From an optimization exercise on the open Yosys and OpenROAD flow, aimed at small area; shortcuts taken in it are not production practice. In this exercise RTL edits were held to simulation tests only and were not proved equivalent to the original. The series may have gaps, and a smaller design here may also do less where the tests do not look.

==> flow/design.v <==
`timescale 1ns/1ns
module RX(input clk, input rst, input [51:0]in, input run, input [1:0]cr, input [1:0]mod, output out, output valid);
wire [17:0]x0_demapped, x1_demapped;
wire [1:0]x_deinterleaved;
wire x_decoded, dec_valid;
reg [2:0]widx;      
reg active;         
reg [4:0]step;      
reg [2:0]blk;       
wire last_blk = (mod == 2'd0) ? (blk == 3'd0) : (mod == 2'd1) ? (blk == 3'd1) : (mod == 2'd2) ? (blk == 3'd3) : (blk == 3'd5);
wire blk_end = active & (step == 5'd23);
wire sym_end = blk_end & last_blk;
wire first8 = (blk == 3'd0) & (step[4:3] == 2'b00);
wire drain = active & ~(last_blk & step[4]);
wire buf_shift = run | (active & first8);
reg [1:0]widx3;
always @(*) begin
	case (widx)
		3'd0, 3'd3, 3'd6: widx3 = 2'd0;
		3'd1, 3'd4, 3'd7: widx3 = 2'd1;
		default: widx3 = 2'd2;
	endcase
end
always @(posedge clk, negedge rst) begin
	if (~rst) begin
		widx <= 3'd0;
		active <= 1'b0;
		step <= 5'd0;
		blk <= 3'd0;
	end
	else begin
		if (run)
			widx <= widx + 3'd1;
		if (run & (widx == 3'd7))
			active <= 1'b1;
		else if (sym_end)
			active <= 1'b0;
		if (active) begin
			step <= (step == 5'd23) ? 5'd0 : step + 5'd1;
			if (step == 5'd23)
				blk <= last_blk ? 3'd0 : blk + 3'd1;
		end
	end
end
demapper_pr rx_demapper(.x_in(in), .mod(mod), .x0_demapped(x0_demapped), .x1_demapped(x1_demapped));
deinterleaver rx_deinterleaver(.clk(clk), .mod(mod), .widx3(widx3), .x0(x0_demapped), .x1(x1_demapped),
	.run(run), .drain(drain), .buf_shift(buf_shift), .sel_buf(first8), .x_deinterleaved(x_deinterleaved));
decoder rx_decoder(.clk(clk), .rst(rst), .x(x_deinterleaved), .start(step == 5'd0), .last(blk_end),
	.valid(dec_valid), .x_decoded(x_decoded));
scrambler rx_descrambler(.x(x_decoded), .run(dec_valid), .clk(clk), .reset(rst), .x_scrambled(out), .valid(valid));
endmodule
`timescale 1ns/1ns
module scrambler(input x, input run, input clk, input reset, output reg x_scrambled, output reg valid);
reg [6:0] sb;
wire fb = sb[6] ^ sb[3];
always @(posedge clk)
	x_scrambled <= x ^ fb;
always @(posedge clk, negedge reset) begin
	if (~reset) begin
		sb <= 7'd127;
		valid <= 1'b0;
	end
	else begin
		valid <= run;
		if (run)
			sb <= {sb[5:0], fb};
	end
end
endmodule
`timescale 1ns/1ns
module demapper_pr(input [51:0]x_in, input [1:0]mod, output reg [17:0]x0_demapped, output reg [17:0]x1_demapped);
wire [1:0] q [0:5];
wire [3:0] h [0:5];
wire [5:0] s [0:5];
genvar g;
generate
	for (g = 0; g < 6; g = g + 1) begin : sc
		demapper dm(.x(x_in[8*g+7:8*g]), .d_qpsk(q[g]), .d_16(h[g]), .d_64(s[g]));
	end
endgenerate
integer k;
always @(*) begin
	for (k = 0; k < 18; k = k + 1) begin
		x0_demapped[k] = s[k/6][k%6];
		x1_demapped[k] = s[3+k/6][k%6];
		if (k < 12 && mod != 2'd3) begin
			x0_demapped[k] = h[k/4][k%4];
			x1_demapped[k] = h[3+k/4][k%4];
			if (k < 6 && mod != 2'd2) begin
				x0_demapped[k] = q[k/2][k%2];
				x1_demapped[k] = q[3+k/2][k%2];
				if (k < 3 && mod == 2'd0) begin
					x0_demapped[k] = q[k][0];
					x1_demapped[k] = q[3+k][0];
				end
			end
		end
	end
end
endmodule
`timescale 1ns/1ns
module demapper(input [7:0]x, output [1:0]d_qpsk, output [3:0]d_16, output [5:0]d_64);
function [1:0] qam16;
	input [3:0] n;
	qam16 = (n == 4'h1) ? 2'b11 : (n == 4'h9) ? 2'b10 : (n == 4'h3) ? 2'b01 : 2'b00;
endfunction
function [2:0] qam64;
	input [3:0] n;
	case (n)
		4'h1: qam64 = 3'b011;
		4'h3: qam64 = 3'b111;
		4'h5: qam64 = 3'b101;
		4'h7: qam64 = 3'b001;
		4'h9: qam64 = 3'b010;
		4'hb: qam64 = 3'b110;
		4'hd: qam64 = 3'b100;
		default: qam64 = 3'b000;
	endcase
endfunction
assign d_qpsk = {~x[3], ~x[7]};
assign d_16 = {qam16(x[3:0]), qam16(x[7:4])};
assign d_64 = {qam64(x[3:0]), qam64(x[7:4])};
endmodule
`timescale 1ns/1ns
module deinterleaver(input clk, input [1:0]mod, input [1:0]widx3, input [17:0]x0, input [17:0]x1,
	input run, input drain, input buf_shift, input sel_buf, output [1:0]x_deinterleaved);
reg [135:0]evens, odds;
reg [7:0]buf_e, buf_o;
reg [7:0]dl_e, dl_o;
reg [1:0]inter_mod_even, inter_mod_odd;
wire [17:0]ie, io;
always @(*) begin
	if (mod == 2'd3) begin
		case (widx3)
			2'd0: begin inter_mod_even = 2'd0; inter_mod_odd = 2'd3; end
			2'd1: begin inter_mod_even = 2'd2; inter_mod_odd = 2'd0; end
			default: begin inter_mod_even = 2'd3; inter_mod_odd = 2'd2; end
		endcase
	end
	else begin
		inter_mod_even = 2'd0;
		inter_mod_odd = (mod == 2'd2) ? 2'd1 : 2'd0;
	end
end
interleave2 inter2_even(.inter_mod(inter_mod_even), .in(x0), .out(ie));
interleave2 inter2_odd(.inter_mod(inter_mod_odd), .in(x1), .out(io));
integer j;
always @(posedge clk) begin
	if (run) begin
		for (j = 1; j < 18; j = j + 1) begin
			evens[8*(17-j) +: 8] <= {evens[8*(17-j) +: 7], ie[j]};
			odds[8*(17-j) +: 8] <= {odds[8*(17-j) +: 7], io[j]};
		end
	end
	else if (drain) begin
		evens <= {evens[134:0], ie[17]};
		odds <= {odds[134:0], io[17]};
	end
	if (buf_shift) begin
		buf_e <= {buf_e[6:0], ie[0]};
		buf_o <= {buf_o[6:0], io[0]};
	end
	dl_e <= {dl_e[6:0], evens[135]};
	dl_o <= {dl_o[6:0], odds[135]};
end
assign x_deinterleaved = sel_buf ? {buf_e[7], buf_o[7]} : {dl_e[7], dl_o[7]};
endmodule
`timescale 1ns/1ns
module interleave2(input [1:0]inter_mod, input [17:0]in, output reg [17:0]out);
integer g;
always @(*) begin
	for (g = 0; g < 3; g = g + 1) begin
		case (inter_mod)
			2'd3: out[6*g +: 6] = {in[6*g+3], in[6*g+5], in[6*g+4], in[6*g+0], in[6*g+2], in[6*g+1]};
			2'd2: out[6*g +: 6] = {in[6*g+4], in[6*g+3], in[6*g+5], in[6*g+1], in[6*g+0], in[6*g+2]};
			2'd1: out[6*g +: 6] = (g == 2) ? in[6*g +: 6] : {in[6*g+4], in[6*g+5], in[6*g+2], in[6*g+3], in[6*g+0], in[6*g+1]};
			default: out[6*g +: 6] = in[6*g +: 6];
		endcase
	end
end
endmodule
`timescale 1ns/1ns
module decoder(input clk, input rst, input [1:0]x, input start, input last, output reg valid, output x_decoded);
reg [255:0]metrics;
reg [18*64-1:0]dec_rows;
reg [5:0]mpn0;
reg tb_now;
reg [23:0]out_reg;
reg [4:0]count2;
wire [255:0]nm;
wire [63:0]dec;
wire [5:0]best;
wire [17:0]tb_bits;
acs u_acs(.x(x), .start(start), .start_state(mpn0), .metrics(metrics), .new_metrics(nm), .dec(dec));
argmin64 u_argmin(.m(nm), .idx(best));
traceback u_tb(.rows(dec_rows), .state(mpn0), .bits(tb_bits));
always @(posedge clk) begin
	metrics <= nm;
	dec_rows <= {dec_rows[17*64-1:0], dec};
	out_reg <= tb_now ? {mpn0, tb_bits} : {1'b0, out_reg[23:1]};
end
always @(posedge clk, negedge rst) begin
	if (~rst) begin
		mpn0 <= 6'd0;
		tb_now <= 1'b0;
		valid <= 1'b0;
		count2 <= 5'd0;
	end
	else begin
		if (last)
			mpn0 <= best;
		tb_now <= last;
		if (tb_now)
			valid <= 1'b1;
		else if (count2 == 5'd23)
			valid <= 1'b0;
		if (valid)
			count2 <= (count2 == 5'd23) ? 5'd0 : count2 + 5'd1;
	end
end
assign x_decoded = out_reg[0];
endmodule
module acs(input [1:0]x, input start, input [5:0]start_state, input [255:0]metrics, output reg [255:0]new_metrics, output reg [63:0]dec);
localparam [63:0] C0 = 64'hdd2222dd88777788;  
function [3:0] sat_add;
	input [3:0] e;
	input [1:0] d;
	sat_add = ({1'b0, e} + d > 5'd15) ? 4'd15 : e + d;
endfunction
function [1:0] hd;
	input [1:0] a;
	input [1:0] b;
	hd = (a[1] ^ b[1]) + (a[0] ^ b[0]);
endfunction
reg [3:0] e_in [0:63];
reg [1:0] p, bm0, bm1;
reg [3:0] ca, cb;
integer i;
always @(*) begin
	for (i = 0; i < 64; i = i + 1)
		e_in[i] = start ? ((start_state == i) ? 4'd0 : 4'd15) : metrics[4*i +: 4];
	for (i = 0; i < 32; i = i + 1) begin
		p = C0[2*i +: 2];
		bm0 = hd(x, p);
		bm1 = hd(x, ~p);
		ca = sat_add(e_in[2*i], bm0);
		cb = sat_add(e_in[2*i+1], bm1);
		dec[i] = cb < ca;
		new_metrics[4*i +: 4] = (cb < ca) ? cb : ca;
		ca = sat_add(e_in[2*i], bm1);
		cb = sat_add(e_in[2*i+1], bm0);
		dec[i+32] = cb < ca;
		new_metrics[4*(i+32) +: 4] = (cb < ca) ? cb : ca;
	end
end
endmodule
module argmin64(input [255:0]m, output reg [5:0]idx);
reg [63:0] alive, t;
reg z;
integer n, b;
always @(*) begin
	alive = {64{1'b1}};
	for (b = 3; b >= 0; b = b - 1) begin
		for (n = 0; n < 64; n = n + 1) t[n] = alive[n] & ~m[4*n+b];
		z = |t;
		for (n = 0; n < 64; n = n + 1) alive[n] = alive[n] & (~m[4*n+b] | ~z);
	end
	idx = 6'd0;
	for (n = 63; n >= 0; n = n - 1) if (alive[n]) idx = n;
end
endmodule
module traceback(input [18*64-1:0]rows, input [5:0]state, output reg [17:0]bits);
reg [5:0] st;
integer k;
always @(*) begin
	st = state;
	for (k = 0; k < 18; k = k + 1) begin
		bits[17-k] = rows[64*k + st];
		st = {st[4:0], bits[17-k]};
	end
end
endmodule
==> flow/run.sh <==
#!/bin/bash
# synth_recipe.tcl (not shown) runs the flow's synth.tcl, then flattens the netlist and writes it again
# the make line also repeats each setting of config.mk as NAME=value (left out here)
make -C /OpenROAD-flow-scripts/flow DESIGN_CONFIG=/design/flow/config.mk WORK_HOME=/design/flow/orfs CLKGATE_MAP_FILE= SYNTH_SCRIPT=/design/flow/synth_recipe.tcl finish
==> flow/config.mk <==
export PLATFORM = sky130hd
export DESIGN_NAME = RX
export DESIGN_NICKNAME = RX
export VERILOG_FILES = /design/flow/design.v
export SDC_FILE = /design/flow/constraint.sdc
export NUM_CORES = 8
export LEC_CHECK = 0
export CAP_MARGIN = 20
export CORE_MARGIN = 2
export CORE_UTILIZATION = 40
export SLEW_MARGIN = 20
==> flow/constraint.sdc <==
create_clock -name core_clock -period 15.0 [get_ports {clk}]
set_input_delay 3.0000 -clock core_clock [delete_from_list [all_inputs] [get_ports {clk}]]
set_output_delay 3.0000 -clock core_clock [all_outputs]
set_load 0.01 [all_outputs]
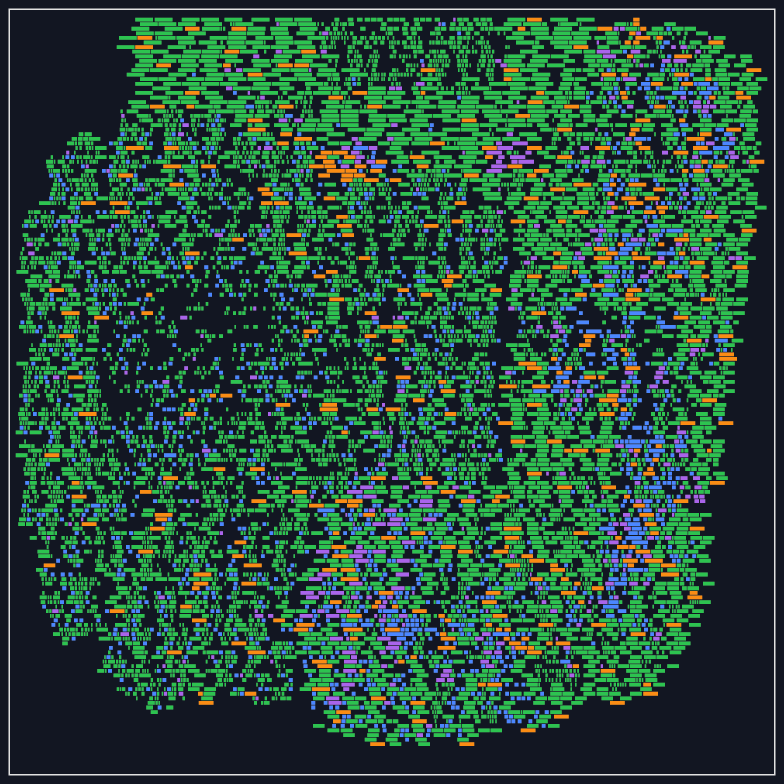
(run_1/sizes.png)
[_0 and _1 cells] green | cells: 7589 | share: 76%
[_3 and _4 cells] blue | cells: 1566 | share: 16%
[_2 cells] purple | cells: 384 | share: 3.9%
[_6 and larger] orange | cells: 412 | share: 4.1%
Final Cell Area: 103600 sq um
nonclk buf count: 1625

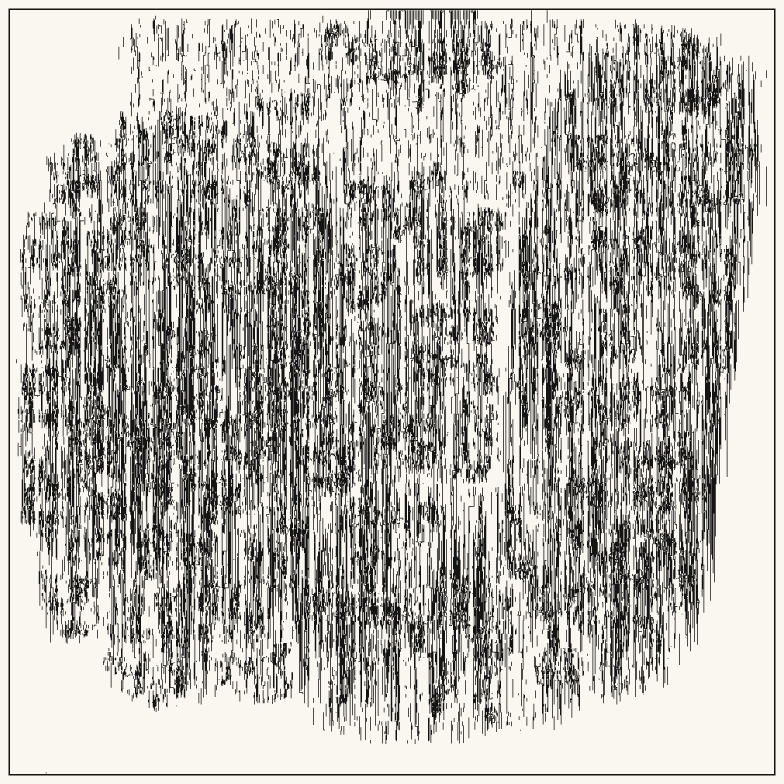
(run_1/layer_met2.png)
main direction: vertical
share of all routed wire: 45%
Final Routed Wirelength: 305800 um
global-route track usage on met2: 45.99%
vias: 70739

==> reports/qor.yml, run 1 <==
grt:
  grt_pass1_wl_um: 443300
  grt_use_total_pct: 28.83
layout:
  syn_to_final_growth_pct: 28.38
  drive_above_1_share_pct: 23.74
  n_antenna_cell: 10
  dominant-cell-class: "multi-input combinational cells"
  nFillCells: 18015
  layout_commonest_cell: "dfxtp_1"
  top_regs: "rx_decoder.dec_rows: 1152 flops, rx_decoder.metrics: 256 flops"
  multi_input_area_share_pct: 38.98
  register_area_sq_um: 38500
yosys:
  synth_warnings: 11
  avgSynthCellArea_sq_um: 9.660
  synth_fa_ha_area_share_pct: 7.304
  synth_top_family_by_area: "compound AO/OA/AOI/OAI gates"
  syn_inst: 8353
sta:
  layout_worst_path_cycle_share_pct: 127.3
  setup_viol: 5
  drv_slew: 0
  rsz0062_at_grt: "yes"
  setup_ws_ns: -4.097
  timing.fmax_mhz: 52.36
  relSlewSlack_pct: 20.78
floorplanning:
  nWellTaps: 2656
  die_w_um: 453.1
  die-area_sq_um: 205300
  rows: 164
status:
  outcome: "complete, but fails checks"
  checkFailReasons: "setup timing"
drt:
  routed.top_layer: "met5"
  ant_nets: 0
  dr.pass1.iters: 6
  wire_per_inst_um: 24.24
worst_setup_path:
  end_kind: "flop"
  required_ns: 15.73
hold_path:
  hold-path-cell-count: 0
  hold_class: "flop to flop"
clock_tree:
  cts_setup_buffers: 41
  cts_buffer_depth: 3
  cts_buffers: 182
placed_design:
  port_buffers: 54
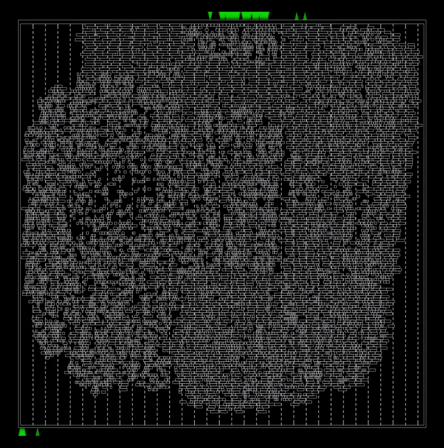
(run_1/placement.png)
Non-Filler Instances: 12617
Seq area share: 37.16%

==> run 1: worst max path at each step <==
stage | slack, ns | depth (start not counted) | start | endpoint
6_report | -4.10 | 86 | rx_decoder.mpn0[0] | rx_decoder.out_reg[0]
5_1_grt | -4.81 | 91 | rx_decoder.mpn0[0] | rx_decoder.out_reg[0]
4_1_cts | -3.88 | 86 | rx_decoder.mpn0[0] | rx_decoder.out_reg[0]
3_5_place_dp | -4.93 | 87 | rx_decoder.mpn0[0] | rx_decoder.out_reg[0]
3_3_place_gp | -4.58 | 87 | rx_decoder.mpn0[0] | rx_decoder.out_reg[0]
2_1_floorplan | -3.05 | 81 | rx_decoder.mpn0[0] | rx_decoder.out_reg[0]
==> run 1: metrics by stage <==
step	worst slack (ns)	instance area, sq um
floorplan	-3.054	81010
global placement	-4.585	94660
detailed placement	-4.929	94660
CTS	-3.875	102200
global route	-4.809	103600
finish	-4.097	103600
==> run_1/flops_by_reg.png <==
Scale bar: 100 um.
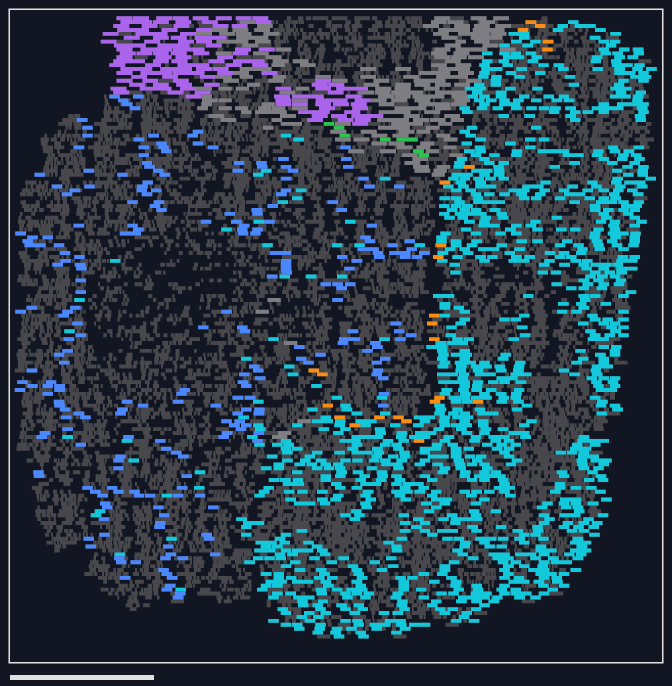

==> run 2: changes to the inputs <==
--- a/flow/design.v
+++ b/flow/design.v
@@ -271,4 +271,22 @@
 endmodule
 module traceback(input [18*64-1:0]rows, input [5:0]state, output reg [17:0]bits);
+function sel64;
+	input [63:0] r;
+	input [5:0] s;   
+	reg [31:0] l1;
+	reg [15:0] l2;
+	reg [7:0] l3;
+	reg [3:0] l4;
+	reg [1:0] l5;
+	integer j;
+	begin
+		for (j = 0; j < 32; j = j + 1) l1[j] = s[5] ? r[32 + j] : r[j];
+		for (j = 0; j < 16; j = j + 1) l2[j] = s[4] ? l1[16 + j] : l1[j];
+		for (j = 0; j < 8; j = j + 1) l3[j] = s[3] ? l2[8 + j] : l2[j];
+		for (j = 0; j < 4; j = j + 1) l4[j] = s[2] ? l3[4 + j] : l3[j];
+		for (j = 0; j < 2; j = j + 1) l5[j] = s[1] ? l4[2 + j] : l4[j];
+		sel64 = s[0] ? l5[1] : l5[0];
+	end
+endfunction
 reg [5:0] st;
 integer k;
@@ -276,5 +294,5 @@
 	st = state;
 	for (k = 0; k < 18; k = k + 1) begin
-		bits[17-k] = rows[64*k + st];
+		bits[17-k] = sel64(rows[64*k +: 64], st);
 		st = {st[4:0], bits[17-k]};
 	end
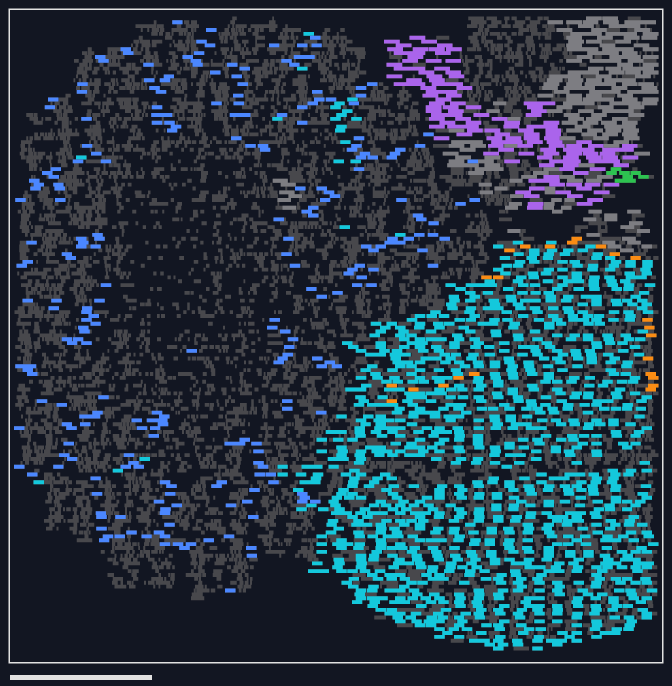
(run_2/flops_by_reg.png)
Scale bar: 100 um.
[rx_decoder.out_reg] orange | placed flops: 24 | where: east
[rx_deinterleaver.odds] purple | placed flops: 136 | where: north-east
[rx_decoder.dec_rows] cyan | placed flops: 1152
[rx_decoder.metrics] blue | placed flops: 256
[rx_deinterleaver.dl_e] green | placed flops: 8 | where: north-east
Seq area share: 40.86%

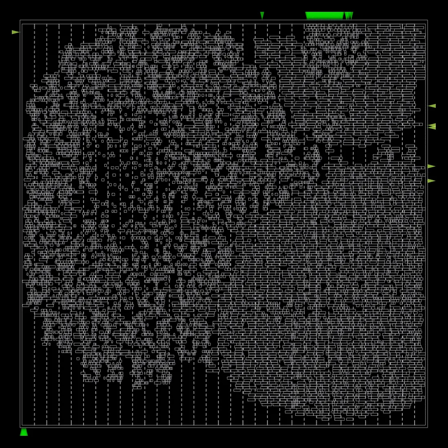
(run_2/placement.png)
total core area: 205000 sq um
Non-Filler Instances: 11403

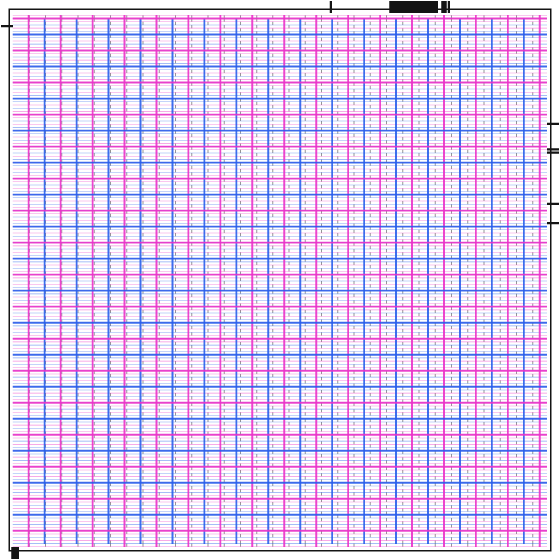
(run_2/power_grid.png)
Pins as bars on the die edge. Tap cells in grey.
[VDD] blue
[VSS] magenta
met1 rails: 167
signal pins: 61
rows: 166
met5 straps: 33
tap cells: 2688
Die Ht: 458.8 um
Die Wd: 458.8 um

==> run 2 against run 1 <==
Now clean on timing, DRC and antenna. Count of clock-buffer cells in the layout grew 19. Cell area down 9.0%. Die area grew 2.5%. Maximum frequency grew 38%. Hold slack worse by 0.029 ns. Largest cell class unchanged.
==> reports/qor.yml, run 2 <==
status:
  outcome: "timing/DRC/antenna clean"
grt:
  grt_use_total_pct: 26.76  # -2.1 points
  grt_pass1_wl_um: 418700  # -5.5%
floorplanning:
  nWellTaps: 2688  # +1.2%
  die-area_sq_um: 210500  # +2.5%
  rows: 166  # +1.2%
sta:
  timing.fmax_mhz: 72.09  # +38%
  relSlewSlack_pct: 18.36  # -2.4 points
  drv_slew: 0  # unchanged
  setup_viol: 0  # -5
  rsz0062_at_grt: "no"
  setup_ws_ns: 1.129  # +5.226 ns
layout:
  dominant-cell-class: "multi-input combinational cells"
  drive_above_1_share_pct: 11.97  # -12 points
  top_regs: "rx_decoder.dec_rows: 1152 flops, rx_decoder.metrics: 256 flops"
  register_area_sq_um: 38510  # about the same
  nFillCells: 19111  # +6.1%
  multi_input_area_share_pct: 43.27  # +4.3 points
  syn_to_final_growth_pct: 13.92
  n_antenna_cell: 9  # -1
  buffers: 375  # -77%
drt:
  wire_per_inst_um: 25.44  # +5.0%
  num_vias: 65446  # -7.5%
  ant_nets: 0  # unchanged
  dr.pass1.iters: 6  # unchanged
  wirelength_um: 290100  # -5.1%
worst_setup_path:
  end_kind: "flop"
  required_ns: 15.68  # -0.05 ns
  startpoint: "blk[0]"
yosys:
  synth_warnings: 11  # unchanged
  avgSynthCellArea_sq_um: 9.881  # +2.3%
  syn_inst: 8372  # +0.23%
placed_design:
  place_ws_ns: 1.465  # +6.393 ns
  placed_area_sq_um: 87780  # -7.3%
  port_buffers: 54  # unchanged
hold_path:
  hold_class: "flop to flop"
clock_tree:
  cts_setup_buffers: 0  # -100%
  cts_buffer_depth: 3  # unchanged
## run 2: changes by cell type in the layout (fill, tap and decap cells not counted), moves of 104 or more
cell      delta
mux2_2     +104
a21oi_1    -106
inv_1      +233
buf_4     -1108
nor3_1     -185
o211ai_1   +112
nand2_1    -116
nor2_1     -271
a211oi_1   +158
## run 2: final timing paths
kind                                             to  cells after the start
min in group asynchronous      rx_decoder.count2[3]                      1
max in group asynchronous        rx_decoder.mpn0[1]                      1
setup / recovery                 rx_decoder.mpn0[0]                     45
setup reg to reg                 rx_decoder.mpn0[0]                     45
hold / removal             rx_deinterleaver.dl_o[2]                      0
hold reg to reg            rx_deinterleaver.dl_o[2]                      0
## run 2: logic make-up (layout without fill, tap and decap cells)
family          count (synthesis)  count (layout)  synth area share [%]
compound gates               2349            2349                 18.79
flops                        1770            1770                 46.53
mux                           704             704                 10.20
buf+inv                       908            1242                 4.410
simple gates                 2020            2020                 11.36
xor+xnor                      150             150                 1.588
fa+ha+maj                     471             471                 7.124
other cells                     0               9                     0
## run 2: layer usage
layer	global-route usage, %	vias up	part of all wire, %
met5	0	-	0.027
li1	-	30943	-
met1	33.40	31720	42
met3	4.725	626	5.9
met2	43.22	2145	46
met4	15.98	12	6.7
==> run_2/sizes.png <==
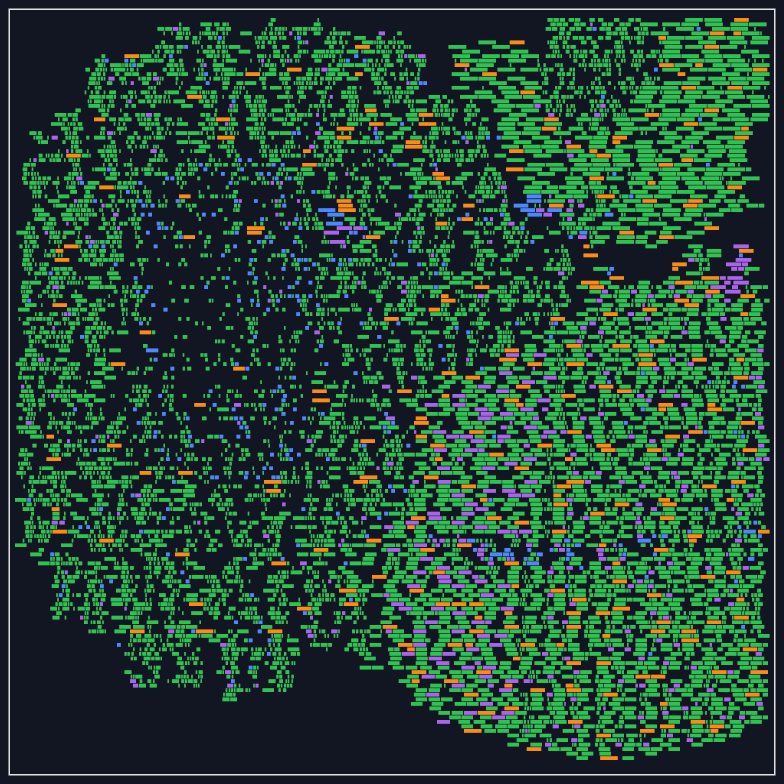

==> run 3: changes to the inputs <==
--- a/flow/design.v
+++ b/flow/design.v
@@ -183,5 +183,5 @@
 module decoder(input clk, input rst, input [1:0]x, input start, input last, output reg valid, output x_decoded);
 reg [255:0]metrics;
-reg [18*64-1:0]dec_rows;
+reg [18*49-1:0]dec_rows;
 reg [5:0]mpn0;
 reg tb_now;
@@ -192,4 +192,10 @@
 wire [5:0]best;
 wire [17:0]tb_bits;
+wire fam = x[1] ^ x[0];
+reg [15:0]dec_up;
+integer q;
+always @(*)
+	for (q = 0; q < 16; q = q + 1)
+		dec_up[q] = dec[32 + 2*q + (fam ^ (q >= 8))];
 acs u_acs(.x(x), .start(start), .start_state(mpn0), .metrics(metrics), .new_metrics(nm), .dec(dec));
 argmin64 u_argmin(.m(nm), .idx(best));
@@ -197,5 +203,5 @@
 always @(posedge clk) begin
 	metrics <= nm;
-	dec_rows <= {dec_rows[17*64-1:0], dec};
+	dec_rows <= {dec_rows[17*49-1:0], fam, dec_up, dec[31:0]};
 	out_reg <= tb_now ? {mpn0, tb_bits} : {1'b0, out_reg[23:1]};
 end
@@ -270,7 +276,7 @@
 end
 endmodule
-module traceback(input [18*64-1:0]rows, input [5:0]state, output reg [17:0]bits);
-function sel64;
-	input [63:0] r;
+module traceback(input [18*49-1:0]rows, input [5:0]state, output reg [17:0]bits);
+function sel49;
+	input [48:0] r;
 	input [5:0] s;   
 	reg [31:0] l1;
@@ -281,10 +287,11 @@
 	integer j;
 	begin
-		for (j = 0; j < 32; j = j + 1) l1[j] = s[5] ? r[32 + j] : r[j];
+		for (j = 0; j < 32; j = j + 1)
+			l1[j] = (s[5] && (r[48] == ((j % 2) ^ (j / 16)))) ? r[32 + j / 2] : r[j];
 		for (j = 0; j < 16; j = j + 1) l2[j] = s[4] ? l1[16 + j] : l1[j];
 		for (j = 0; j < 8; j = j + 1) l3[j] = s[3] ? l2[8 + j] : l2[j];
 		for (j = 0; j < 4; j = j + 1) l4[j] = s[2] ? l3[4 + j] : l3[j];
 		for (j = 0; j < 2; j = j + 1) l5[j] = s[1] ? l4[2 + j] : l4[j];
-		sel64 = s[0] ? l5[1] : l5[0];
+		sel49 = s[0] ? l5[1] : l5[0];
 	end
 endfunction
@@ -294,5 +301,5 @@
 	st = state;
 	for (k = 0; k < 18; k = k + 1) begin
-		bits[17-k] = sel64(rows[64*k +: 64], st);
+		bits[17-k] = sel49(rows[49*k +: 49], st);
 		st = {st[4:0], bits[17-k]};
 	end
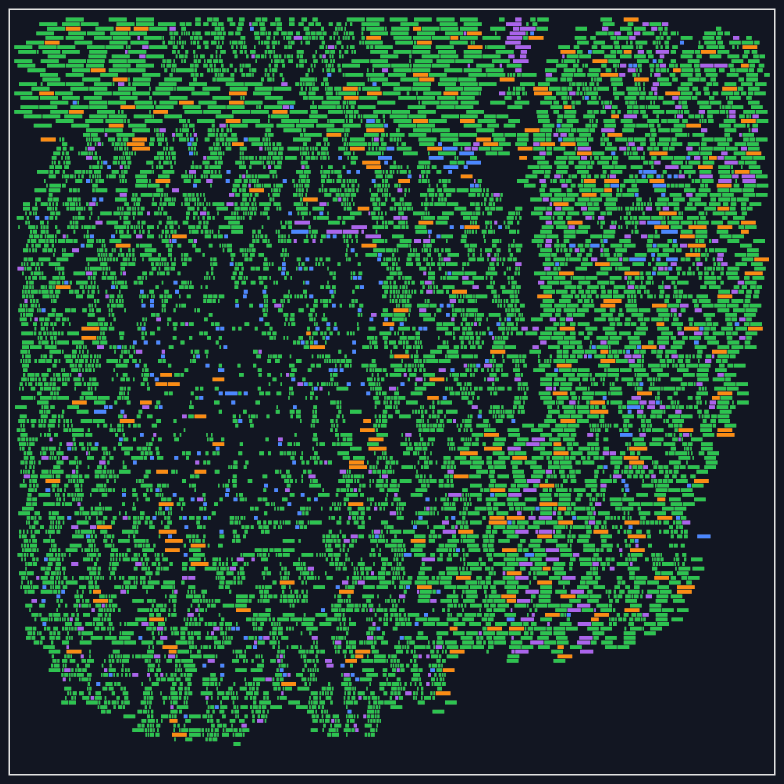
(run_3/sizes.png)
[_0 and _1 cells] green | cells: 7650 | share: 89%
[_6 and larger] orange | cells: 238 | share: 2.8%
[_3 and _4 cells] blue | cells: 297 | share: 3.4%
[_2 cells] purple | cells: 445 | share: 5.2%
PnR worst setup slack: 1.374 ns
Final Cell Area: 89970 sq um
Layout area overhead: 12.91%

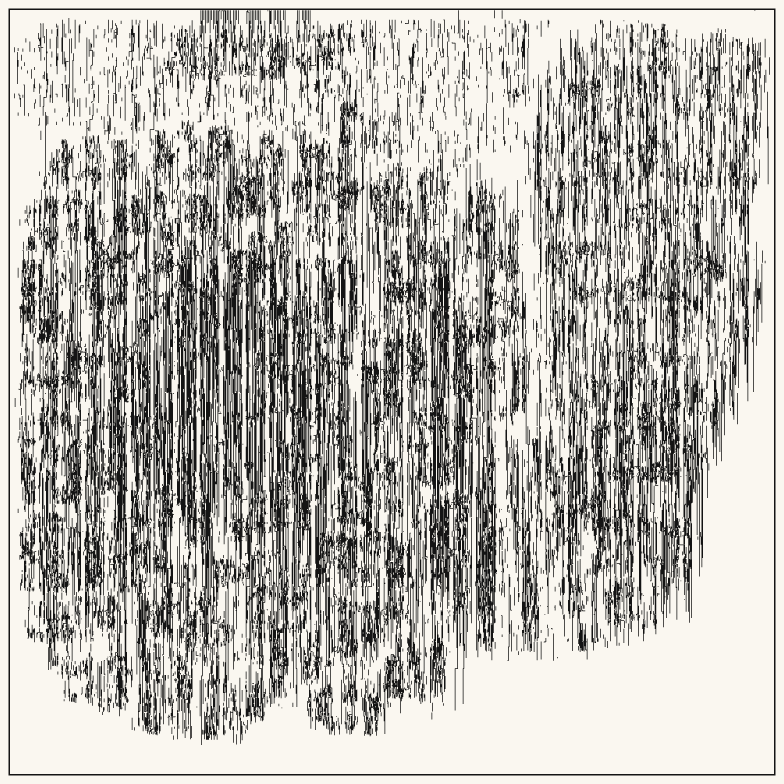
(run_3/layer_met2.png)
longest straight run: 129 um
wire length on this layer: 132 mm
main direction: vertical
nets with wire on the layer: 7623
share of all routed wire: 43%
vias: 68128
global-route track usage on met2: 44.54%
Final Routed Wirelength: 305500 um

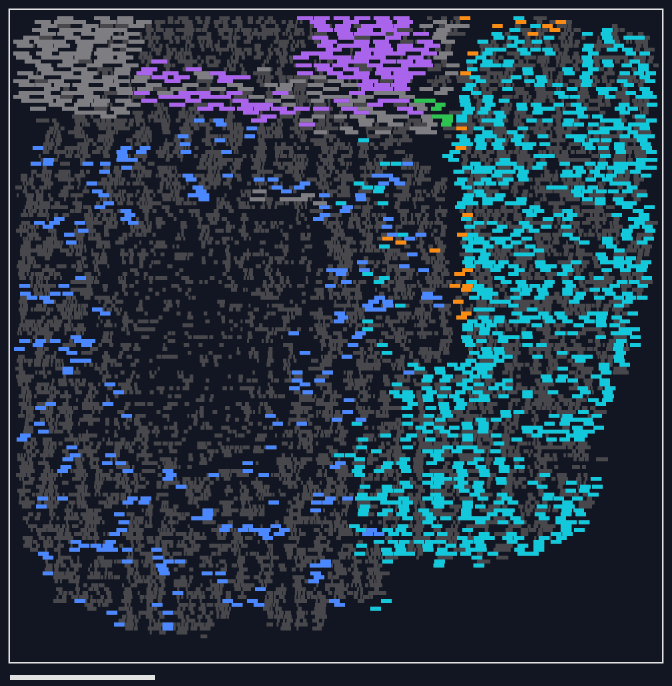
(run_3/flops_by_reg.png)
Scale bar: 100 um.
[rx_decoder.dec_rows] cyan | placed flops: 882
[rx_deinterleaver.dl_e] green | placed flops: 8
[rx_decoder.out_reg] orange | placed flops: 24
[rx_deinterleaver.odds] purple | placed flops: 136 | where: north
[rx_decoder.metrics] blue | placed flops: 256
not coloured: 194
Sequential cell area: 33100 sq um
Seq area share: 36.79%

==> run 3 against run 2 <==
Register-to-register slack improved by 0.25 ns. Flip-flop and latch count decreased by 270. Global-route usage increased by 2.4 points. Non-clock buffer count down 45. Critical path depth down 6. Via count is 4.1% higher. Hold slack better by 0.022 ns. Synthesized cell count rose by 0.23%.
==> reports/qor.yml, run 3 <==
status:
  outcome: "timing/DRC/antenna clean"
drt:
  dr.pass1.iters: 8  # +2
  wl_met1_um: 130800  # +8.0%
  wire_per_inst_um: 27.09  # +6.5%
  ant_nets: 0  # unchanged
  routed.top_layer: "met5"
  wl_met2_um: 131700  # -0.53%
placed_design:
  place_ws_ns: 2.002  # +0.5374 ns
worst_setup_path:
  end_kind: "flop"
  ff2ff_path_depth: 39  # -13%
yosys:
  synth_warnings: 11  # unchanged
  avgSynthCellArea_sq_um: 9.496  # -3.9%
  syn_inst: 8391  # +0.23%
grt:
  grt_use_total_pct: 29.19  # +2.4 points
  grt.busiest_layer: "met2"
  grt_pass1_wl_um: 441800  # +5.5%
layout:
  drive_above_1_share_pct: 11.36  # -0.61 points
  dominant-cell-class: "multi-input combinational cells"
  buffers: 330  # -12%
  top_regs: "rx_decoder.dec_rows: 882 flops, rx_decoder.metrics: 256 flops"
sta:
  setup_viol: 0  # unchanged
  timing.fmax_mhz: 73.39  # +1.8%
  relSlewSlack_pct: 18.03  # -0.33 points
hold_path:
  hold_class: "flop to flop"
floorplanning:
  die_w_um: 450.3  # -1.8%
-- run 3: cell types whose count changed after synthesis, moves of 52 or more --
cell	change
dfxtp_1	-270
inv_1	-102
mux2i_1	+183
nor2_1	+92
o211ai_1	-73
o21ai_0	-91
o31ai_1	+52
xnor2_1	+101
xor2_1	-98
-- run 3: how the worst max path moves through the flow --
stage,from,to,cells after the start
global route,rx_decoder.mpn0[1],rx_decoder.mpn0[0],40
finish,rx_decoder.mpn0[1],rx_decoder.mpn0[0],39
CTS,rx_decoder.mpn0[1],rx_decoder.mpn0[0],40
global placement,step[0],rx_decoder.mpn0[0],41
floorplan,step[0],rx_decoder.mpn0[0],51
detailed placement,rx_decoder.mpn0[1],rx_decoder.mpn0[0],40
-- run 3: cell families after synthesis --
group / Yosys count / synth area share, %
adders and majority gates: 471 / 7.396
buffers and inverters: 820 / 4.248
DFF: 1500 / 41.52
AOI/OAI and AO/OA: 2281 / 19.28
xor gates and xnor gates: 153 / 1.682
and+or+nand+nor: 2331 / 14.39
muxes: 835 / 11.48
==> run_3/power_grid.png <==
Pins as bars on the die edge. Tap cells in grey.
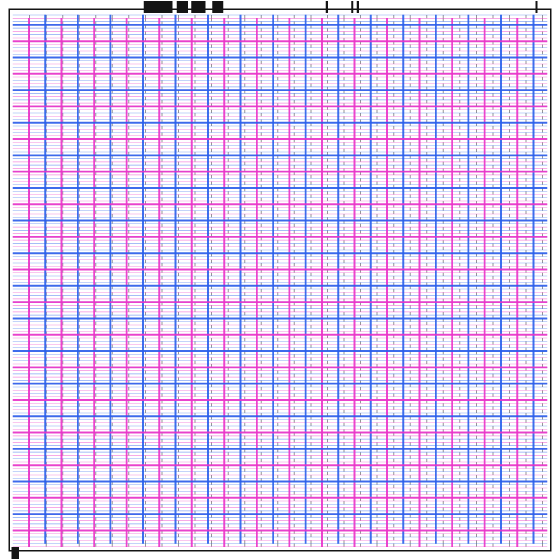

==> run 4: changes to the inputs <==
--- a/flow/design.v
+++ b/flow/design.v
@@ -8,4 +8,5 @@
 reg [4:0]step;      
 reg [2:0]blk;       
+reg at_start;       
 wire last_blk = (mod == 2'd0) ? (blk == 3'd0) : (mod == 2'd1) ? (blk == 3'd1) : (mod == 2'd2) ? (blk == 3'd3) : (blk == 3'd5);
 wire blk_end = active & (step == 5'd23);
@@ -28,4 +29,5 @@
 		step <= 5'd0;
 		blk <= 3'd0;
+		at_start <= 1'b1;
 	end
 	else begin
@@ -37,4 +39,5 @@
 			active <= 1'b0;
 		if (active) begin
+			at_start <= (step == 5'd23);
 			step <= (step == 5'd23) ? 5'd0 : step + 5'd1;
 			if (step == 5'd23)
@@ -46,5 +49,5 @@
 deinterleaver rx_deinterleaver(.clk(clk), .mod(mod), .widx3(widx3), .x0(x0_demapped), .x1(x1_demapped),
 	.run(run), .drain(drain), .buf_shift(buf_shift), .sel_buf(first8), .x_deinterleaved(x_deinterleaved));
-decoder rx_decoder(.clk(clk), .rst(rst), .x(x_deinterleaved), .start(step == 5'd0), .last(blk_end),
+decoder rx_decoder(.clk(clk), .rst(rst), .x(x_deinterleaved), .start(at_start), .last(blk_end),
 	.valid(dec_valid), .x_decoded(x_decoded));
 scrambler rx_descrambler(.x(x_decoded), .run(dec_valid), .clk(clk), .reset(rst), .x_scrambled(out), .valid(valid));
@@ -261,18 +264,38 @@
 end
 endmodule
-module argmin64(input [255:0]m, output reg [5:0]idx);
-reg [63:0] alive, t;
-reg z;
-integer n, b;
+module argmin64(input [255:0]m, output [5:0]idx);
+function [6:0] amin8;   
+	input [31:0] v;
+	reg [7:0] alive, t;
+	reg [3:0] mn;
+	reg [2:0] li;
+	integer n, b;
+	begin
+		alive = 8'hff;
+		for (b = 3; b >= 0; b = b - 1) begin
+			for (n = 0; n < 8; n = n + 1) t[n] = alive[n] & ~v[4*n+b];
+			mn[b] = ~|t;
+			for (n = 0; n < 8; n = n + 1) alive[n] = alive[n] & (~v[4*n+b] | mn[b]);
+		end
+		li = 3'd0;
+		for (n = 7; n >= 0; n = n - 1) if (alive[n]) li = n;
+		amin8 = {mn, li};
+	end
+endfunction
+reg [31:0] gm;
+reg [23:0] gi;
+reg [6:0] r;
+reg [2:0] g;
+integer q;
 always @(*) begin
-	alive = {64{1'b1}};
-	for (b = 3; b >= 0; b = b - 1) begin
-		for (n = 0; n < 64; n = n + 1) t[n] = alive[n] & ~m[4*n+b];
-		z = |t;
-		for (n = 0; n < 64; n = n + 1) alive[n] = alive[n] & (~m[4*n+b] | ~z);
+	for (q = 0; q < 8; q = q + 1) begin
+		r = amin8(m[32*q +: 32]);
+		gm[4*q +: 4] = r[6:3];
+		gi[3*q +: 3] = r[2:0];
 	end
-	idx = 6'd0;
-	for (n = 63; n >= 0; n = n - 1) if (alive[n]) idx = n;
+	r = amin8(gm);
+	g = r[2:0];
 end
+assign idx = {g, gi[3*g +: 3]};
 endmodule
 module traceback(input [18*49-1:0]rows, input [5:0]state, output reg [17:0]bits);
==> flow/flow/run.sh (new file) <==
#!/bin/bash
# Own flow: the standard layout, with one change to synthesis: the
# combinational logic is mapped by ABC for area (amap) instead of speed, and
# Yosys does not pull out half/full adder cells first. Registers, their names
# and everything from floorplan on are the standard flow's.
set -euo pipefail
here=$(pwd)
sed -E "s#SYNTH_SCRIPT=[^ ]+#SYNTH_SCRIPT=${here}/flow/area_synth.tcl#" standard.sh > area_standard.sh
bash area_standard.sh > flow_make.log 2>&1
==> flow/flow/abc_area_map.script (new file) <==
strash; dc2; dch -f; amap
==> flow/flow/area_synth.tcl (new file) <==
# synth_recipe.tcl with an area-oriented ABC script.
set area_abc_script [file join [file dirname [file normalize [info script]]] abc_area_map.script]
proc synth {args} { yosys synth -nofsm -noshare {*}$args }
proc extract_fa {args} { puts "extract_fa skipped (area flow)" }
proc abc {args} {
  set i [lsearch -exact $args -script]
  if { $i >= 0 } {
    lset args [expr { $i + 1 }] $::area_abc_script
  }
  set i [lsearch -exact $args -D]
  if { $i >= 0 } {
    lset args [expr { $i + 1 }] 12000
  } else {
    lappend args -D 12000
  }
  yosys abc {*}$args
}
source $::env(SCRIPTS_DIR)/synth.tcl
# left out here: clear keep_hierarchy, flatten, clean up, hide names made inside functions, write 1_2_yosys.v
==> flow/standard.sh (new file) <==
#!/bin/bash
# synth_recipe.tcl (not shown) runs the flow's synth.tcl, then flattens the netlist and writes it again
# the make line also repeats each setting of config.mk as NAME=value (left out here)
make -C /OpenROAD-flow-scripts/flow DESIGN_CONFIG=/design/flow/config.mk WORK_HOME=/design/flow/orfs CLKGATE_MAP_FILE= SYNTH_SCRIPT=/design/flow/synth_recipe.tcl "${@:-finish}"
removed: flow/run.sh
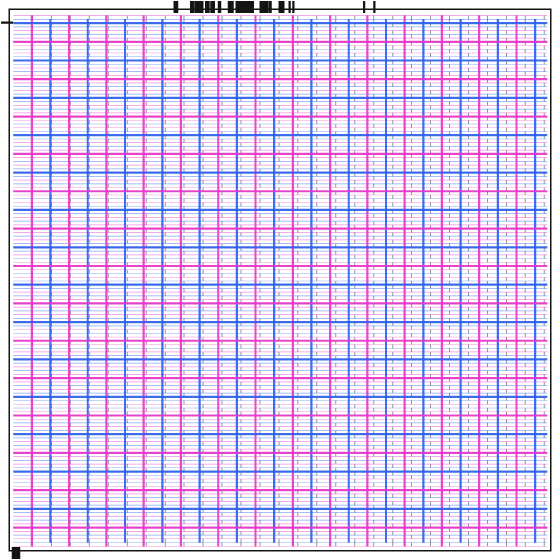
(run_4/power_grid.png)
Pins as bars on the die edge. Tap cells in grey.
[VSS] magenta
[VDD] blue
met4 straps: 28
signal pins: 61
rows: 142
tap cells: 2016
total core area: 150100 sq um
Die Ht: 393.1 um
Die Wd: 393.1 um

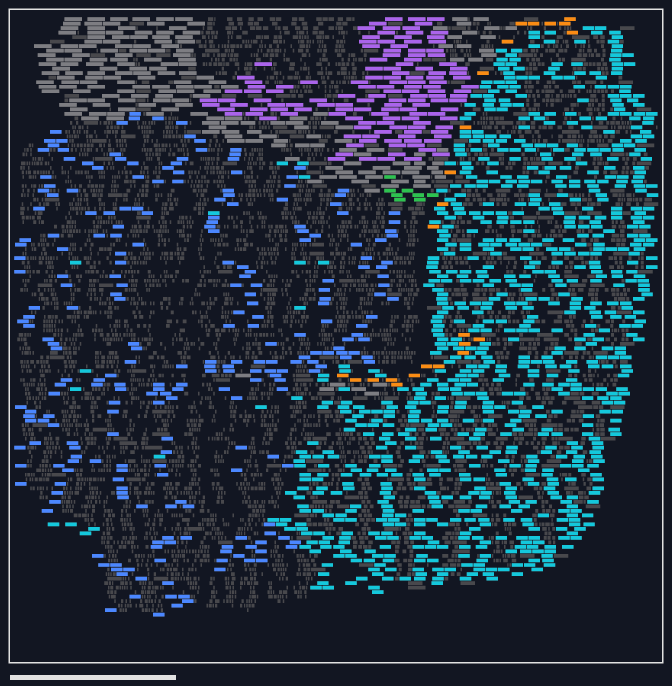
(run_4/flops_by_reg.png)
Scale bar: 100 um.
[rx_decoder.metrics] blue | placed flops: 256
[rx_decoder.dec_rows] cyan | placed flops: 882
[rx_decoder.out_reg] orange | placed flops: 24
[rx_deinterleaver.dl_e] green | placed flops: 8
[rx_deinterleaver.odds] purple | placed flops: 136 | where: north
Seq area share: 47.17%
Sequential cell area: 33120 sq um
Layout Utilization: 46.76%

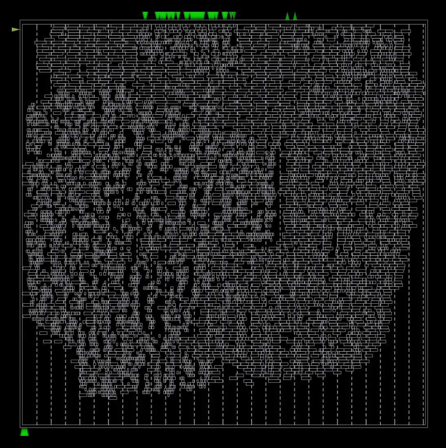
(run_4/placement.png)
site row count: 142
num tapcells: 2016
Non-Filler Instances: 9339
Filler cells: 14283

==> run 4 against run 3 <==
Non-clock buffer count down 181. Still clean. Highest routed layer unchanged. Critical path depth grew 12.
==> reports/qor.yml, run 4 <==
drt:
  ant_nets: 0  # unchanged
  wire_per_inst_um: 21.96  # -19%
  num_vias: 55125  # -19%
  wl_met1_um: 87420  # -33%
  wirelength_um: 205100  # -33%
  wl_met2_um: 93460  # -29%
  dr.pass1.iters: 6  # -2
  wl_met3_um: 13320
  routed.top_layer: "met5"
yosys:
  syn_inst: 6886  # -18%
  yosys.area.top_type: "dfxtp_1"
  synth_warnings: 11  # unchanged
  syn_nets: 6945
  synthDominantCellAreaShare_pct: 38.98
  avgSynthCellArea_sq_um: 8.793  # -7.4%
worst_setup_path:
  worst_path_dominant_cell_family: "compound AO/OA/AOI/OAI gates"
  end_kind: "flop"
  crit_buf_inv: 15
  r2r_slack_ns: 0.82
  worstSetupPathDepth: 51  # +31%
  startpoint: "rx_decoder.mpn0[5]"
  endpoint: "rx_decoder.out_reg[0]"
  ff2ff_path_depth: 51  # +31%
  required_ns: 15.65
layout:
  nNetsFinal: 7250
  syn_to_final_growth_pct: 15.95
  top_regs: "rx_decoder.dec_rows: 882 flops, rx_decoder.metrics: 256 flops"
  drive_above_1_share_pct: 5.794  # -5.6 points
  finalInstanceArea_sq_um: 70210  # -22%
placed_design:
  gp_congestion: 0.9802
  port_buffers: 54
grt:
  use_met2_pct: 41.83  # -2.7 points
  grt_pass1_wl_um: 306500  # -31%
  grt_use_total_pct: 25.77  # -3.4 points
  grt.busiest_layer: "met2"
  antenna_found_initial: 12
status:
  outcome: "timing/DRC/antenna clean"
sta:
  rsz0062_at_grt: "no"
  drv_slew: 0
  relSlewSlack_pct: 20.62  # +2.6 points
  setup_viol: 0  # unchanged
  timing.fmax_mhz: 70.52  # -3.9%
  layout_worst_path_cycle_share_pct: 94.53
clock_tree:
  cts_max_level: 4
  cts_root_buf: "clkbuf_16"
hold_path:
  hold-path-cell-count: 0
  hold_class: "flop to flop"
floorplanning:
  start_util_pct: 40.33
==> run 4: cell count changes in the layout (fill, tap and decap cells not counted), moves of 230 or more <==
cell / before / now
nor2_1: 819 / 1694
o22ai_1: 84 / 786
inv_1: 426 / 1
clkinv_1: 4 / 537
a21oi_1: 624 / 394
ha_1: 465 / 0
mux2i_1: 602 / 0
==> run 4: final cells by class <==
type	count	share of cell area, %
diodes	5	0.01782
clock buffers	213	6.275
clock inverters	69	1.246
inverters	553	3.087
multi-input cells	4833	36.81
flip-flops and latches	1501	47.17
well taps	2016	3.593
repair buffers	149	1.796
==> run 4: logic make-up after synthesis <==
group | share of synthesized area, %
buffers and inverters | 3.428
DFF | 54.68
AOI/OAI and AO/OA | 25.83
and+or+nand+nor | 16.06
==> run 4: through the flow <==
step	instances	hold slack, ns	worst slack, ns
after floorplan	6886	0.3096	-2.803
after global placement	9046	0.3128	0.6826
after detailed placement	9046	0.3150	0.5290
after CTS	9328	0.3230	0.5218
after global routing	9334	0.3357	0.04802
final	9339	0.3270	0.8198
==> run_4/layer_met2.png <==
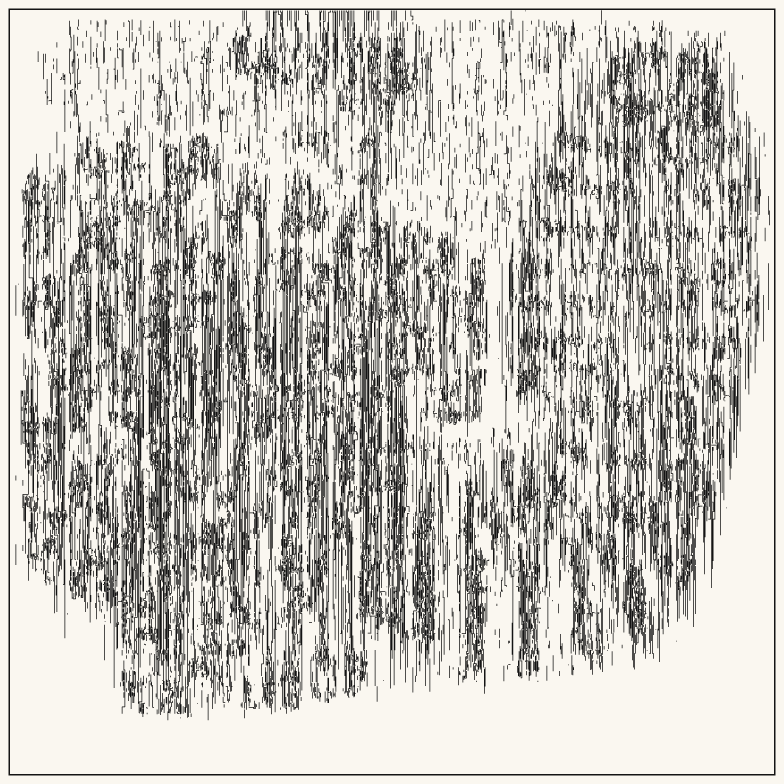

==> run 5: changes to the inputs <==
--- a/flow/design.v
+++ b/flow/design.v
@@ -302,19 +302,38 @@
 function sel49;
 	input [48:0] r;
-	input [5:0] s;   
-	reg [31:0] l1;
-	reg [15:0] l2;
-	reg [7:0] l3;
-	reg [3:0] l4;
-	reg [1:0] l5;
+	input [5:0] s;
+	reg [15:0] le, lo, u;
+	reg [7:0] le2, lo2, u2;
+	reg [3:0] le3, lo3, u3;
+	reg [1:0] le4, lo4, u4;
+	reg l0, l1, uu, o0, o1;
 	integer j;
 	begin
-		for (j = 0; j < 32; j = j + 1)
-			l1[j] = (s[5] && (r[48] == ((j % 2) ^ (j / 16)))) ? r[32 + j / 2] : r[j];
-		for (j = 0; j < 16; j = j + 1) l2[j] = s[4] ? l1[16 + j] : l1[j];
-		for (j = 0; j < 8; j = j + 1) l3[j] = s[3] ? l2[8 + j] : l2[j];
-		for (j = 0; j < 4; j = j + 1) l4[j] = s[2] ? l3[4 + j] : l3[j];
-		for (j = 0; j < 2; j = j + 1) l5[j] = s[1] ? l4[2 + j] : l4[j];
-		sel49 = s[0] ? l5[1] : l5[0];
+		for (j = 0; j < 16; j = j + 1) begin
+			le[j] = r[2*j];
+			lo[j] = r[2*j + 1];
+			u[j] = r[32 + j];
+		end
+		for (j = 0; j < 8; j = j + 1) begin
+			le2[j] = s[4] ? le[8 + j] : le[j];
+			lo2[j] = s[4] ? lo[8 + j] : lo[j];
+			u2[j] = s[4] ? u[8 + j] : u[j];
+		end
+		for (j = 0; j < 4; j = j + 1) begin
+			le3[j] = s[3] ? le2[4 + j] : le2[j];
+			lo3[j] = s[3] ? lo2[4 + j] : lo2[j];
+			u3[j] = s[3] ? u2[4 + j] : u2[j];
+		end
+		for (j = 0; j < 2; j = j + 1) begin
+			le4[j] = s[2] ? le3[2 + j] : le3[j];
+			lo4[j] = s[2] ? lo3[2 + j] : lo3[j];
+			u4[j] = s[2] ? u3[2 + j] : u3[j];
+		end
+		l0 = s[1] ? le4[1] : le4[0];
+		l1 = s[1] ? lo4[1] : lo4[0];
+		uu = s[1] ? u4[1] : u4[0];
+		o0 = (s[5] && (s[4] == r[48])) ? uu : l0;
+		o1 = (s[5] && (s[4] != r[48])) ? uu : l1;
+		sel49 = s[0] ? o1 : o0;
 	end
 endfunction
==> flow/flow/run.sh (replaced) <==
#!/bin/bash
# Own flow: the standard layout (standard.sh's make command), with
#  - synthesis mapped by ABC for area (flow/area_synth.tcl), and
#  - the extra make variables listed in flow/make_vars.txt (one VAR=value
#    per line), e.g. the clock tree's arguments.
# Registers, their names and types, and every step from floorplan on are the
# standard flow's. make's output goes to flow_make.log; ORFS writes each
# step's log under orfs/logs/.
set -euo pipefail
here=$(pwd)
extra="SYNTH_SCRIPT=${here}/flow/area_synth.tcl"
if [[ -f flow/make_vars.txt ]]; then
  while IFS= read -r line; do
    [[ -z "$line" || "$line" == \#* ]] && continue
    extra="${extra} '${line}'"
  done < flow/make_vars.txt
fi
sed -E "s#SYNTH_SCRIPT=[^ ]+#${extra}#" standard.sh > area_standard.sh
bash area_standard.sh > flow_make.log 2>&1
==> flow/flow/make_vars.txt (new file) <==
CTS_ARGS=-sink_clustering_enable -repair_clock_nets -sink_clustering_size 24 -sink_clustering_max_diameter 100 -dont_use_dummy_load
BUFFER_PORTS_ARGS=-buffer_cell sky130_fd_sc_hd__buf_1
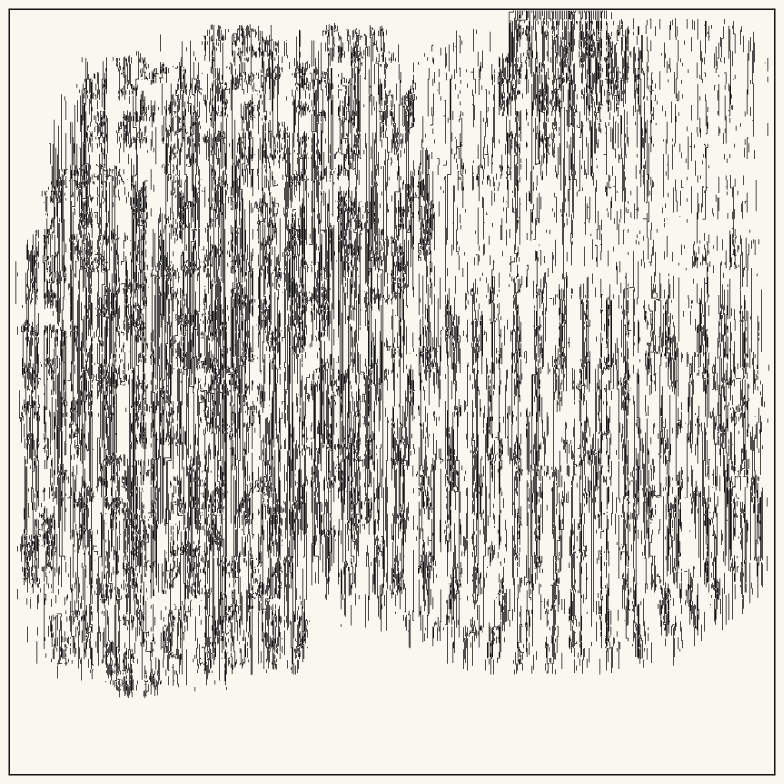
(run_5/layer_met2.png)
wire length on this layer: 83.6 mm
main direction: vertical
nets with wire on the layer: 5884
share of all routed wire: 46%
longest straight run: 114 um
vias: 50050
Final Routed Wirelength: 181500 um

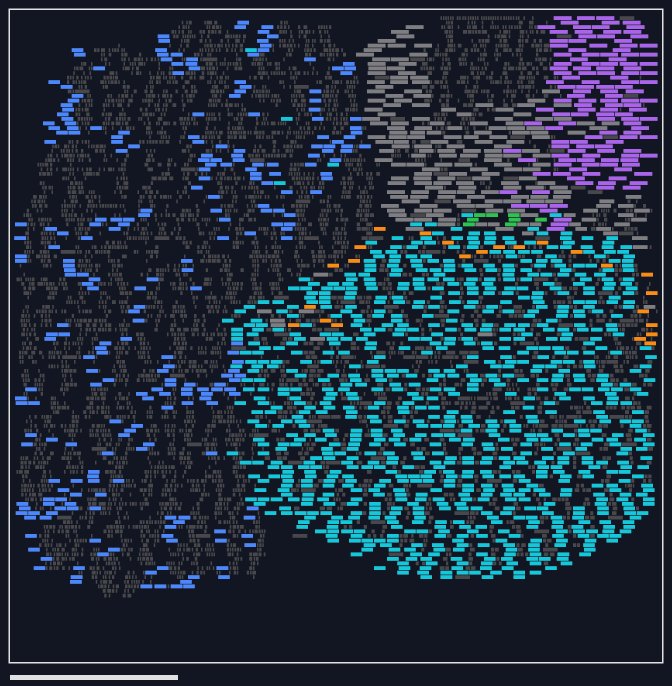
(run_5/flops_by_reg.png)
Scale bar: 100 um.
[rx_deinterleaver.odds] purple | placed flops: 136 | where: north-east
[rx_decoder.out_reg] orange | placed flops: 24
[rx_decoder.dec_rows] cyan | placed flops: 882
[rx_decoder.metrics] blue | placed flops: 256
[rx_deinterleaver.dl_e] green | placed flops: 8
not coloured: 195
Seq area share: 51.36%
Layout Utilization: 44.30%
Sequential cell area: 33120 sq um

==> run 5 against run 4 <==
Still clean on timing, DRC and antenna. Sequential share of layout area grew 4.2 points. Critical path type unchanged. Flip-flop and latch count stayed put. Non-clock buffer count grew 7. Register-to-register slack improved by 0.40 ns.
==> reports/qor.yml, run 5 <==
hold_path:
  hold_class: "flop to flop"
yosys:
  synthXorXnorAreaFrac_pct: 0  # unchanged
  yosys.area.top_type: "dfxtp_1"
  syn_nets: 6643  # -4.3%
  synth_compound_area_share_pct: 24.04  # -1.8 points
  synth_warnings: 11  # unchanged
  avgSynthCellArea_sq_um: 8.909  # +1.3%
  syn_inst: 6584  # -4.4%
  synth_top_family_by_area: "compound AO/OA/AOI/OAI gates"
  synth_simple_gate_area_share_pct: 16.14  # +0.089 points
floorplanning:
  start_util_pct: 40.30  # about the same
  die_w_um: 386.9  # -1.6%
  die_h_um: 386.9  # -1.6%
sta:
  layout_worst_path_cycle_share_pct: 91.85  # -2.7 points
  setup_ws_ns: 1.222  # +0.4023 ns
  drv_slew: 0  # unchanged
  timing.fmax_mhz: 72.58  # +2.9%
  rsz0062_at_grt: "no"
  relSlewSlack_pct: 23.62  # +3.0 points
layout:
  top_regs: "rx_decoder.dec_rows: 882 flops, rx_decoder.metrics: 256 flops"
  drive_above_1_share_pct: 3.623  # -2.2 points
  finalInstanceArea_sq_um: 64480  # -8.2%
drt:
  ant_nets: 0  # unchanged
  wire_per_inst_um: 20.78  # -5.4%
  wl_met1_um: 77790  # -11%
  wl_met2_um: 83590  # -11%
  wl_met3_um: 9306  # -30%
worst_setup_path:
  required_ns: 15.60  # -0.05 ns
  worst_path_dominant_cell_family: "compound AO/OA/AOI/OAI gates"
  end_kind: "flop"
placed_design:
  port_buffers: 54  # unchanged
grt:
  grt.busiest_layer: "met2"
  antenna_found_initial: 6  # -6
  grt_use_total_pct: 23.17  # -2.6 points
clock_tree:
  cts_root_buf: "clkbuf_16"
status:
  outcome: "timing/DRC/antenna clean"
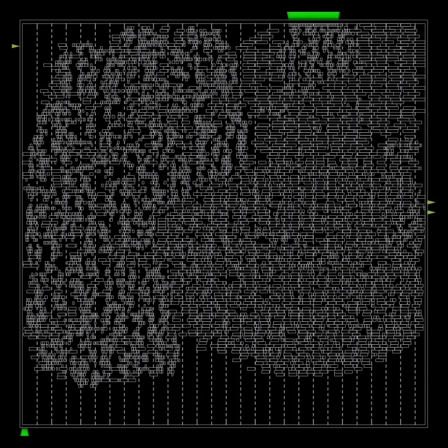
(run_5/placement.png)
site row count: 140
total core area: 145600 sq um
Non-Filler Instances: 8737

run 5: cell count changes in the layout (fill, tap and decap cells not counted), sizes merged, moves of 53 or more:
cell           before   now
clkbuf            213    76
o22ai             795   740
clkdlybuf4s50      53     0
o221ai            134    68
nor2             1703  1640
clkinv            594   525
buf                96   155
a22oi             168    76
run 5: worst paths after layout:
path,from,end,slack (ns),cells past startpoint
setup / recovery,rx_decoder.mpn0[3],rx_decoder.out_reg[0],1.22,53
hold / removal,rx_decoder.dec_rows[529],rx_decoder.dec_rows[578],0.29,0
setup reg to reg,rx_decoder.mpn0[3],rx_decoder.out_reg[0],1.22,53
hold reg to reg,rx_decoder.dec_rows[529],rx_decoder.dec_rows[578],0.29,0
max in group asynchronous,rst,rx_decoder.mpn0[2],12.18,2
min in group asynchronous,rst,widx[0],2.36,2
run 5: cell type report:
cell class | count | area share [%]
antenna | 2 | 0.007762
clock buffer | 75 | 2.911
inverter | 526 | 3.291
multi-input combinational | 4560 | 37.13
sequential | 1501 | 51.36
tap | 1917 | 3.720
timing repair buffer | 156 | 1.579
==> run_5/power_grid.png <==
Pins as bars on the die edge. Tap cells in grey.
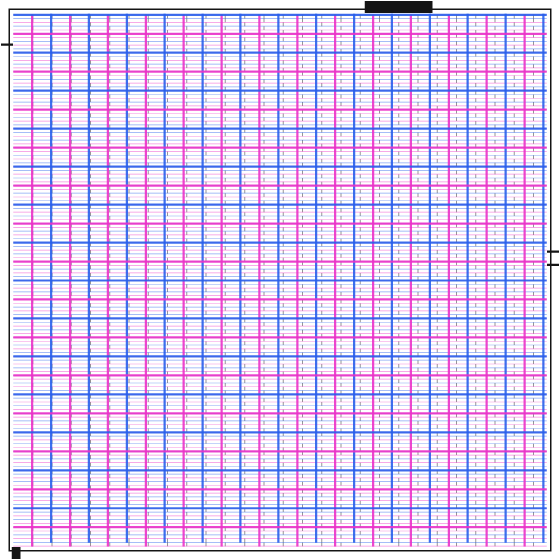

==> run 6: changes to the inputs <==
--- a/flow/design.v
+++ b/flow/design.v
@@ -202,5 +202,5 @@
 		dec_up[q] = dec[32 + 2*q + (fam ^ (q >= 8))];
 acs u_acs(.x(x), .start(start), .start_state(mpn0), .metrics(metrics), .new_metrics(nm), .dec(dec));
-argmin64 u_argmin(.m(nm), .idx(best));
+argmin64 u_argmin(.m(nm), .fam(fam), .idx(best));
 traceback u_tb(.rows(dec_rows), .state(mpn0), .bits(tb_bits));
 always @(posedge clk) begin
@@ -264,5 +264,5 @@
 end
 endmodule
-module argmin64(input [255:0]m, output [5:0]idx);
+module argmin64(input [255:0]m, input fam, output [5:0]idx);
 function [6:0] amin8;   
 	input [31:0] v;
@@ -283,19 +283,46 @@
 	end
 endfunction
-reg [31:0] gm;
-reg [23:0] gi;
+function [6:0] amin6;   
+	input [23:0] v;
+	reg [5:0] alive, t;
+	reg [3:0] mn;
+	reg [2:0] li;
+	integer n, b;
+	begin
+		alive = 6'h3f;
+		for (b = 3; b >= 0; b = b - 1) begin
+			for (n = 0; n < 6; n = n + 1) t[n] = alive[n] & ~v[4*n+b];
+			mn[b] = ~|t;
+			for (n = 0; n < 6; n = n + 1) alive[n] = alive[n] & (~v[4*n+b] | mn[b]);
+		end
+		li = 3'd0;
+		for (n = 5; n >= 0; n = n - 1) if (alive[n]) li = n;
+		amin6 = {mn, li};
+	end
+endfunction
+reg [191:0] c;
+reg [23:0] gm;
+reg [17:0] gi;
 reg [6:0] r;
-reg [2:0] g;
+reg [2:0] g, li;
+reg [3:0] kk;
+reg [5:0] id;
 integer q;
 always @(*) begin
-	for (q = 0; q < 8; q = q + 1) begin
-		r = amin8(m[32*q +: 32]);
+	c[127:0] = m[127:0];
+	for (q = 0; q < 16; q = q + 1)
+		c[128 + 4*q +: 4] = m[4*(32 + 2*q + (fam ^ (q >= 8))) +: 4];
+	for (q = 0; q < 6; q = q + 1) begin
+		r = amin8(c[32*q +: 32]);
 		gm[4*q +: 4] = r[6:3];
 		gi[3*q +: 3] = r[2:0];
 	end
-	r = amin8(gm);
+	r = amin6(gm);
 	g = r[2:0];
+	li = gi[3*g +: 3];
+	kk = {g[0], li};
+	id = (g < 3'd4) ? {1'b0, g[1:0], li} : {1'b1, kk, fam ^ kk[3]};
 end
-assign idx = {g, gi[3*g +: 3]};
+assign idx = id;
 endmodule
 module traceback(input [18*49-1:0]rows, input [5:0]state, output reg [17:0]bits);
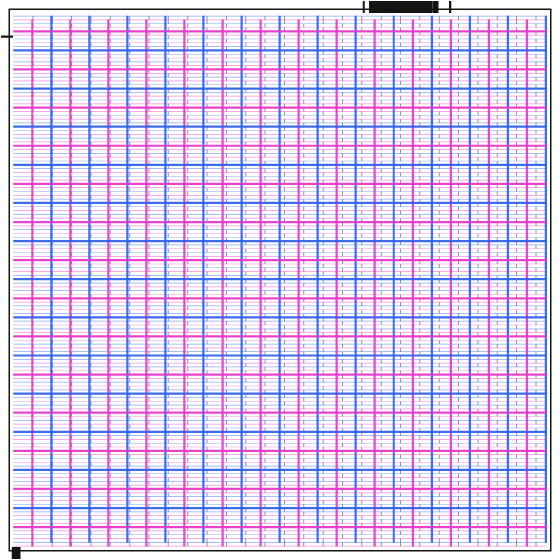
(run_6/power_grid.png)
Pins as bars on the die edge. Tap cells in grey.
[VSS] magenta
[VDD] blue
rows: 139
met1 rails: 140
met4 straps: 28
signal pins: 61
total core area: 143800 sq um

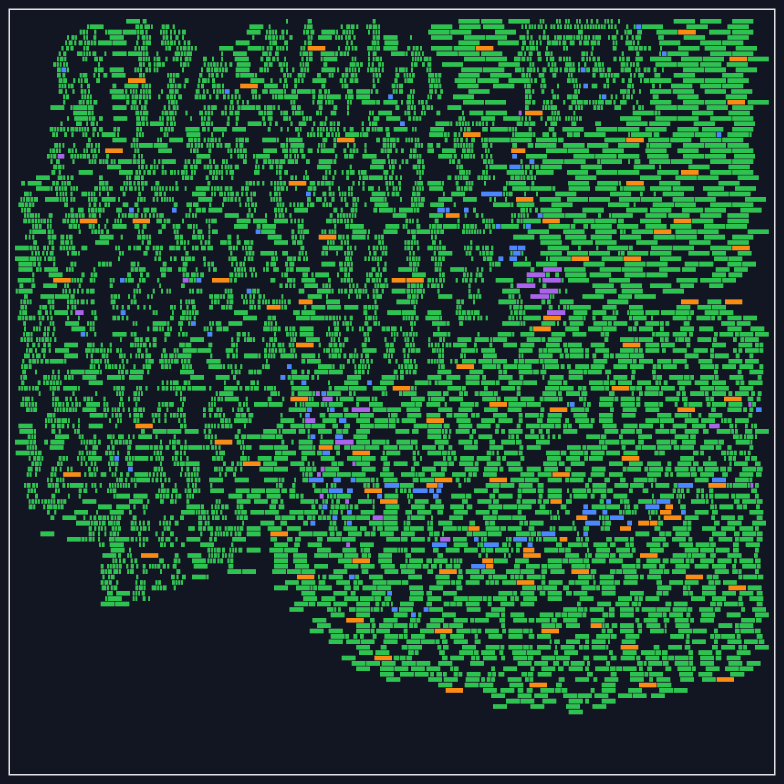
(run_6/sizes.png)
[_2 cells] purple | cells: 27 | share: 0.41%
[_0 and _1 cells] green | cells: 6355 | share: 97%
[_3 and _4 cells] blue | cells: 94 | share: 1.4%
[_6 and larger] orange | cells: 96 | share: 1.5%
Final Cell Area: 63760 sq um
nonclk buf count: 125
Layout area overhead: 9.731%
PnR worst setup slack: 0.9363 ns

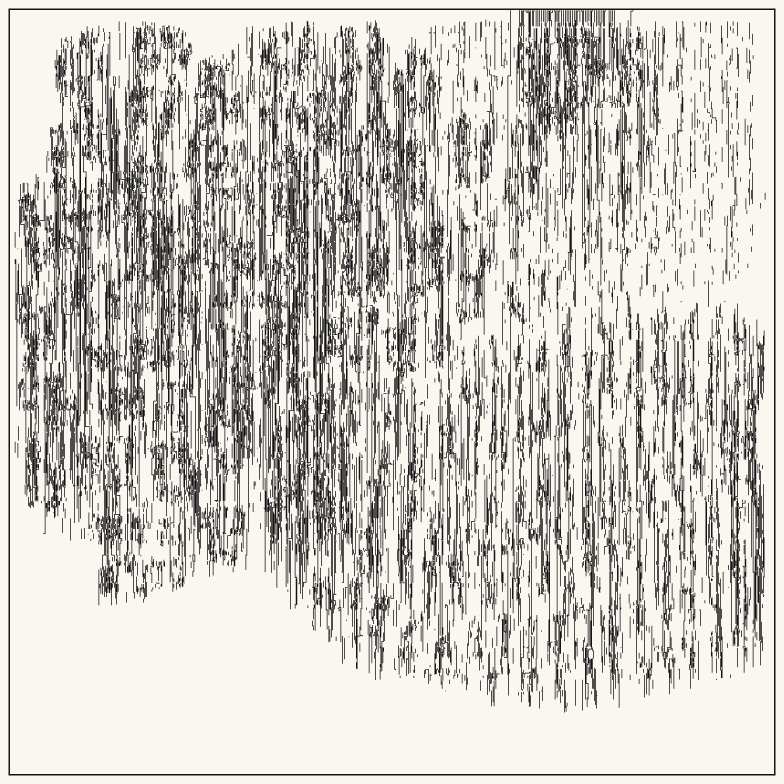
(run_6/layer_met2.png)
longest straight run: 133 um
main direction: vertical
share of all routed wire: 45%
wire length on this layer: 79.5 mm
global-route track usage on met2: 37.09%
vias: 49098

==> run 6 against run 5 <==
Critical endpoint unchanged. Global-route usage is 0.25 points lower. First-iteration DRC count up 1.6%. Highest routed layer unchanged.
==> reports/qor.yml, run 6 <==
drt:
  wl_met1_um: 76080  # -2.2%
  ant_nets: 0  # unchanged
  wl_met3_um: 10740  # +15%
worst_setup_path:
  endpoint: "rx_decoder.out_reg[0]"
  required_ns: 15.61  # about the same
  end_kind: "flop"
  worstSetupPathDepth: 49  # -7.5%
  worst_path_dominant_cell_family: "compound AO/OA/AOI/OAI gates"
  ff2ff_path_depth: 49  # -7.5%
  startpoint: "rx_decoder.mpn0[3]"
yosys:
  syn_nets: 6428  # -3.2%
  yosys.area.top_type: "dfxtp_1"
  synth_warnings: 11  # unchanged
  syn_inst: 6369  # -3.3%
  synth_top_family_by_area: "compound AO/OA/AOI/OAI gates"
  synth_simple_gate_area_share_pct: 15.47  # -0.68 points
floorplanning:
  die_w_um: 385.1  # -0.47%
  rows: 139  # -0.71%
  start_util_pct: 40.40  # +0.10 points
  die_h_um: 385.1  # -0.47%
hold_path:
  hold_start: "rx_decoder.dec_rows[202]"
  hold_path_end: "rx_decoder.dec_rows[251]"
sta:
  drv_slew: 0  # unchanged
  timing.fmax_mhz: 71.11  # -2.0%
  relSlewSlack_pct: 27.43  # +3.8 points
grt:
  antenna_found_initial: 3  # -3
placed_design:
  port_buffers: 54  # unchanged
clock_tree:
  cts_root_buf: "clkbuf_16"
layout:
  drive_above_1_share_pct: 3.302  # -0.32 points
status:
  outcome: "timing/DRC/antenna clean"
## run 6: changes by cell type after synthesis, moves of 12 or more
cell / change
o22a_1: +46
clkinv_1: -69
a21oi_1: -53
nor2b_1: +28
o21ai_0: -21
o22ai_1: -26
o221ai_1: -24
nor3_1: -32
or2_0: -14
a221oi_1: +38
nor2_1: -98
o21a_1: +12
## run 6: area by class of cell
cell class | instances | area [sq um] | area share [%]
diodes | 2 | 5.005 | 0.007849
clock buffers | 76 | 1902 | 2.983
inverters | 457 | 1872 | 2.936
multi-input cells | 4413 | 23660 | 37.10
flip-flops and latches | 1501 | 33120 | 51.94
well taps | 1903 | 2381 | 3.734
repair buffers | 125 | 827.0 | 1.297
## run 6: through the flow
step / instances / utilization [%] / instance area [sq um] / setup WS, ns
6_report: 8477 / 44.33 / 63760 / 0.9363
5_1_grt: 8475 / 44.33 / 63760 / -0.006215
4_1_cts: 8468 / 44.26 / 63660 / 0.1624
3_5_place_dp: 8392 / 42.94 / 61760 / 0.1248
3_3_place_gp: 8392 / 42.94 / 61760 / 0.3316
2_1_floorplan: 6369 / - / 58550 / -4.763
==> run_6/placement.png <==
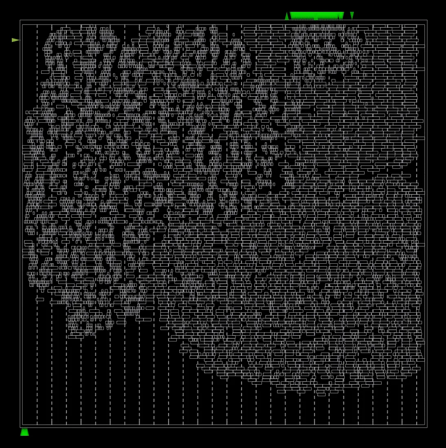

==> run 7: changes to the inputs <==
--- a/flow/design.v
+++ b/flow/design.v
@@ -152,16 +152,24 @@
 	if (run) begin
 		for (j = 1; j < 18; j = j + 1) begin
-			evens[8*(17-j) +: 8] <= {evens[8*(17-j) +: 7], ie[j]};
-			odds[8*(17-j) +: 8] <= {odds[8*(17-j) +: 7], io[j]};
+			evens[8*(17-j) +: 7] <= {evens[8*(17-j) +: 6], ie[j]};
+			odds[8*(17-j) +: 7] <= {odds[8*(17-j) +: 6], io[j]};
 		end
 	end
 	else if (drain) begin
-		evens <= {evens[134:0], ie[17]};
-		odds <= {odds[134:0], io[17]};
+		for (j = 1; j < 18; j = j + 1) begin
+			evens[8*(17-j) +: 7] <= {evens[8*(17-j) +: 6], (j == 17) ? ie[17] : evens[8*(17-j) - 1]};
+			odds[8*(17-j) +: 7] <= {odds[8*(17-j) +: 6], (j == 17) ? io[17] : odds[8*(17-j) - 1]};
+		end
+	end
+	for (j = 1; j < 18; j = j + 1) begin
+		evens[8*(17-j) + 7] <= evens[8*(17-j) + 6];
+		odds[8*(17-j) + 7] <= odds[8*(17-j) + 6];
 	end
 	if (buf_shift) begin
-		buf_e <= {buf_e[6:0], ie[0]};
-		buf_o <= {buf_o[6:0], io[0]};
+		buf_e[6:0] <= {buf_e[5:0], ie[0]};
+		buf_o[6:0] <= {buf_o[5:0], io[0]};
 	end
+	buf_e[7] <= buf_e[6];
+	buf_o[7] <= buf_o[6];
 	dl_e <= {dl_e[6:0], evens[135]};
 	dl_o <= {dl_o[6:0], odds[135]};
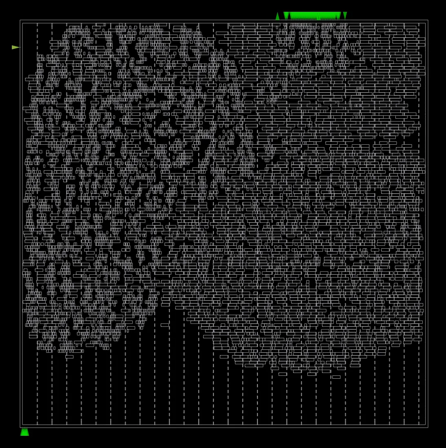
(run_7/placement.png)
total core area: 143300 sq um
site row count: 139
Layout Utilization: 44.20%
Seq area share: 51.72%

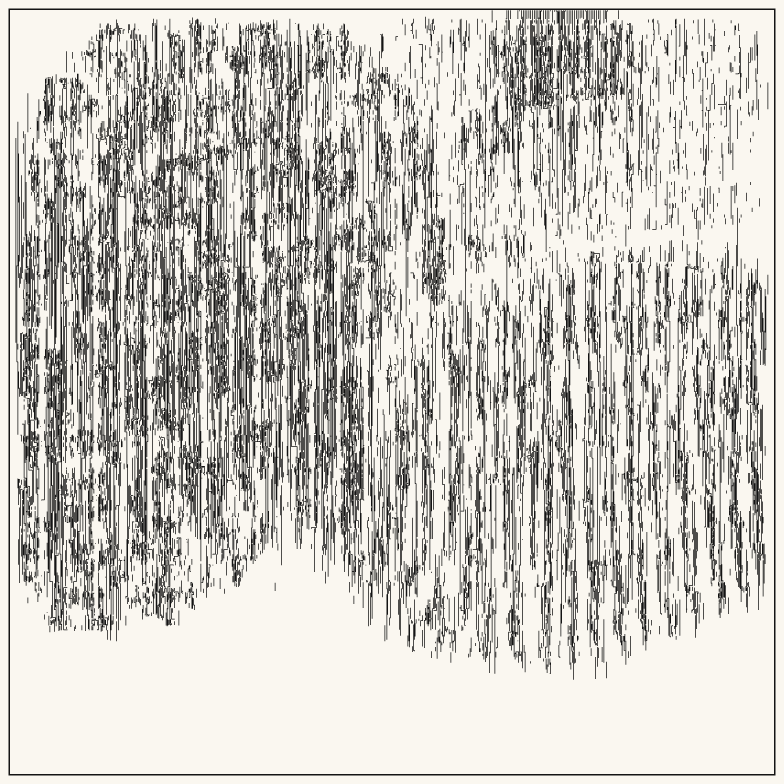
(run_7/layer_met2.png)
main direction: vertical
longest straight run: 115 um
nets with wire on the layer: 5789
vias: 49214
global-route track usage on met2: 37.69%
Final Routed Wirelength: 175800 um

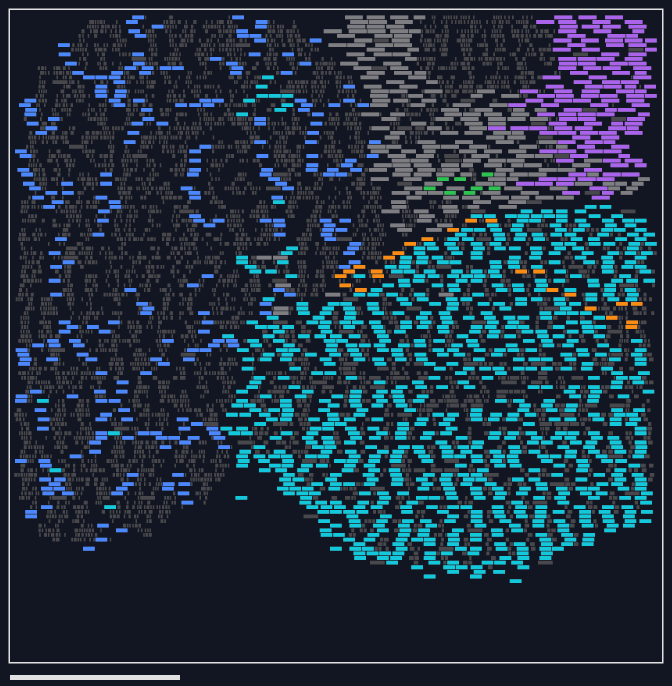
(run_7/flops_by_reg.png)
Scale bar: 100 um.
[rx_decoder.metrics] blue | placed flops: 256
[rx_decoder.out_reg] orange | placed flops: 24
[rx_deinterleaver.dl_e] green | placed flops: 8
[rx_deinterleaver.odds] purple | placed flops: 136 | where: north-east
[rx_decoder.dec_rows] cyan | placed flops: 882
not coloured: 195
Sequential cell area: 32760 sq um

==> run 7 against run 6 <==
Highest routed layer unchanged. Register-to-register slack improved by 0.19 ns. Still clean. Setup slack improved by 0.19 ns. Via count increased by 0.24%.
==> reports/qor.yml, run 7 <==
placed_design:
  placed_area_sq_um: 61420  # -0.55%
  port_buffers: 54  # unchanged
layout:
  largest-register: "rx_decoder.dec_rows"
  syn_to_final_growth_pct: 9.790  # about the same
  final_cells: 8510  # +0.39%
  finalInstanceArea_sq_um: 63340  # -0.66%
  drive_above_1_share_pct: 3.437  # +0.14 points
sta:
  drv_slew: 0  # unchanged
  relSlewSlack_pct: 24.11  # -3.3 points
  setup_ws_ns: 1.130  # +0.1936 ns
  timing.fmax_mhz: 72.10  # +1.4%
status:
  outcome: "timing/DRC/antenna clean"
clock_tree:
  cts_root_buf: "clkbuf_16"
worst_setup_path:
  required_ns: 15.58  # -0.03 ns
  endpoint: "rx_decoder.out_reg[0]"
  startpoint: "rx_decoder.mpn0[3]"
  ff2ff_path_depth: 52  # +6.1%
  end_kind: "flop"
floorplanning:
  die_w_um: 383.8  # -0.35%
  start_util_pct: 40.26  # -0.14 points
hold_path:
  hold_path_end: "rx_deinterleaver.dl_o[7]"
  hold_start: "rx_deinterleaver.dl_o[6]"
grt:
  antenna_found_initial: 4  # +1
yosys:
  yosys.area.top_type: "dfxtp_1"
  syn_inst: 6394  # +0.39%
  synth_top_family_by_area: "compound AO/OA/AOI/OAI gates"
  syn_nets: 6453  # +0.39%
  synth_warnings: 11  # unchanged
drt:
  ant_nets: 0  # unchanged
run 7: cell types whose count changed in the layout (fill, tap and decap cells not counted), moves of 8 or more:
| cell | change |
|---|---|
| a221oi_1 | -10 |
| a222oi_1 | -8 |
| a22oi_1 | +8 |
| a32oi_1 | -9 |
| buf_4 | +12 |
| dfxtp_1 | +36 |
| edfxtp_1 | -36 |
| nor2_1 | +13 |
| nor2b_1 | -9 |
| o21a_1 | -12 |
| o21ai_0 | +36 |
| o22a_1 | -22 |
| o22ai_1 | +47 |
run 7: layout make-up:
type	count	area, sq um
multi-input combinational	4440	23630
clock buffer	75	1877
antenna	3	7.507
timing repair buffer	134	857.1
fill	14004	79970
sequential	1501	32760
inverter	454	1831
tap	1903	2381
run 7: layer usage:
| metal | wire, um | track usage, % |
|---|---|---|
| met1 | 75050 | 29.79 |
| met2 | 80430 | 37.69 |
| met3 | 10380 | 3.158 |
| met4 | 9874 | 11.31 |
| met5 | 27 | 0 |
run 7: timing repair:
action / CTS / global route
setup endpoints to repair: 0 / 2
hold buffers: 0 / 0
resized for setup: 0 / 3
setup buffers: 0 / 2
==> run_7/sizes.png <==
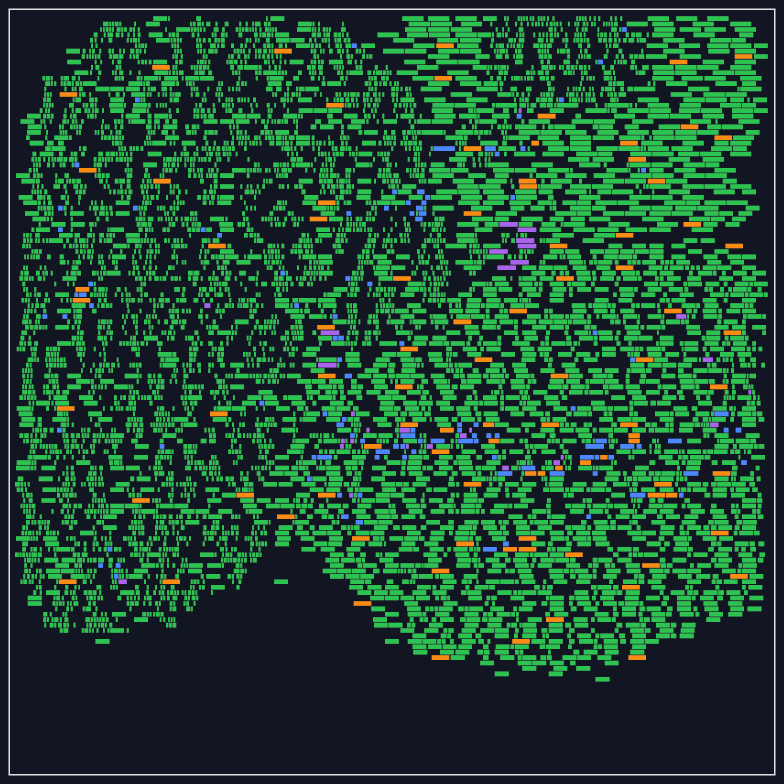

==> run 8: changes to the inputs <==
--- a/flow/design.v
+++ b/flow/design.v
@@ -193,5 +193,7 @@
 `timescale 1ns/1ns
 module decoder(input clk, input rst, input [1:0]x, input start, input last, output reg valid, output x_decoded);
-reg [255:0]metrics;
+reg [127:0]met_lo;       
+reg [63:0]met_hi;        
+reg fam_q;               
 reg [18*49-1:0]dec_rows;
 reg [5:0]mpn0;
@@ -199,20 +201,20 @@
 reg [23:0]out_reg;
 reg [4:0]count2;
-wire [255:0]nm;
-wire [63:0]dec;
+wire [127:0]nm_lo;
+wire [63:0]nm_hi;
+wire [31:0]dec_lo;
+wire [15:0]dec_hi;
 wire [5:0]best;
 wire [17:0]tb_bits;
 wire fam = x[1] ^ x[0];
-reg [15:0]dec_up;
-integer q;
-always @(*)
-	for (q = 0; q < 16; q = q + 1)
-		dec_up[q] = dec[32 + 2*q + (fam ^ (q >= 8))];
-acs u_acs(.x(x), .start(start), .start_state(mpn0), .metrics(metrics), .new_metrics(nm), .dec(dec));
-argmin64 u_argmin(.m(nm), .fam(fam), .idx(best));
+acs u_acs(.x(x), .start(start), .start_state(mpn0), .met_lo(met_lo), .met_hi(met_hi), .fam_q(fam_q),
+	.nm_lo(nm_lo), .nm_hi(nm_hi), .dec_lo(dec_lo), .dec_hi(dec_hi));
+argmin64 u_argmin(.m({nm_hi, nm_lo}), .fam(fam), .idx(best));
 traceback u_tb(.rows(dec_rows), .state(mpn0), .bits(tb_bits));
 always @(posedge clk) begin
-	metrics <= nm;
-	dec_rows <= {dec_rows[17*49-1:0], fam, dec_up, dec[31:0]};
+	met_lo <= nm_lo;
+	met_hi <= nm_hi;
+	fam_q <= fam;
+	dec_rows <= {dec_rows[17*49-1:0], fam, dec_hi, dec_lo};
 	out_reg <= tb_now ? {mpn0, tb_bits} : {1'b0, out_reg[23:1]};
 end
@@ -238,5 +240,6 @@
 assign x_decoded = out_reg[0];
 endmodule
-module acs(input [1:0]x, input start, input [5:0]start_state, input [255:0]metrics, output reg [255:0]new_metrics, output reg [63:0]dec);
+module acs(input [1:0]x, input start, input [5:0]start_state, input [127:0]met_lo, input [63:0]met_hi, input fam_q,
+	output reg [127:0]nm_lo, output reg [63:0]nm_hi, output reg [31:0]dec_lo, output reg [15:0]dec_hi);
 localparam [63:0] C0 = 64'hdd2222dd88777788;  
 function [3:0] sat_add;
@@ -250,11 +253,17 @@
 	hd = (a[1] ^ b[1]) + (a[0] ^ b[0]);
 endfunction
+wire fam = x[1] ^ x[0];
+reg [3:0] m [0:63];
 reg [3:0] e_in [0:63];
 reg [1:0] p, bm0, bm1;
 reg [3:0] ca, cb;
-integer i;
+integer i, k, t;
 always @(*) begin
+	for (i = 0; i < 32; i = i + 1) begin
+		m[i] = met_lo[4*i +: 4];
+		m[32 + i] = (((i % 2) ^ (i / 16)) == fam_q) ? met_hi[4*(i/2) +: 4] : met_lo[4*i +: 4];
+	end
 	for (i = 0; i < 64; i = i + 1)
-		e_in[i] = start ? ((start_state == i) ? 4'd0 : 4'd15) : metrics[4*i +: 4];
+		e_in[i] = start ? ((start_state == i) ? 4'd0 : 4'd15) : m[i];
 	for (i = 0; i < 32; i = i + 1) begin
 		p = C0[2*i +: 2];
@@ -263,14 +272,21 @@
 		ca = sat_add(e_in[2*i], bm0);
 		cb = sat_add(e_in[2*i+1], bm1);
-		dec[i] = cb < ca;
-		new_metrics[4*i +: 4] = (cb < ca) ? cb : ca;
+		dec_lo[i] = cb < ca;
+		nm_lo[4*i +: 4] = (cb < ca) ? cb : ca;
+	end
+	for (k = 0; k < 16; k = k + 1) begin
+		t = fam ^ (k >= 8);
+		i = 2*k + t;
+		p = C0[2*i +: 2];
+		bm0 = hd(x, p);
+		bm1 = hd(x, ~p);
 		ca = sat_add(e_in[2*i], bm1);
 		cb = sat_add(e_in[2*i+1], bm0);
-		dec[i+32] = cb < ca;
-		new_metrics[4*(i+32) +: 4] = (cb < ca) ? cb : ca;
+		dec_hi[k] = cb < ca;
+		nm_hi[4*k +: 4] = (cb < ca) ? cb : ca;
 	end
 end
 endmodule
-module argmin64(input [255:0]m, input fam, output [5:0]idx);
+module argmin64(input [191:0]m, input fam, output [5:0]idx);
 function [6:0] amin8;   
 	input [31:0] v;
@@ -318,7 +334,5 @@
 integer q;
 always @(*) begin
-	c[127:0] = m[127:0];
-	for (q = 0; q < 16; q = q + 1)
-		c[128 + 4*q +: 4] = m[4*(32 + 2*q + (fam ^ (q >= 8))) +: 4];
+	c = m[191:0];
 	for (q = 0; q < 6; q = q + 1) begin
 		r = amin8(c[32*q +: 32]);
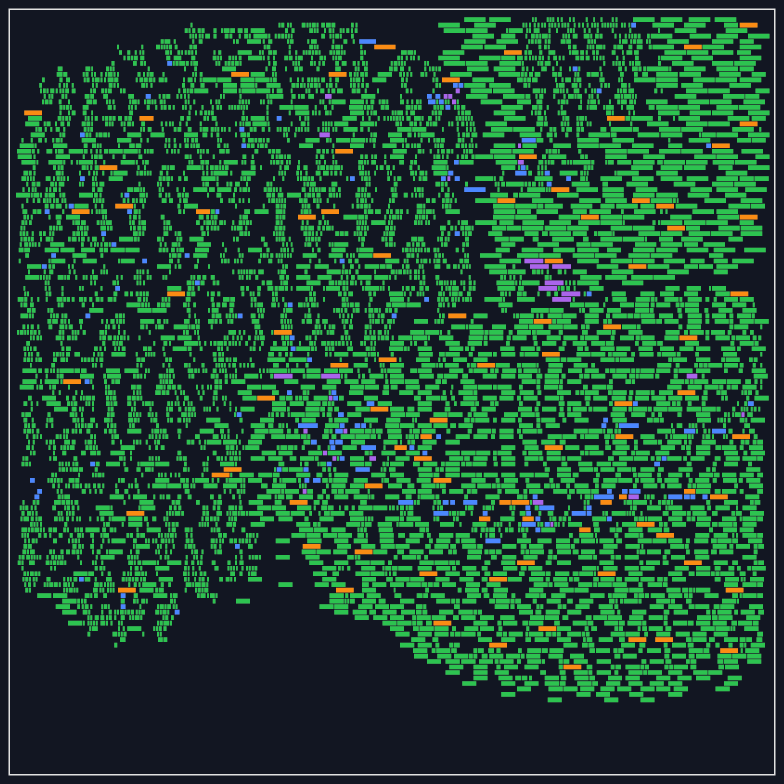
(run_8/sizes.png)
[_0 and _1 cells] green | cells: 6206 | share: 96%
[_3 and _4 cells] blue | cells: 127 | share: 2.0%
[_2 cells] purple | cells: 30 | share: 0.47%
[_6 and larger] orange | cells: 87 | share: 1.3%
Final Cell Area: 61910 sq um
nonclk buf count: 150

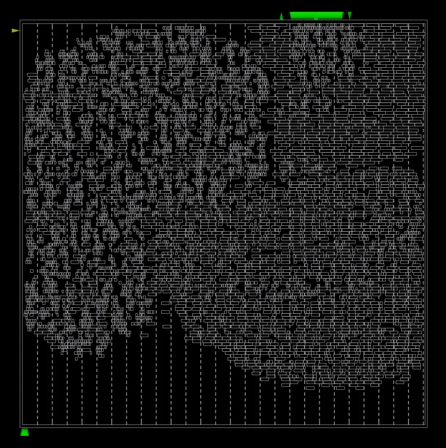
(run_8/placement.png)
total core area: 139500 sq um
site row count: 137
num tapcells: 1876
Seq area share: 50.85%

==> run 8 against run 7 <==
Area after synthesis decreased by 2.6%. Core utilization rose by 0.17 points. Register-to-register slack got worse by 0.03 ns. Cell area down 2.3%. Setup slack got worse by 0.033 ns. Maximum frequency decreased by 0.24%. First-iteration DRC count shrank 1.2%. Largest cell class unchanged.
==> reports/qor.yml, run 8 <==
worst_setup_path:
  end_kind: "flop"
  worst_path_dominant_cell_family: "compound AO/OA/AOI/OAI gates"
  ff2ff_path_depth: 51  # -1.9%
  startpoint: "rx_decoder.mpn0[3]"
  critPathMaxFanout: 54
  cp-start-kind: "flop"
  endpoint: "rx_decoder.out_reg[0]"
  required_ns: 15.61  # +0.03 ns
yosys:
  yosysSeqAreaShare_pct: 56.02
  yosys.area.top_type: "dfxtp_1"
  synthFlopType: "dfxtp_1"
  synth_warnings: 12  # +1
  syn_nets: 6282  # -2.6%
  synth_top_cells_by_area: "dfxtp_1 41%, edfxtp_1 13%, o22ai_1 7.4%"
  synth_top_family_by_area: "compound AO/OA/AOI/OAI gates"
  avgSynthCellArea_sq_um: 9.027
placed_design:
  port_buffers: 54  # unchanged
  gp_congestion: 1.017
  placed_area_sq_um: 59990  # -2.3%
  dpl.hpwl_um: 134200
drt:
  wl_met2_um: 82330  # +2.4%
  routed.top_layer: "met5"
  wl_met3_um: 12350  # +19%
  wirelength_um: 181800  # +3.4%
  ant_nets: 0  # unchanged
  num_vias: 48472  # -1.5%
  viasPerCell: 5.822
clock_tree:
  cts_setup_buffers: 0  # unchanged
  ctsHoldBuffers: 0  # unchanged
  cts-resized-gates: 0  # unchanged
  cts_root_buf: "clkbuf_16"
layout:
  largest_reg_flops: 882
  multiInputGateArea_sq_um: 23040  # -2.5%
  nFillCells: 13611  # -2.8%
  largest-register: "rx_decoder.dec_rows"
  nClkBuffers: 75  # unchanged
  seq_cells: 1437  # -4.3%
  n_antenna_cell: 0  # -3
  final-clk-cell-share_pct: 3.032  # +0.069 points
  syn_to_final_growth_pct: 10.20
  multi_input_area_share_pct: 37.21  # -0.094 points
  drive_above_1_share_pct: 3.783  # +0.35 points
  num-multi-input-gates: 4245  # -4.4%
  dominant-cell-class: "sequential cells"
  nNonClkInverters: 543  # +20%
sta:
  drv_slew: 0  # unchanged
  relSlewSlack_pct: 23.81  # -0.30 points
  setup_ws_ns: 1.097  # -0.03284 ns
  timing.fmax_mhz: 71.93  # -0.24%
status:
  outcome: "timing/DRC/antenna clean"
grt:
  use_met2_pct: 39.57  # +1.9 points
  use_met1_pct: 31.75  # +2.0 points
  antenna_found_initial: 6  # +2
  met3_usage_pct: 3.838  # +0.68 points
  grt.busiest_layer: "met2"
floorplanning:
  start_util_pct: 40.26  # about the same
  die_w_um: 378.7  # -1.3%
hold_path:
  hold_path_end: "rx_decoder.dec_rows[568]"
  hold_start: "rx_decoder.dec_rows[519]"
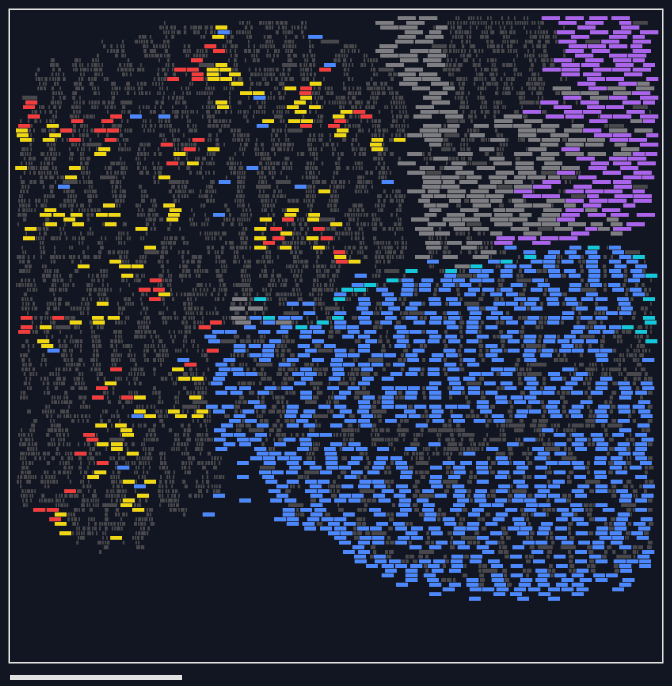
(run_8/flops_by_reg.png)
Scale bar: 100 um.
[rx_deinterleaver.odds] purple | placed flops: 136 | where: north-east
[rx_decoder.met_lo] yellow | placed flops: 128
[rx_decoder.met_hi] red | placed flops: 64
[rx_decoder.out_reg] cyan | placed flops: 24
[rx_decoder.dec_rows] blue | placed flops: 882
not coloured: 203
Layout Utilization: 44.37%
Sequential cell area: 31480 sq um

run 8: cell count changes after synthesis, moves of 19 or more:
cell	change
a22oi_1	+19
nand2_1	+297
a221oi_1	-20
a31oi_1	+117
clkinv_1	+89
dfxtp_1	-64
nor2_1	-512
or2_0	+20
o22ai_1	-97
a21oi_1	-22
o22a_1	+24
o21a_1	+33
nor3_1	-34
run 8: stage by stage:
stage / instances / hold WS [ns] / utilization [%] / TNS (ns)
5_1_grt: 8326 / 0.3232 / 44.37 / 0
3_5_place_dp: 8249 / 0.3121 / 42.99 / 0
4_1_cts: 8324 / 0.3097 / 44.34 / 0
6_report: 8326 / 0.3080 / 44.37 / 0
2_1_floorplan: 6223 / 0.3096 / - / -23.81
3_3_place_gp: 8248 / 0.3134 / 42.98 / 0
==> run_8/power_grid.png <==
Pins as bars on the die edge. Tap cells in grey.
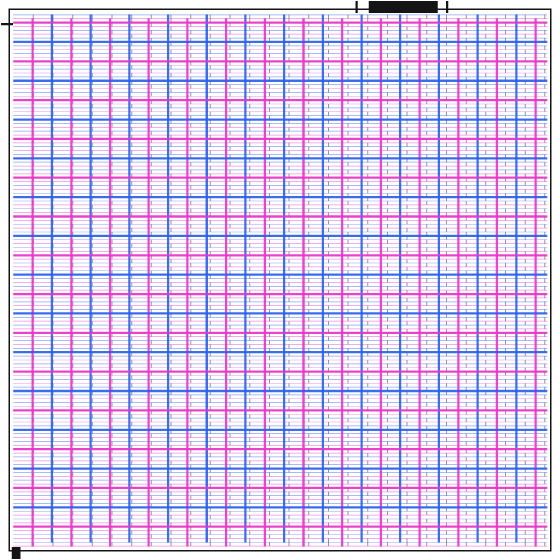

==> run 9: changes to the inputs <==
--- a/flow/design.v
+++ b/flow/design.v
@@ -8,5 +8,4 @@
 reg [4:0]step;      
 reg [2:0]blk;       
-reg at_start;       
 wire last_blk = (mod == 2'd0) ? (blk == 3'd0) : (mod == 2'd1) ? (blk == 3'd1) : (mod == 2'd2) ? (blk == 3'd3) : (blk == 3'd5);
 wire blk_end = active & (step == 5'd23);
@@ -29,5 +28,4 @@
 		step <= 5'd0;
 		blk <= 3'd0;
-		at_start <= 1'b1;
 	end
 	else begin
@@ -39,5 +37,4 @@
 			active <= 1'b0;
 		if (active) begin
-			at_start <= (step == 5'd23);
 			step <= (step == 5'd23) ? 5'd0 : step + 5'd1;
 			if (step == 5'd23)
@@ -49,5 +46,5 @@
 deinterleaver rx_deinterleaver(.clk(clk), .mod(mod), .widx3(widx3), .x0(x0_demapped), .x1(x1_demapped),
 	.run(run), .drain(drain), .buf_shift(buf_shift), .sel_buf(first8), .x_deinterleaved(x_deinterleaved));
-decoder rx_decoder(.clk(clk), .rst(rst), .x(x_deinterleaved), .start(at_start), .last(blk_end),
+decoder rx_decoder(.clk(clk), .rst(rst), .x(x_deinterleaved), .active(active), .last(blk_end),
 	.valid(dec_valid), .x_decoded(x_decoded));
 scrambler rx_descrambler(.x(x_decoded), .run(dec_valid), .clk(clk), .reset(rst), .x_scrambled(out), .valid(valid));
@@ -192,5 +189,5 @@
 endmodule
 `timescale 1ns/1ns
-module decoder(input clk, input rst, input [1:0]x, input start, input last, output reg valid, output x_decoded);
+module decoder(input clk, input rst, input [1:0]x, input active, input last, output reg valid, output x_decoded);
 reg [127:0]met_lo;       
 reg [63:0]met_hi;        
@@ -208,12 +205,23 @@
 wire [17:0]tb_bits;
 wire fam = x[1] ^ x[0];
-acs u_acs(.x(x), .start(start), .start_state(mpn0), .met_lo(met_lo), .met_hi(met_hi), .fam_q(fam_q),
+acs u_acs(.x(x), .met_lo(met_lo), .met_hi(met_hi), .fam_q(fam_q),
 	.nm_lo(nm_lo), .nm_hi(nm_hi), .dec_lo(dec_lo), .dec_hi(dec_hi));
+wire restart = last | ~active;
+wire [5:0] b = last ? best : mpn0;
+reg [127:0] init_lo;
+reg [63:0] init_hi;
+integer r;
+always @(*) begin
+	for (r = 0; r < 32; r = r + 1)
+		init_lo[4*r +: 4] = (b == r) ? 4'd0 : 4'd15;
+	for (r = 0; r < 16; r = r + 1)
+		init_hi[4*r +: 4] = (b[5] && (b[4:1] == r)) ? 4'd0 : 4'd15;
+end
 argmin64 u_argmin(.m({nm_hi, nm_lo}), .fam(fam), .idx(best));
 traceback u_tb(.rows(dec_rows), .state(mpn0), .bits(tb_bits));
 always @(posedge clk) begin
-	met_lo <= nm_lo;
-	met_hi <= nm_hi;
-	fam_q <= fam;
+	met_lo <= restart ? init_lo : nm_lo;
+	met_hi <= restart ? init_hi : nm_hi;
+	fam_q <= restart ? (b[0] ^ b[4]) : fam;
 	dec_rows <= {dec_rows[17*49-1:0], fam, dec_hi, dec_lo};
 	out_reg <= tb_now ? {mpn0, tb_bits} : {1'b0, out_reg[23:1]};
@@ -240,5 +248,5 @@
 assign x_decoded = out_reg[0];
 endmodule
-module acs(input [1:0]x, input start, input [5:0]start_state, input [127:0]met_lo, input [63:0]met_hi, input fam_q,
+module acs(input [1:0]x, input [127:0]met_lo, input [63:0]met_hi, input fam_q,
 	output reg [127:0]nm_lo, output reg [63:0]nm_hi, output reg [31:0]dec_lo, output reg [15:0]dec_hi);
 localparam [63:0] C0 = 64'hdd2222dd88777788;  
@@ -265,5 +273,5 @@
 	end
 	for (i = 0; i < 64; i = i + 1)
-		e_in[i] = start ? ((start_state == i) ? 4'd0 : 4'd15) : m[i];
+		e_in[i] = m[i];
 	for (i = 0; i < 32; i = i + 1) begin
 		p = C0[2*i +: 2];
@@ -279,6 +287,6 @@
 		i = 2*k + t;
 		p = C0[2*i +: 2];
-		bm0 = hd(x, p);
-		bm1 = hd(x, ~p);
+		bm0 = (x == p) ? 2'd0 : 2'd2;
+		bm1 = 2'd2 - bm0;
 		ca = sat_add(e_in[2*i], bm1);
 		cb = sat_add(e_in[2*i+1], bm0);
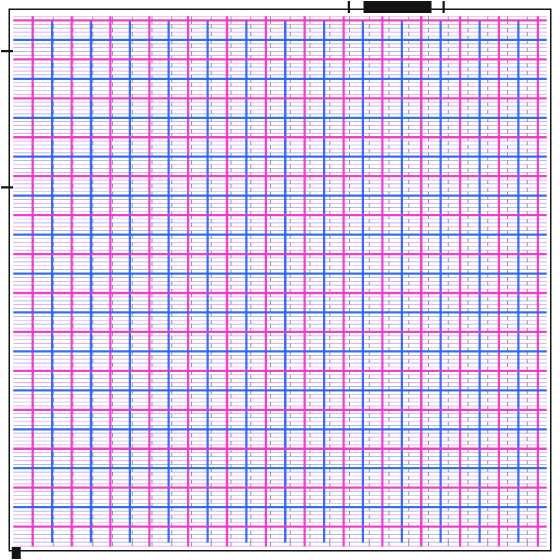
(run_9/power_grid.png)
Pins as bars on the die edge. Tap cells in grey.
[VDD] blue
[VSS] magenta
met4 straps: 27
rows: 136
Die Wd: 377.2 um

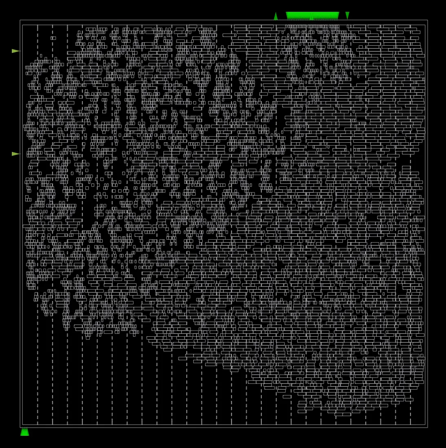
(run_9/placement.png)
num sequential: 1437
Filler cells: 13298
total core area: 137800 sq um
Layout Utilization: 44.69%

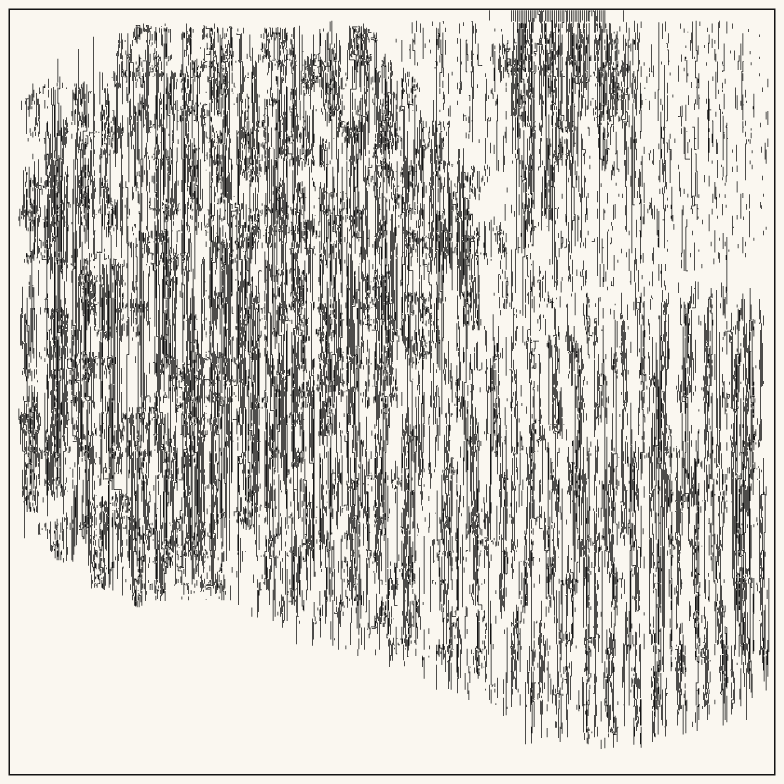
(run_9/layer_met2.png)
wire length on this layer: 83.3 mm
longest straight run: 87.4 um
share of all routed wire: 46%
main direction: vertical
nets with wire on the layer: 5459
Final Routed Wirelength: 182600 um
vias: 48220
global-route track usage on met2: 40.26%

==> run 9 against run 8 <==
Still clean on timing, DRC and antenna. Sequential share of layout area increased by 0.24 points. Clock skew decreased by 0.023 ns. Maximum frequency decreased by 0.67%. Flip-flop and latch count unchanged. Cell area decreased by 0.49%. Core utilization increased by 0.33 points. Synthesized cell count decreased by 4.0%. Global-route usage increased by 0.31 points. Die area decreased by 0.81%.
==> reports/qor.yml, run 9 <==
layout:
  drive_above_1_share_pct: 4.510  # +0.73 points
  largest-register: "rx_decoder.dec_rows"
  nClkBuffers: 74  # -1.3%
  seq-cell-share_pct: 51.09  # +0.24 points
  num-multi-input-gates: 4055  # -4.5%
  nNonClkInverters: 482  # -11%
  syn_to_final_growth_pct: 10.57
  dominant-cell-class: "sequential cells"
  multiInputGateArea_sq_um: 22830  # -0.88%
yosys:
  yosysSeqAreaShare_pct: 56.48  # +0.45 points
  yosys.area.top_type: "dfxtp_1"
  syn_nets: 6033  # -4.0%
  synth_top_cells_by_area: "dfxtp_1 41%, edfxtp_1 14%, o22ai_1 9.0%"
  synthFlopType: "dfxtp_1"
drt:
  wl_met3_um: 11570  # -6.4%
  viasPerCell: 6.006  # +3.2%
  wl_met2_um: 83250  # +1.1%
status:
  outcome: "timing/DRC/antenna clean"
worst_setup_path:
  ff2ff_path_depth: 53  # +3.9%
  startpoint: "rx_decoder.mpn0[2]"
  worst_path_dominant_cell_family: "compound AO/OA/AOI/OAI gates"
  required_ns: 15.56  # -0.05 ns
hold_path:
  hold_start: "rx_deinterleaver.evens[110]"
floorplanning:
  rows: 136  # -0.73%
  start_util_pct: 40.42  # +0.16 points
grt:
  use_met1_pct: 32.68  # +0.93 points
sta:
  fin_hold_ws_ns: 0.3142  # +0.006193 ns
placed_design:
  port_buffers: 54  # unchanged
clock_tree:
  cts_setup_buffers: 0  # unchanged
==> run 9: changes by cell type in the layout (fill, tap and decap cells not counted), moves of 32 or more <==
| cell | delta |
|---|---|
| a31oi_1 | -92 |
| clkinv_1 | -64 |
| nand2_1 | -281 |
| nor2_1 | -219 |
| nor2b_1 | +32 |
| nor3_1 | +71 |
| o21ai_0 | +161 |
| o22ai_1 | +143 |
==> run 9: logic make-up (layout without fill, tap and decap cells) <==
logic type / Yosys count / count (layout) / synth area share [%]
AO/OA/AOI/OAI: 2435 / 2435 / 28.06
buffers and inverters: 482 / 738 / 3.247
flip-flops: 1437 / 1437 / 56.48
other: 0 / 5 / 0
AND/OR/NAND/NOR: 1620 / 1620 / 12.21
==> run 9: per-stage QoR <==
step / area, sq um / cells / utilization (%)
2_1_floorplan: 56200 / 5974 / -
4_1_cts: 61520 / 8016 / 44.64
6_report: 61600 / 8029 / 44.69
3_5_place_dp: 59670 / 7942 / 43.29
5_1_grt: 61590 / 8024 / 44.69
3_3_place_gp: 59630 / 7940 / 43.26
==> run_9/flops_by_reg.png <==
Scale bar: 100 um.
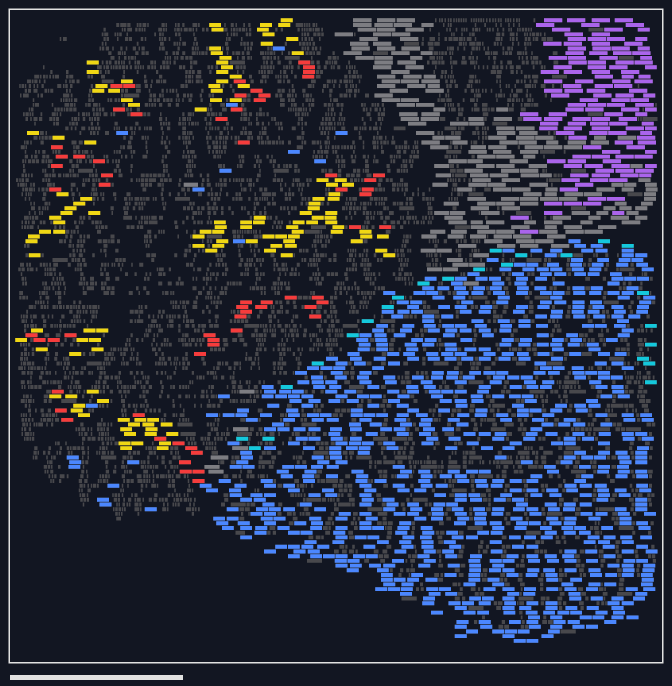

==> run 10: changes to the inputs <==
--- a/flow/design.v
+++ b/flow/design.v
@@ -11,7 +11,6 @@
 wire blk_end = active & (step == 5'd23);
 wire sym_end = blk_end & last_blk;
-wire first8 = (blk == 3'd0) & (step[4:3] == 2'b00);
-wire drain = active & ~(last_blk & step[4]);
-wire buf_shift = run | (active & first8);
+wire tail = active & last_blk & step[4];
+wire drain = active & ~tail;
 reg [1:0]widx3;
 always @(*) begin
@@ -44,6 +43,6 @@
 end
 demapper_pr rx_demapper(.x_in(in), .mod(mod), .x0_demapped(x0_demapped), .x1_demapped(x1_demapped));
-deinterleaver rx_deinterleaver(.clk(clk), .mod(mod), .widx3(widx3), .x0(x0_demapped), .x1(x1_demapped),
-	.run(run), .drain(drain), .buf_shift(buf_shift), .sel_buf(first8), .x_deinterleaved(x_deinterleaved));
+deinterleaver rx_deinterleaver(.clk(clk), .mod(mod), .widx3(widx3), .widx(widx), .x0(x0_demapped), .x1(x1_demapped),
+	.run(run), .drain(drain), .tail(tail), .x_deinterleaved(x_deinterleaved));
 decoder rx_decoder(.clk(clk), .rst(rst), .x(x_deinterleaved), .active(active), .last(blk_end),
 	.valid(dec_valid), .x_decoded(x_decoded));
@@ -123,9 +122,7 @@
 endmodule
 `timescale 1ns/1ns
-module deinterleaver(input clk, input [1:0]mod, input [1:0]widx3, input [17:0]x0, input [17:0]x1,
-	input run, input drain, input buf_shift, input sel_buf, output [1:0]x_deinterleaved);
-reg [135:0]evens, odds;
-reg [7:0]buf_e, buf_o;
-reg [7:0]dl_e, dl_o;
+module deinterleaver(input clk, input [1:0]mod, input [1:0]widx3, input [2:0]widx, input [17:0]x0, input [17:0]x1,
+	input run, input drain, input tail, output [1:0]x_deinterleaved);
+reg [143:0]evens, odds;
 reg [1:0]inter_mod_even, inter_mod_odd;
 wire [17:0]ie, io;
@@ -145,32 +142,24 @@
 interleave2 inter2_even(.inter_mod(inter_mod_even), .in(x0), .out(ie));
 interleave2 inter2_odd(.inter_mod(inter_mod_odd), .in(x1), .out(io));
-integer j;
+integer j, i;
 always @(posedge clk) begin
-	if (run) begin
-		for (j = 1; j < 18; j = j + 1) begin
-			evens[8*(17-j) +: 7] <= {evens[8*(17-j) +: 6], ie[j]};
-			odds[8*(17-j) +: 7] <= {odds[8*(17-j) +: 6], io[j]};
-		end
-	end
-	else if (drain) begin
-		for (j = 1; j < 18; j = j + 1) begin
-			evens[8*(17-j) +: 7] <= {evens[8*(17-j) +: 6], (j == 17) ? ie[17] : evens[8*(17-j) - 1]};
-			odds[8*(17-j) +: 7] <= {odds[8*(17-j) +: 6], (j == 17) ? io[17] : odds[8*(17-j) - 1]};
+	for (j = 0; j < 18; j = j + 1) begin
+		for (i = 0; i < 7; i = i + 1) begin
+			if (run || drain || (j == 0 && tail && widx <= i)) begin
+				if (i == 0) begin
+					evens[8*(17-j)] <= run ? ie[j] : (j == 17) ? ie[17] : evens[8*(17-j) - 1];
+					odds[8*(17-j)] <= run ? io[j] : (j == 17) ? io[17] : odds[8*(17-j) - 1];
+				end
+				else begin
+					evens[8*(17-j) + i] <= evens[8*(17-j) + i - 1];
+					odds[8*(17-j) + i] <= odds[8*(17-j) + i - 1];
+				end
+			end
 		end
-	end
-	for (j = 1; j < 18; j = j + 1) begin
 		evens[8*(17-j) + 7] <= evens[8*(17-j) + 6];
 		odds[8*(17-j) + 7] <= odds[8*(17-j) + 6];
 	end
-	if (buf_shift) begin
-		buf_e[6:0] <= {buf_e[5:0], ie[0]};
-		buf_o[6:0] <= {buf_o[5:0], io[0]};
-	end
-	buf_e[7] <= buf_e[6];
-	buf_o[7] <= buf_o[6];
-	dl_e <= {dl_e[6:0], evens[135]};
-	dl_o <= {dl_o[6:0], odds[135]};
 end
-assign x_deinterleaved = sel_buf ? {buf_e[7], buf_o[7]} : {dl_e[7], dl_o[7]};
+assign x_deinterleaved = {evens[143], odds[143]};
 endmodule
 `timescale 1ns/1ns
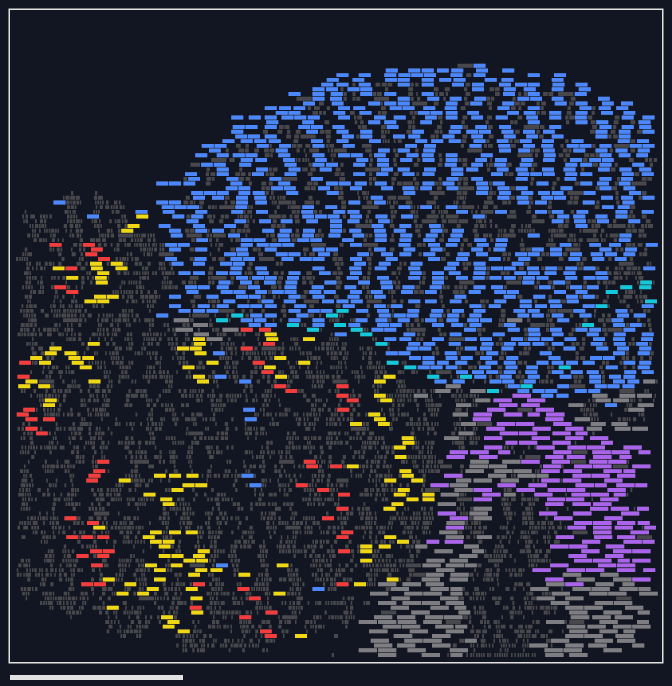
(run_10/flops_by_reg.png)
Scale bar: 100 um.
[rx_decoder.out_reg] cyan | placed flops: 24
[rx_decoder.met_lo] yellow | placed flops: 128
[rx_deinterleaver.odds] purple | placed flops: 144 | where: south-east
[rx_decoder.met_hi] red | placed flops: 64
[rx_decoder.dec_rows] blue | placed flops: 882
not coloured: 179
Layout Utilization: 44.33%
Sequential cell area: 31150 sq um
Seq area share: 51.11%

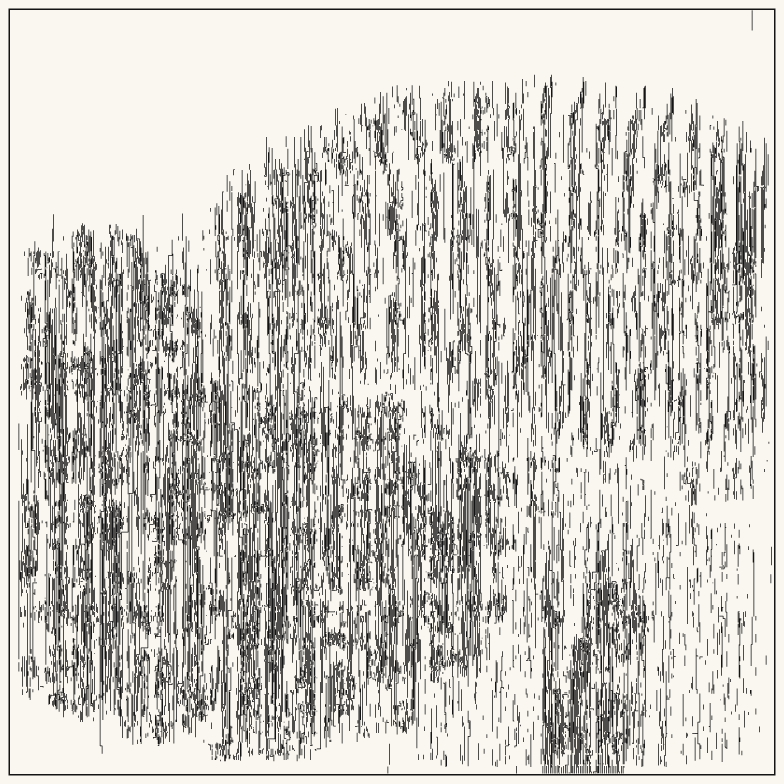
(run_10/layer_met2.png)
main direction: vertical
share of all routed wire: 44%
nets with wire on the layer: 5332
global-route track usage on met2: 37.17%
vias: 47542
Final Routed Wirelength: 174900 um

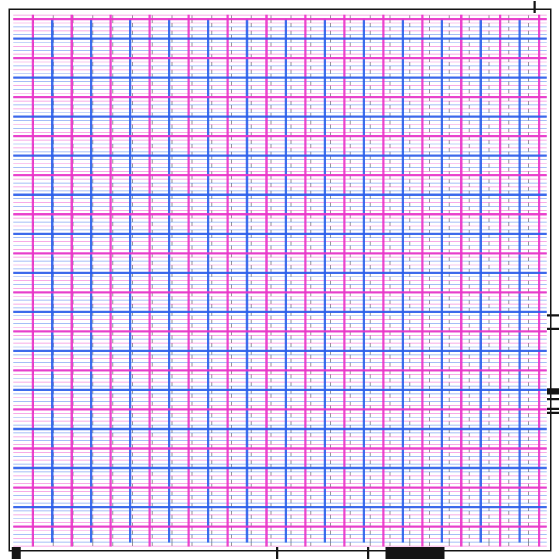
(run_10/power_grid.png)
Pins as bars on the die edge. Tap cells in grey.
[VSS] magenta
[VDD] blue
signal pins: 61
tap cells: 1794
met5 straps: 27
Die Wd: 376.2 um

==> run 10 against run 9 <==
Register-to-register slack got worse by 0.14 ns. Hold slack improved by 0.0020 ns. Still clean.
==> reports/qor.yml, run 10 <==
yosys:
  yosys.area.top_type: "dfxtp_1"
  synthXorXnorAreaFrac_pct: 0.01580  # +0.016 points
  synth_fa_ha_area_share_pct: 0  # unchanged
  synth_compound_area_share_pct: 28.27  # +0.21 points
  synth_top_cells_by_area: "dfxtp_1 41%, edfxtp_1 14%, o22ai_1 10%"
  yosysSeqAreaShare_pct: 56.19  # -0.29 points
  synthFlopType: "dfxtp_1"
  synth_simple_gate_area_share_pct: 11.28  # -0.93 points
layout:
  nFillCells: 13300  # +0.015%
  drive_above_1_share_pct: 3.749  # -0.76 points
  syn_to_final_growth_pct: 9.973
  multiInputGateArea_sq_um: 22320  # -2.2%
  final_cells: 8011  # -0.22%
worst_setup_path:
  worst_path_dominant_cell_family: "compound AO/OA/AOI/OAI gates"
  required_ns: 15.59  # +0.03 ns
status:
  outcome: "timing/DRC/antenna clean"
sta:
  fin_hold_ws_ns: 0.3161  # +0.001965 ns
drt:
  wl_met3_um: 11980  # +3.6%
placed_design:
  port_buffers: 54  # unchanged
==> run 10: changes by cell type after synthesis, sizes merged, moves of 32 or more <==
cell    delta
clkinv   +145
nor2      +32
nor2b     -45
o21ai     -56
o22ai     +96
nand2     -44
a22oi     -34
nor3      -43
==> run 10: final timing paths <==
kind | start | end | slack [ns] | cells after the start
min in group asynchronous | rst | rx_decoder.tb_now | 2.40 | 2
hold / removal | rx_decoder.dec_rows[119] | rx_decoder.dec_rows[168] | 0.32 | 0
max in group asynchronous | rst | rx_decoder.mpn0[2] | 12.07 | 2
setup / recovery | rx_decoder.mpn0[2] | rx_decoder.out_reg[0] | 0.86 | 52
setup reg to reg | rx_decoder.mpn0[2] | rx_decoder.out_reg[0] | 0.86 | 52
hold reg to reg | rx_decoder.dec_rows[119] | rx_decoder.dec_rows[168] | 0.32 | 0
==> run 10: area by class of cell <==
type	count	area share, %
repair buffers	137	1.476
multi-input cells	3958	36.62
clock buffers	72	2.956
well taps	1794	3.683
inverters	627	4.144
diodes	2	0.008211
flip-flops and latches	1421	51.11
==> run 10: timing repair <==
action	CTS	global route
resized for setup	0	8
setup endpoints to repair	0	3
buffers inserted	0	1

==> gallery <==
Cell sizes after repair.
picture 1
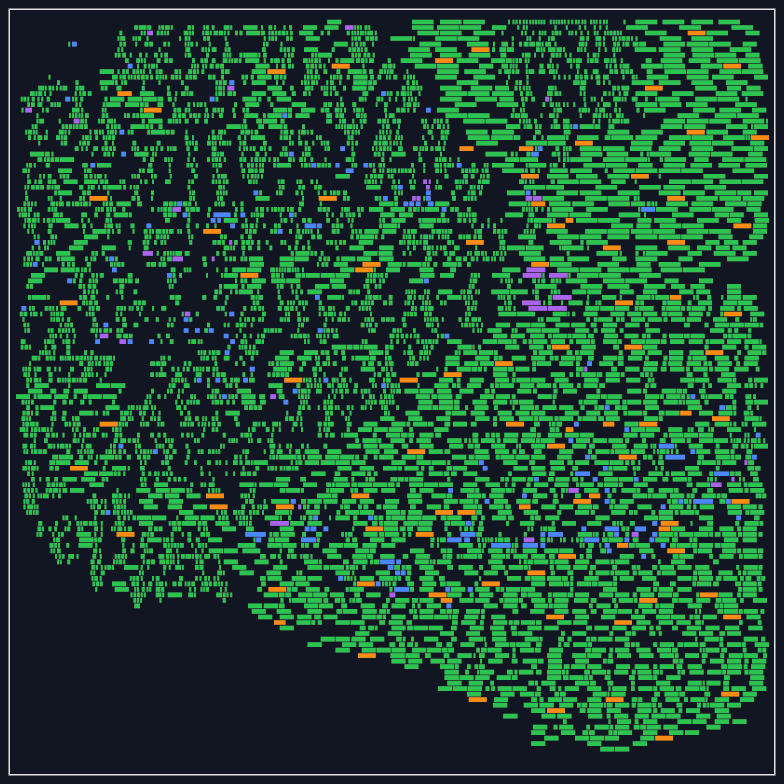
picture 2
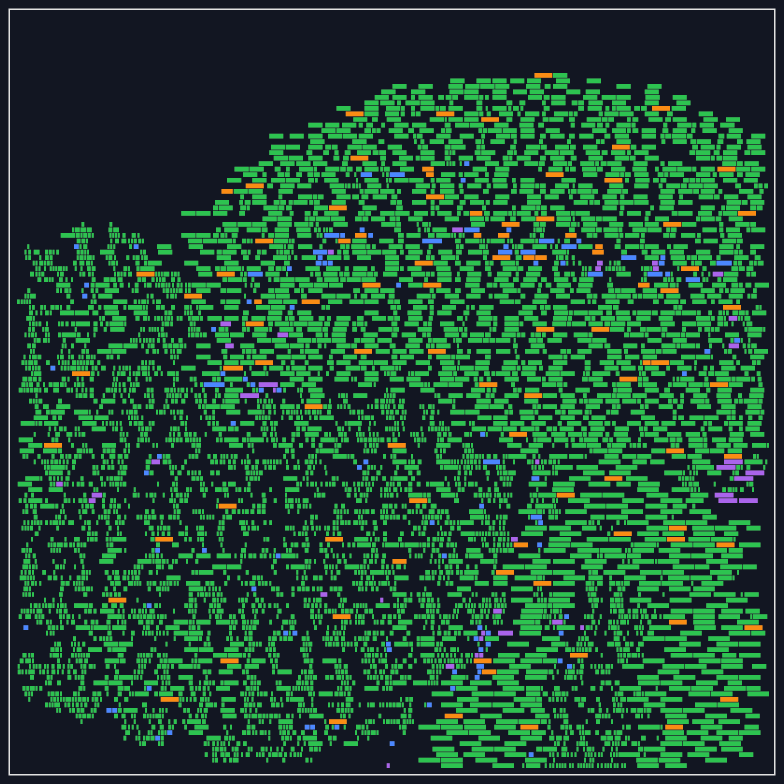
picture 3
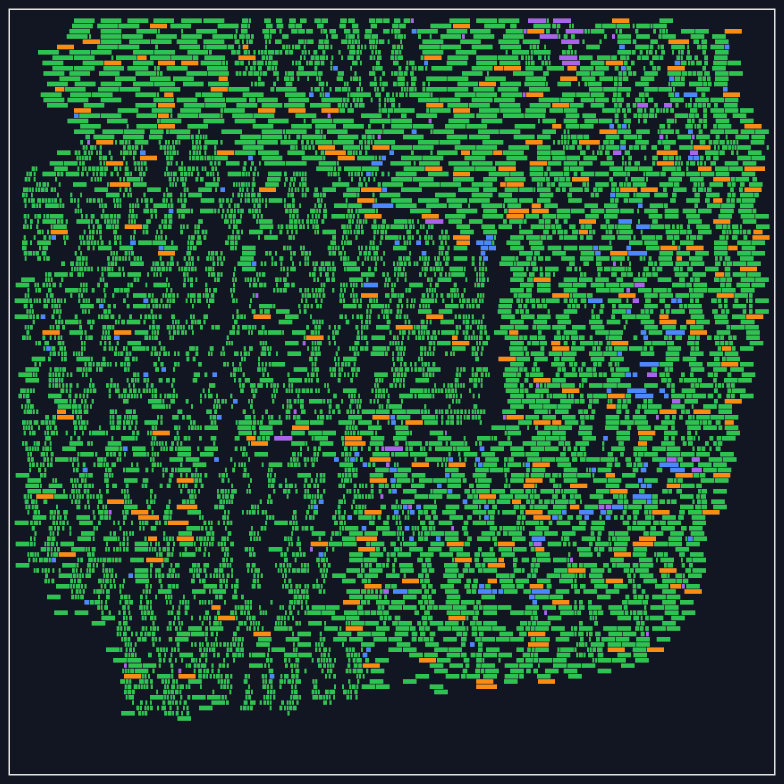
picture 4
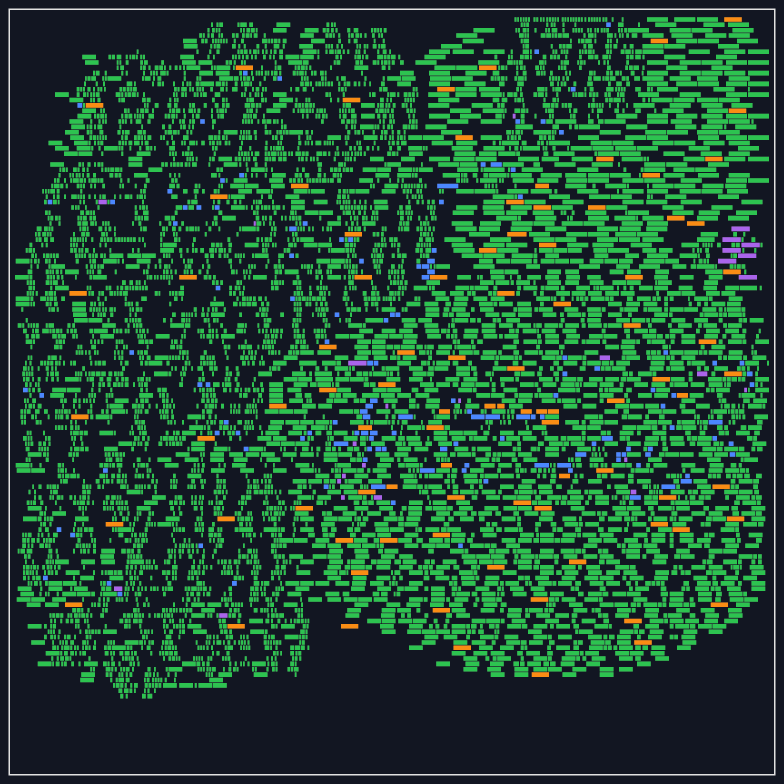
For run 10, see picture 2.
For run 4, see picture 3.
For run 9, see picture 1.
For run 5, see picture 4.

Key to picture 2:
[_2 cells] purple | cells: 40 | share: 0.64%
[_6 and larger] orange | cells: 92 | share: 1.5%
[_0 and _1 cells] green | cells: 5982 | share: 96%
[_3 and _4 cells] blue | cells: 101 | share: 1.6%

separate check: timing with driven ports:
Ports are ideal in the flow. The routed layouts listed here were re-timed in OpenROAD.
Step 1 sets driving cells, clkbuf_16 on the clock port and buf_2 on the other inputs (assumed; they add their load-dependent delay and slew).
Step 2 times the ports against the registers' clock, not the clock port: input delays grow and output delays shrink by t, the midpoint of the rising clock arrivals with the driver on.
Three values: ideal ports, drivers, drivers and shift; two values: the first two.
| run | shift t [ns] | setup slack, ns | worst setup path after step 2 |
|---|---|---|---|
| run 1 | 0.909 | -4.097 / -4.097 / -4.097 | register to register |
| run 2 | 0.917 | 1.129 / 1.129 / 1.129 | register to register |
| run 3 | 0.883 | 1.374 / 1.374 / 1.374 | register to register |
| run 4 | 0.843 | 0.820 / 0.820 / 0.820 | register to register |
| run 5 | 0.746 | 1.222 / 1.222 / 1.222 | register to register |
| run 6 | 0.756 | 0.936 / 0.936 / 0.936 | register to register |
| run 7 | 0.733 | 1.130 / 1.130 / 1.130 | register to register |
| run 8 | 0.731 | 1.097 / 1.097 / 1.097 | register to register |
| run 9 | 0.735 | 1.003 / 1.003 / 1.003 | register to register |
| run 10 | 0.750 | 0.864 / 0.864 / 0.864 | register to register |
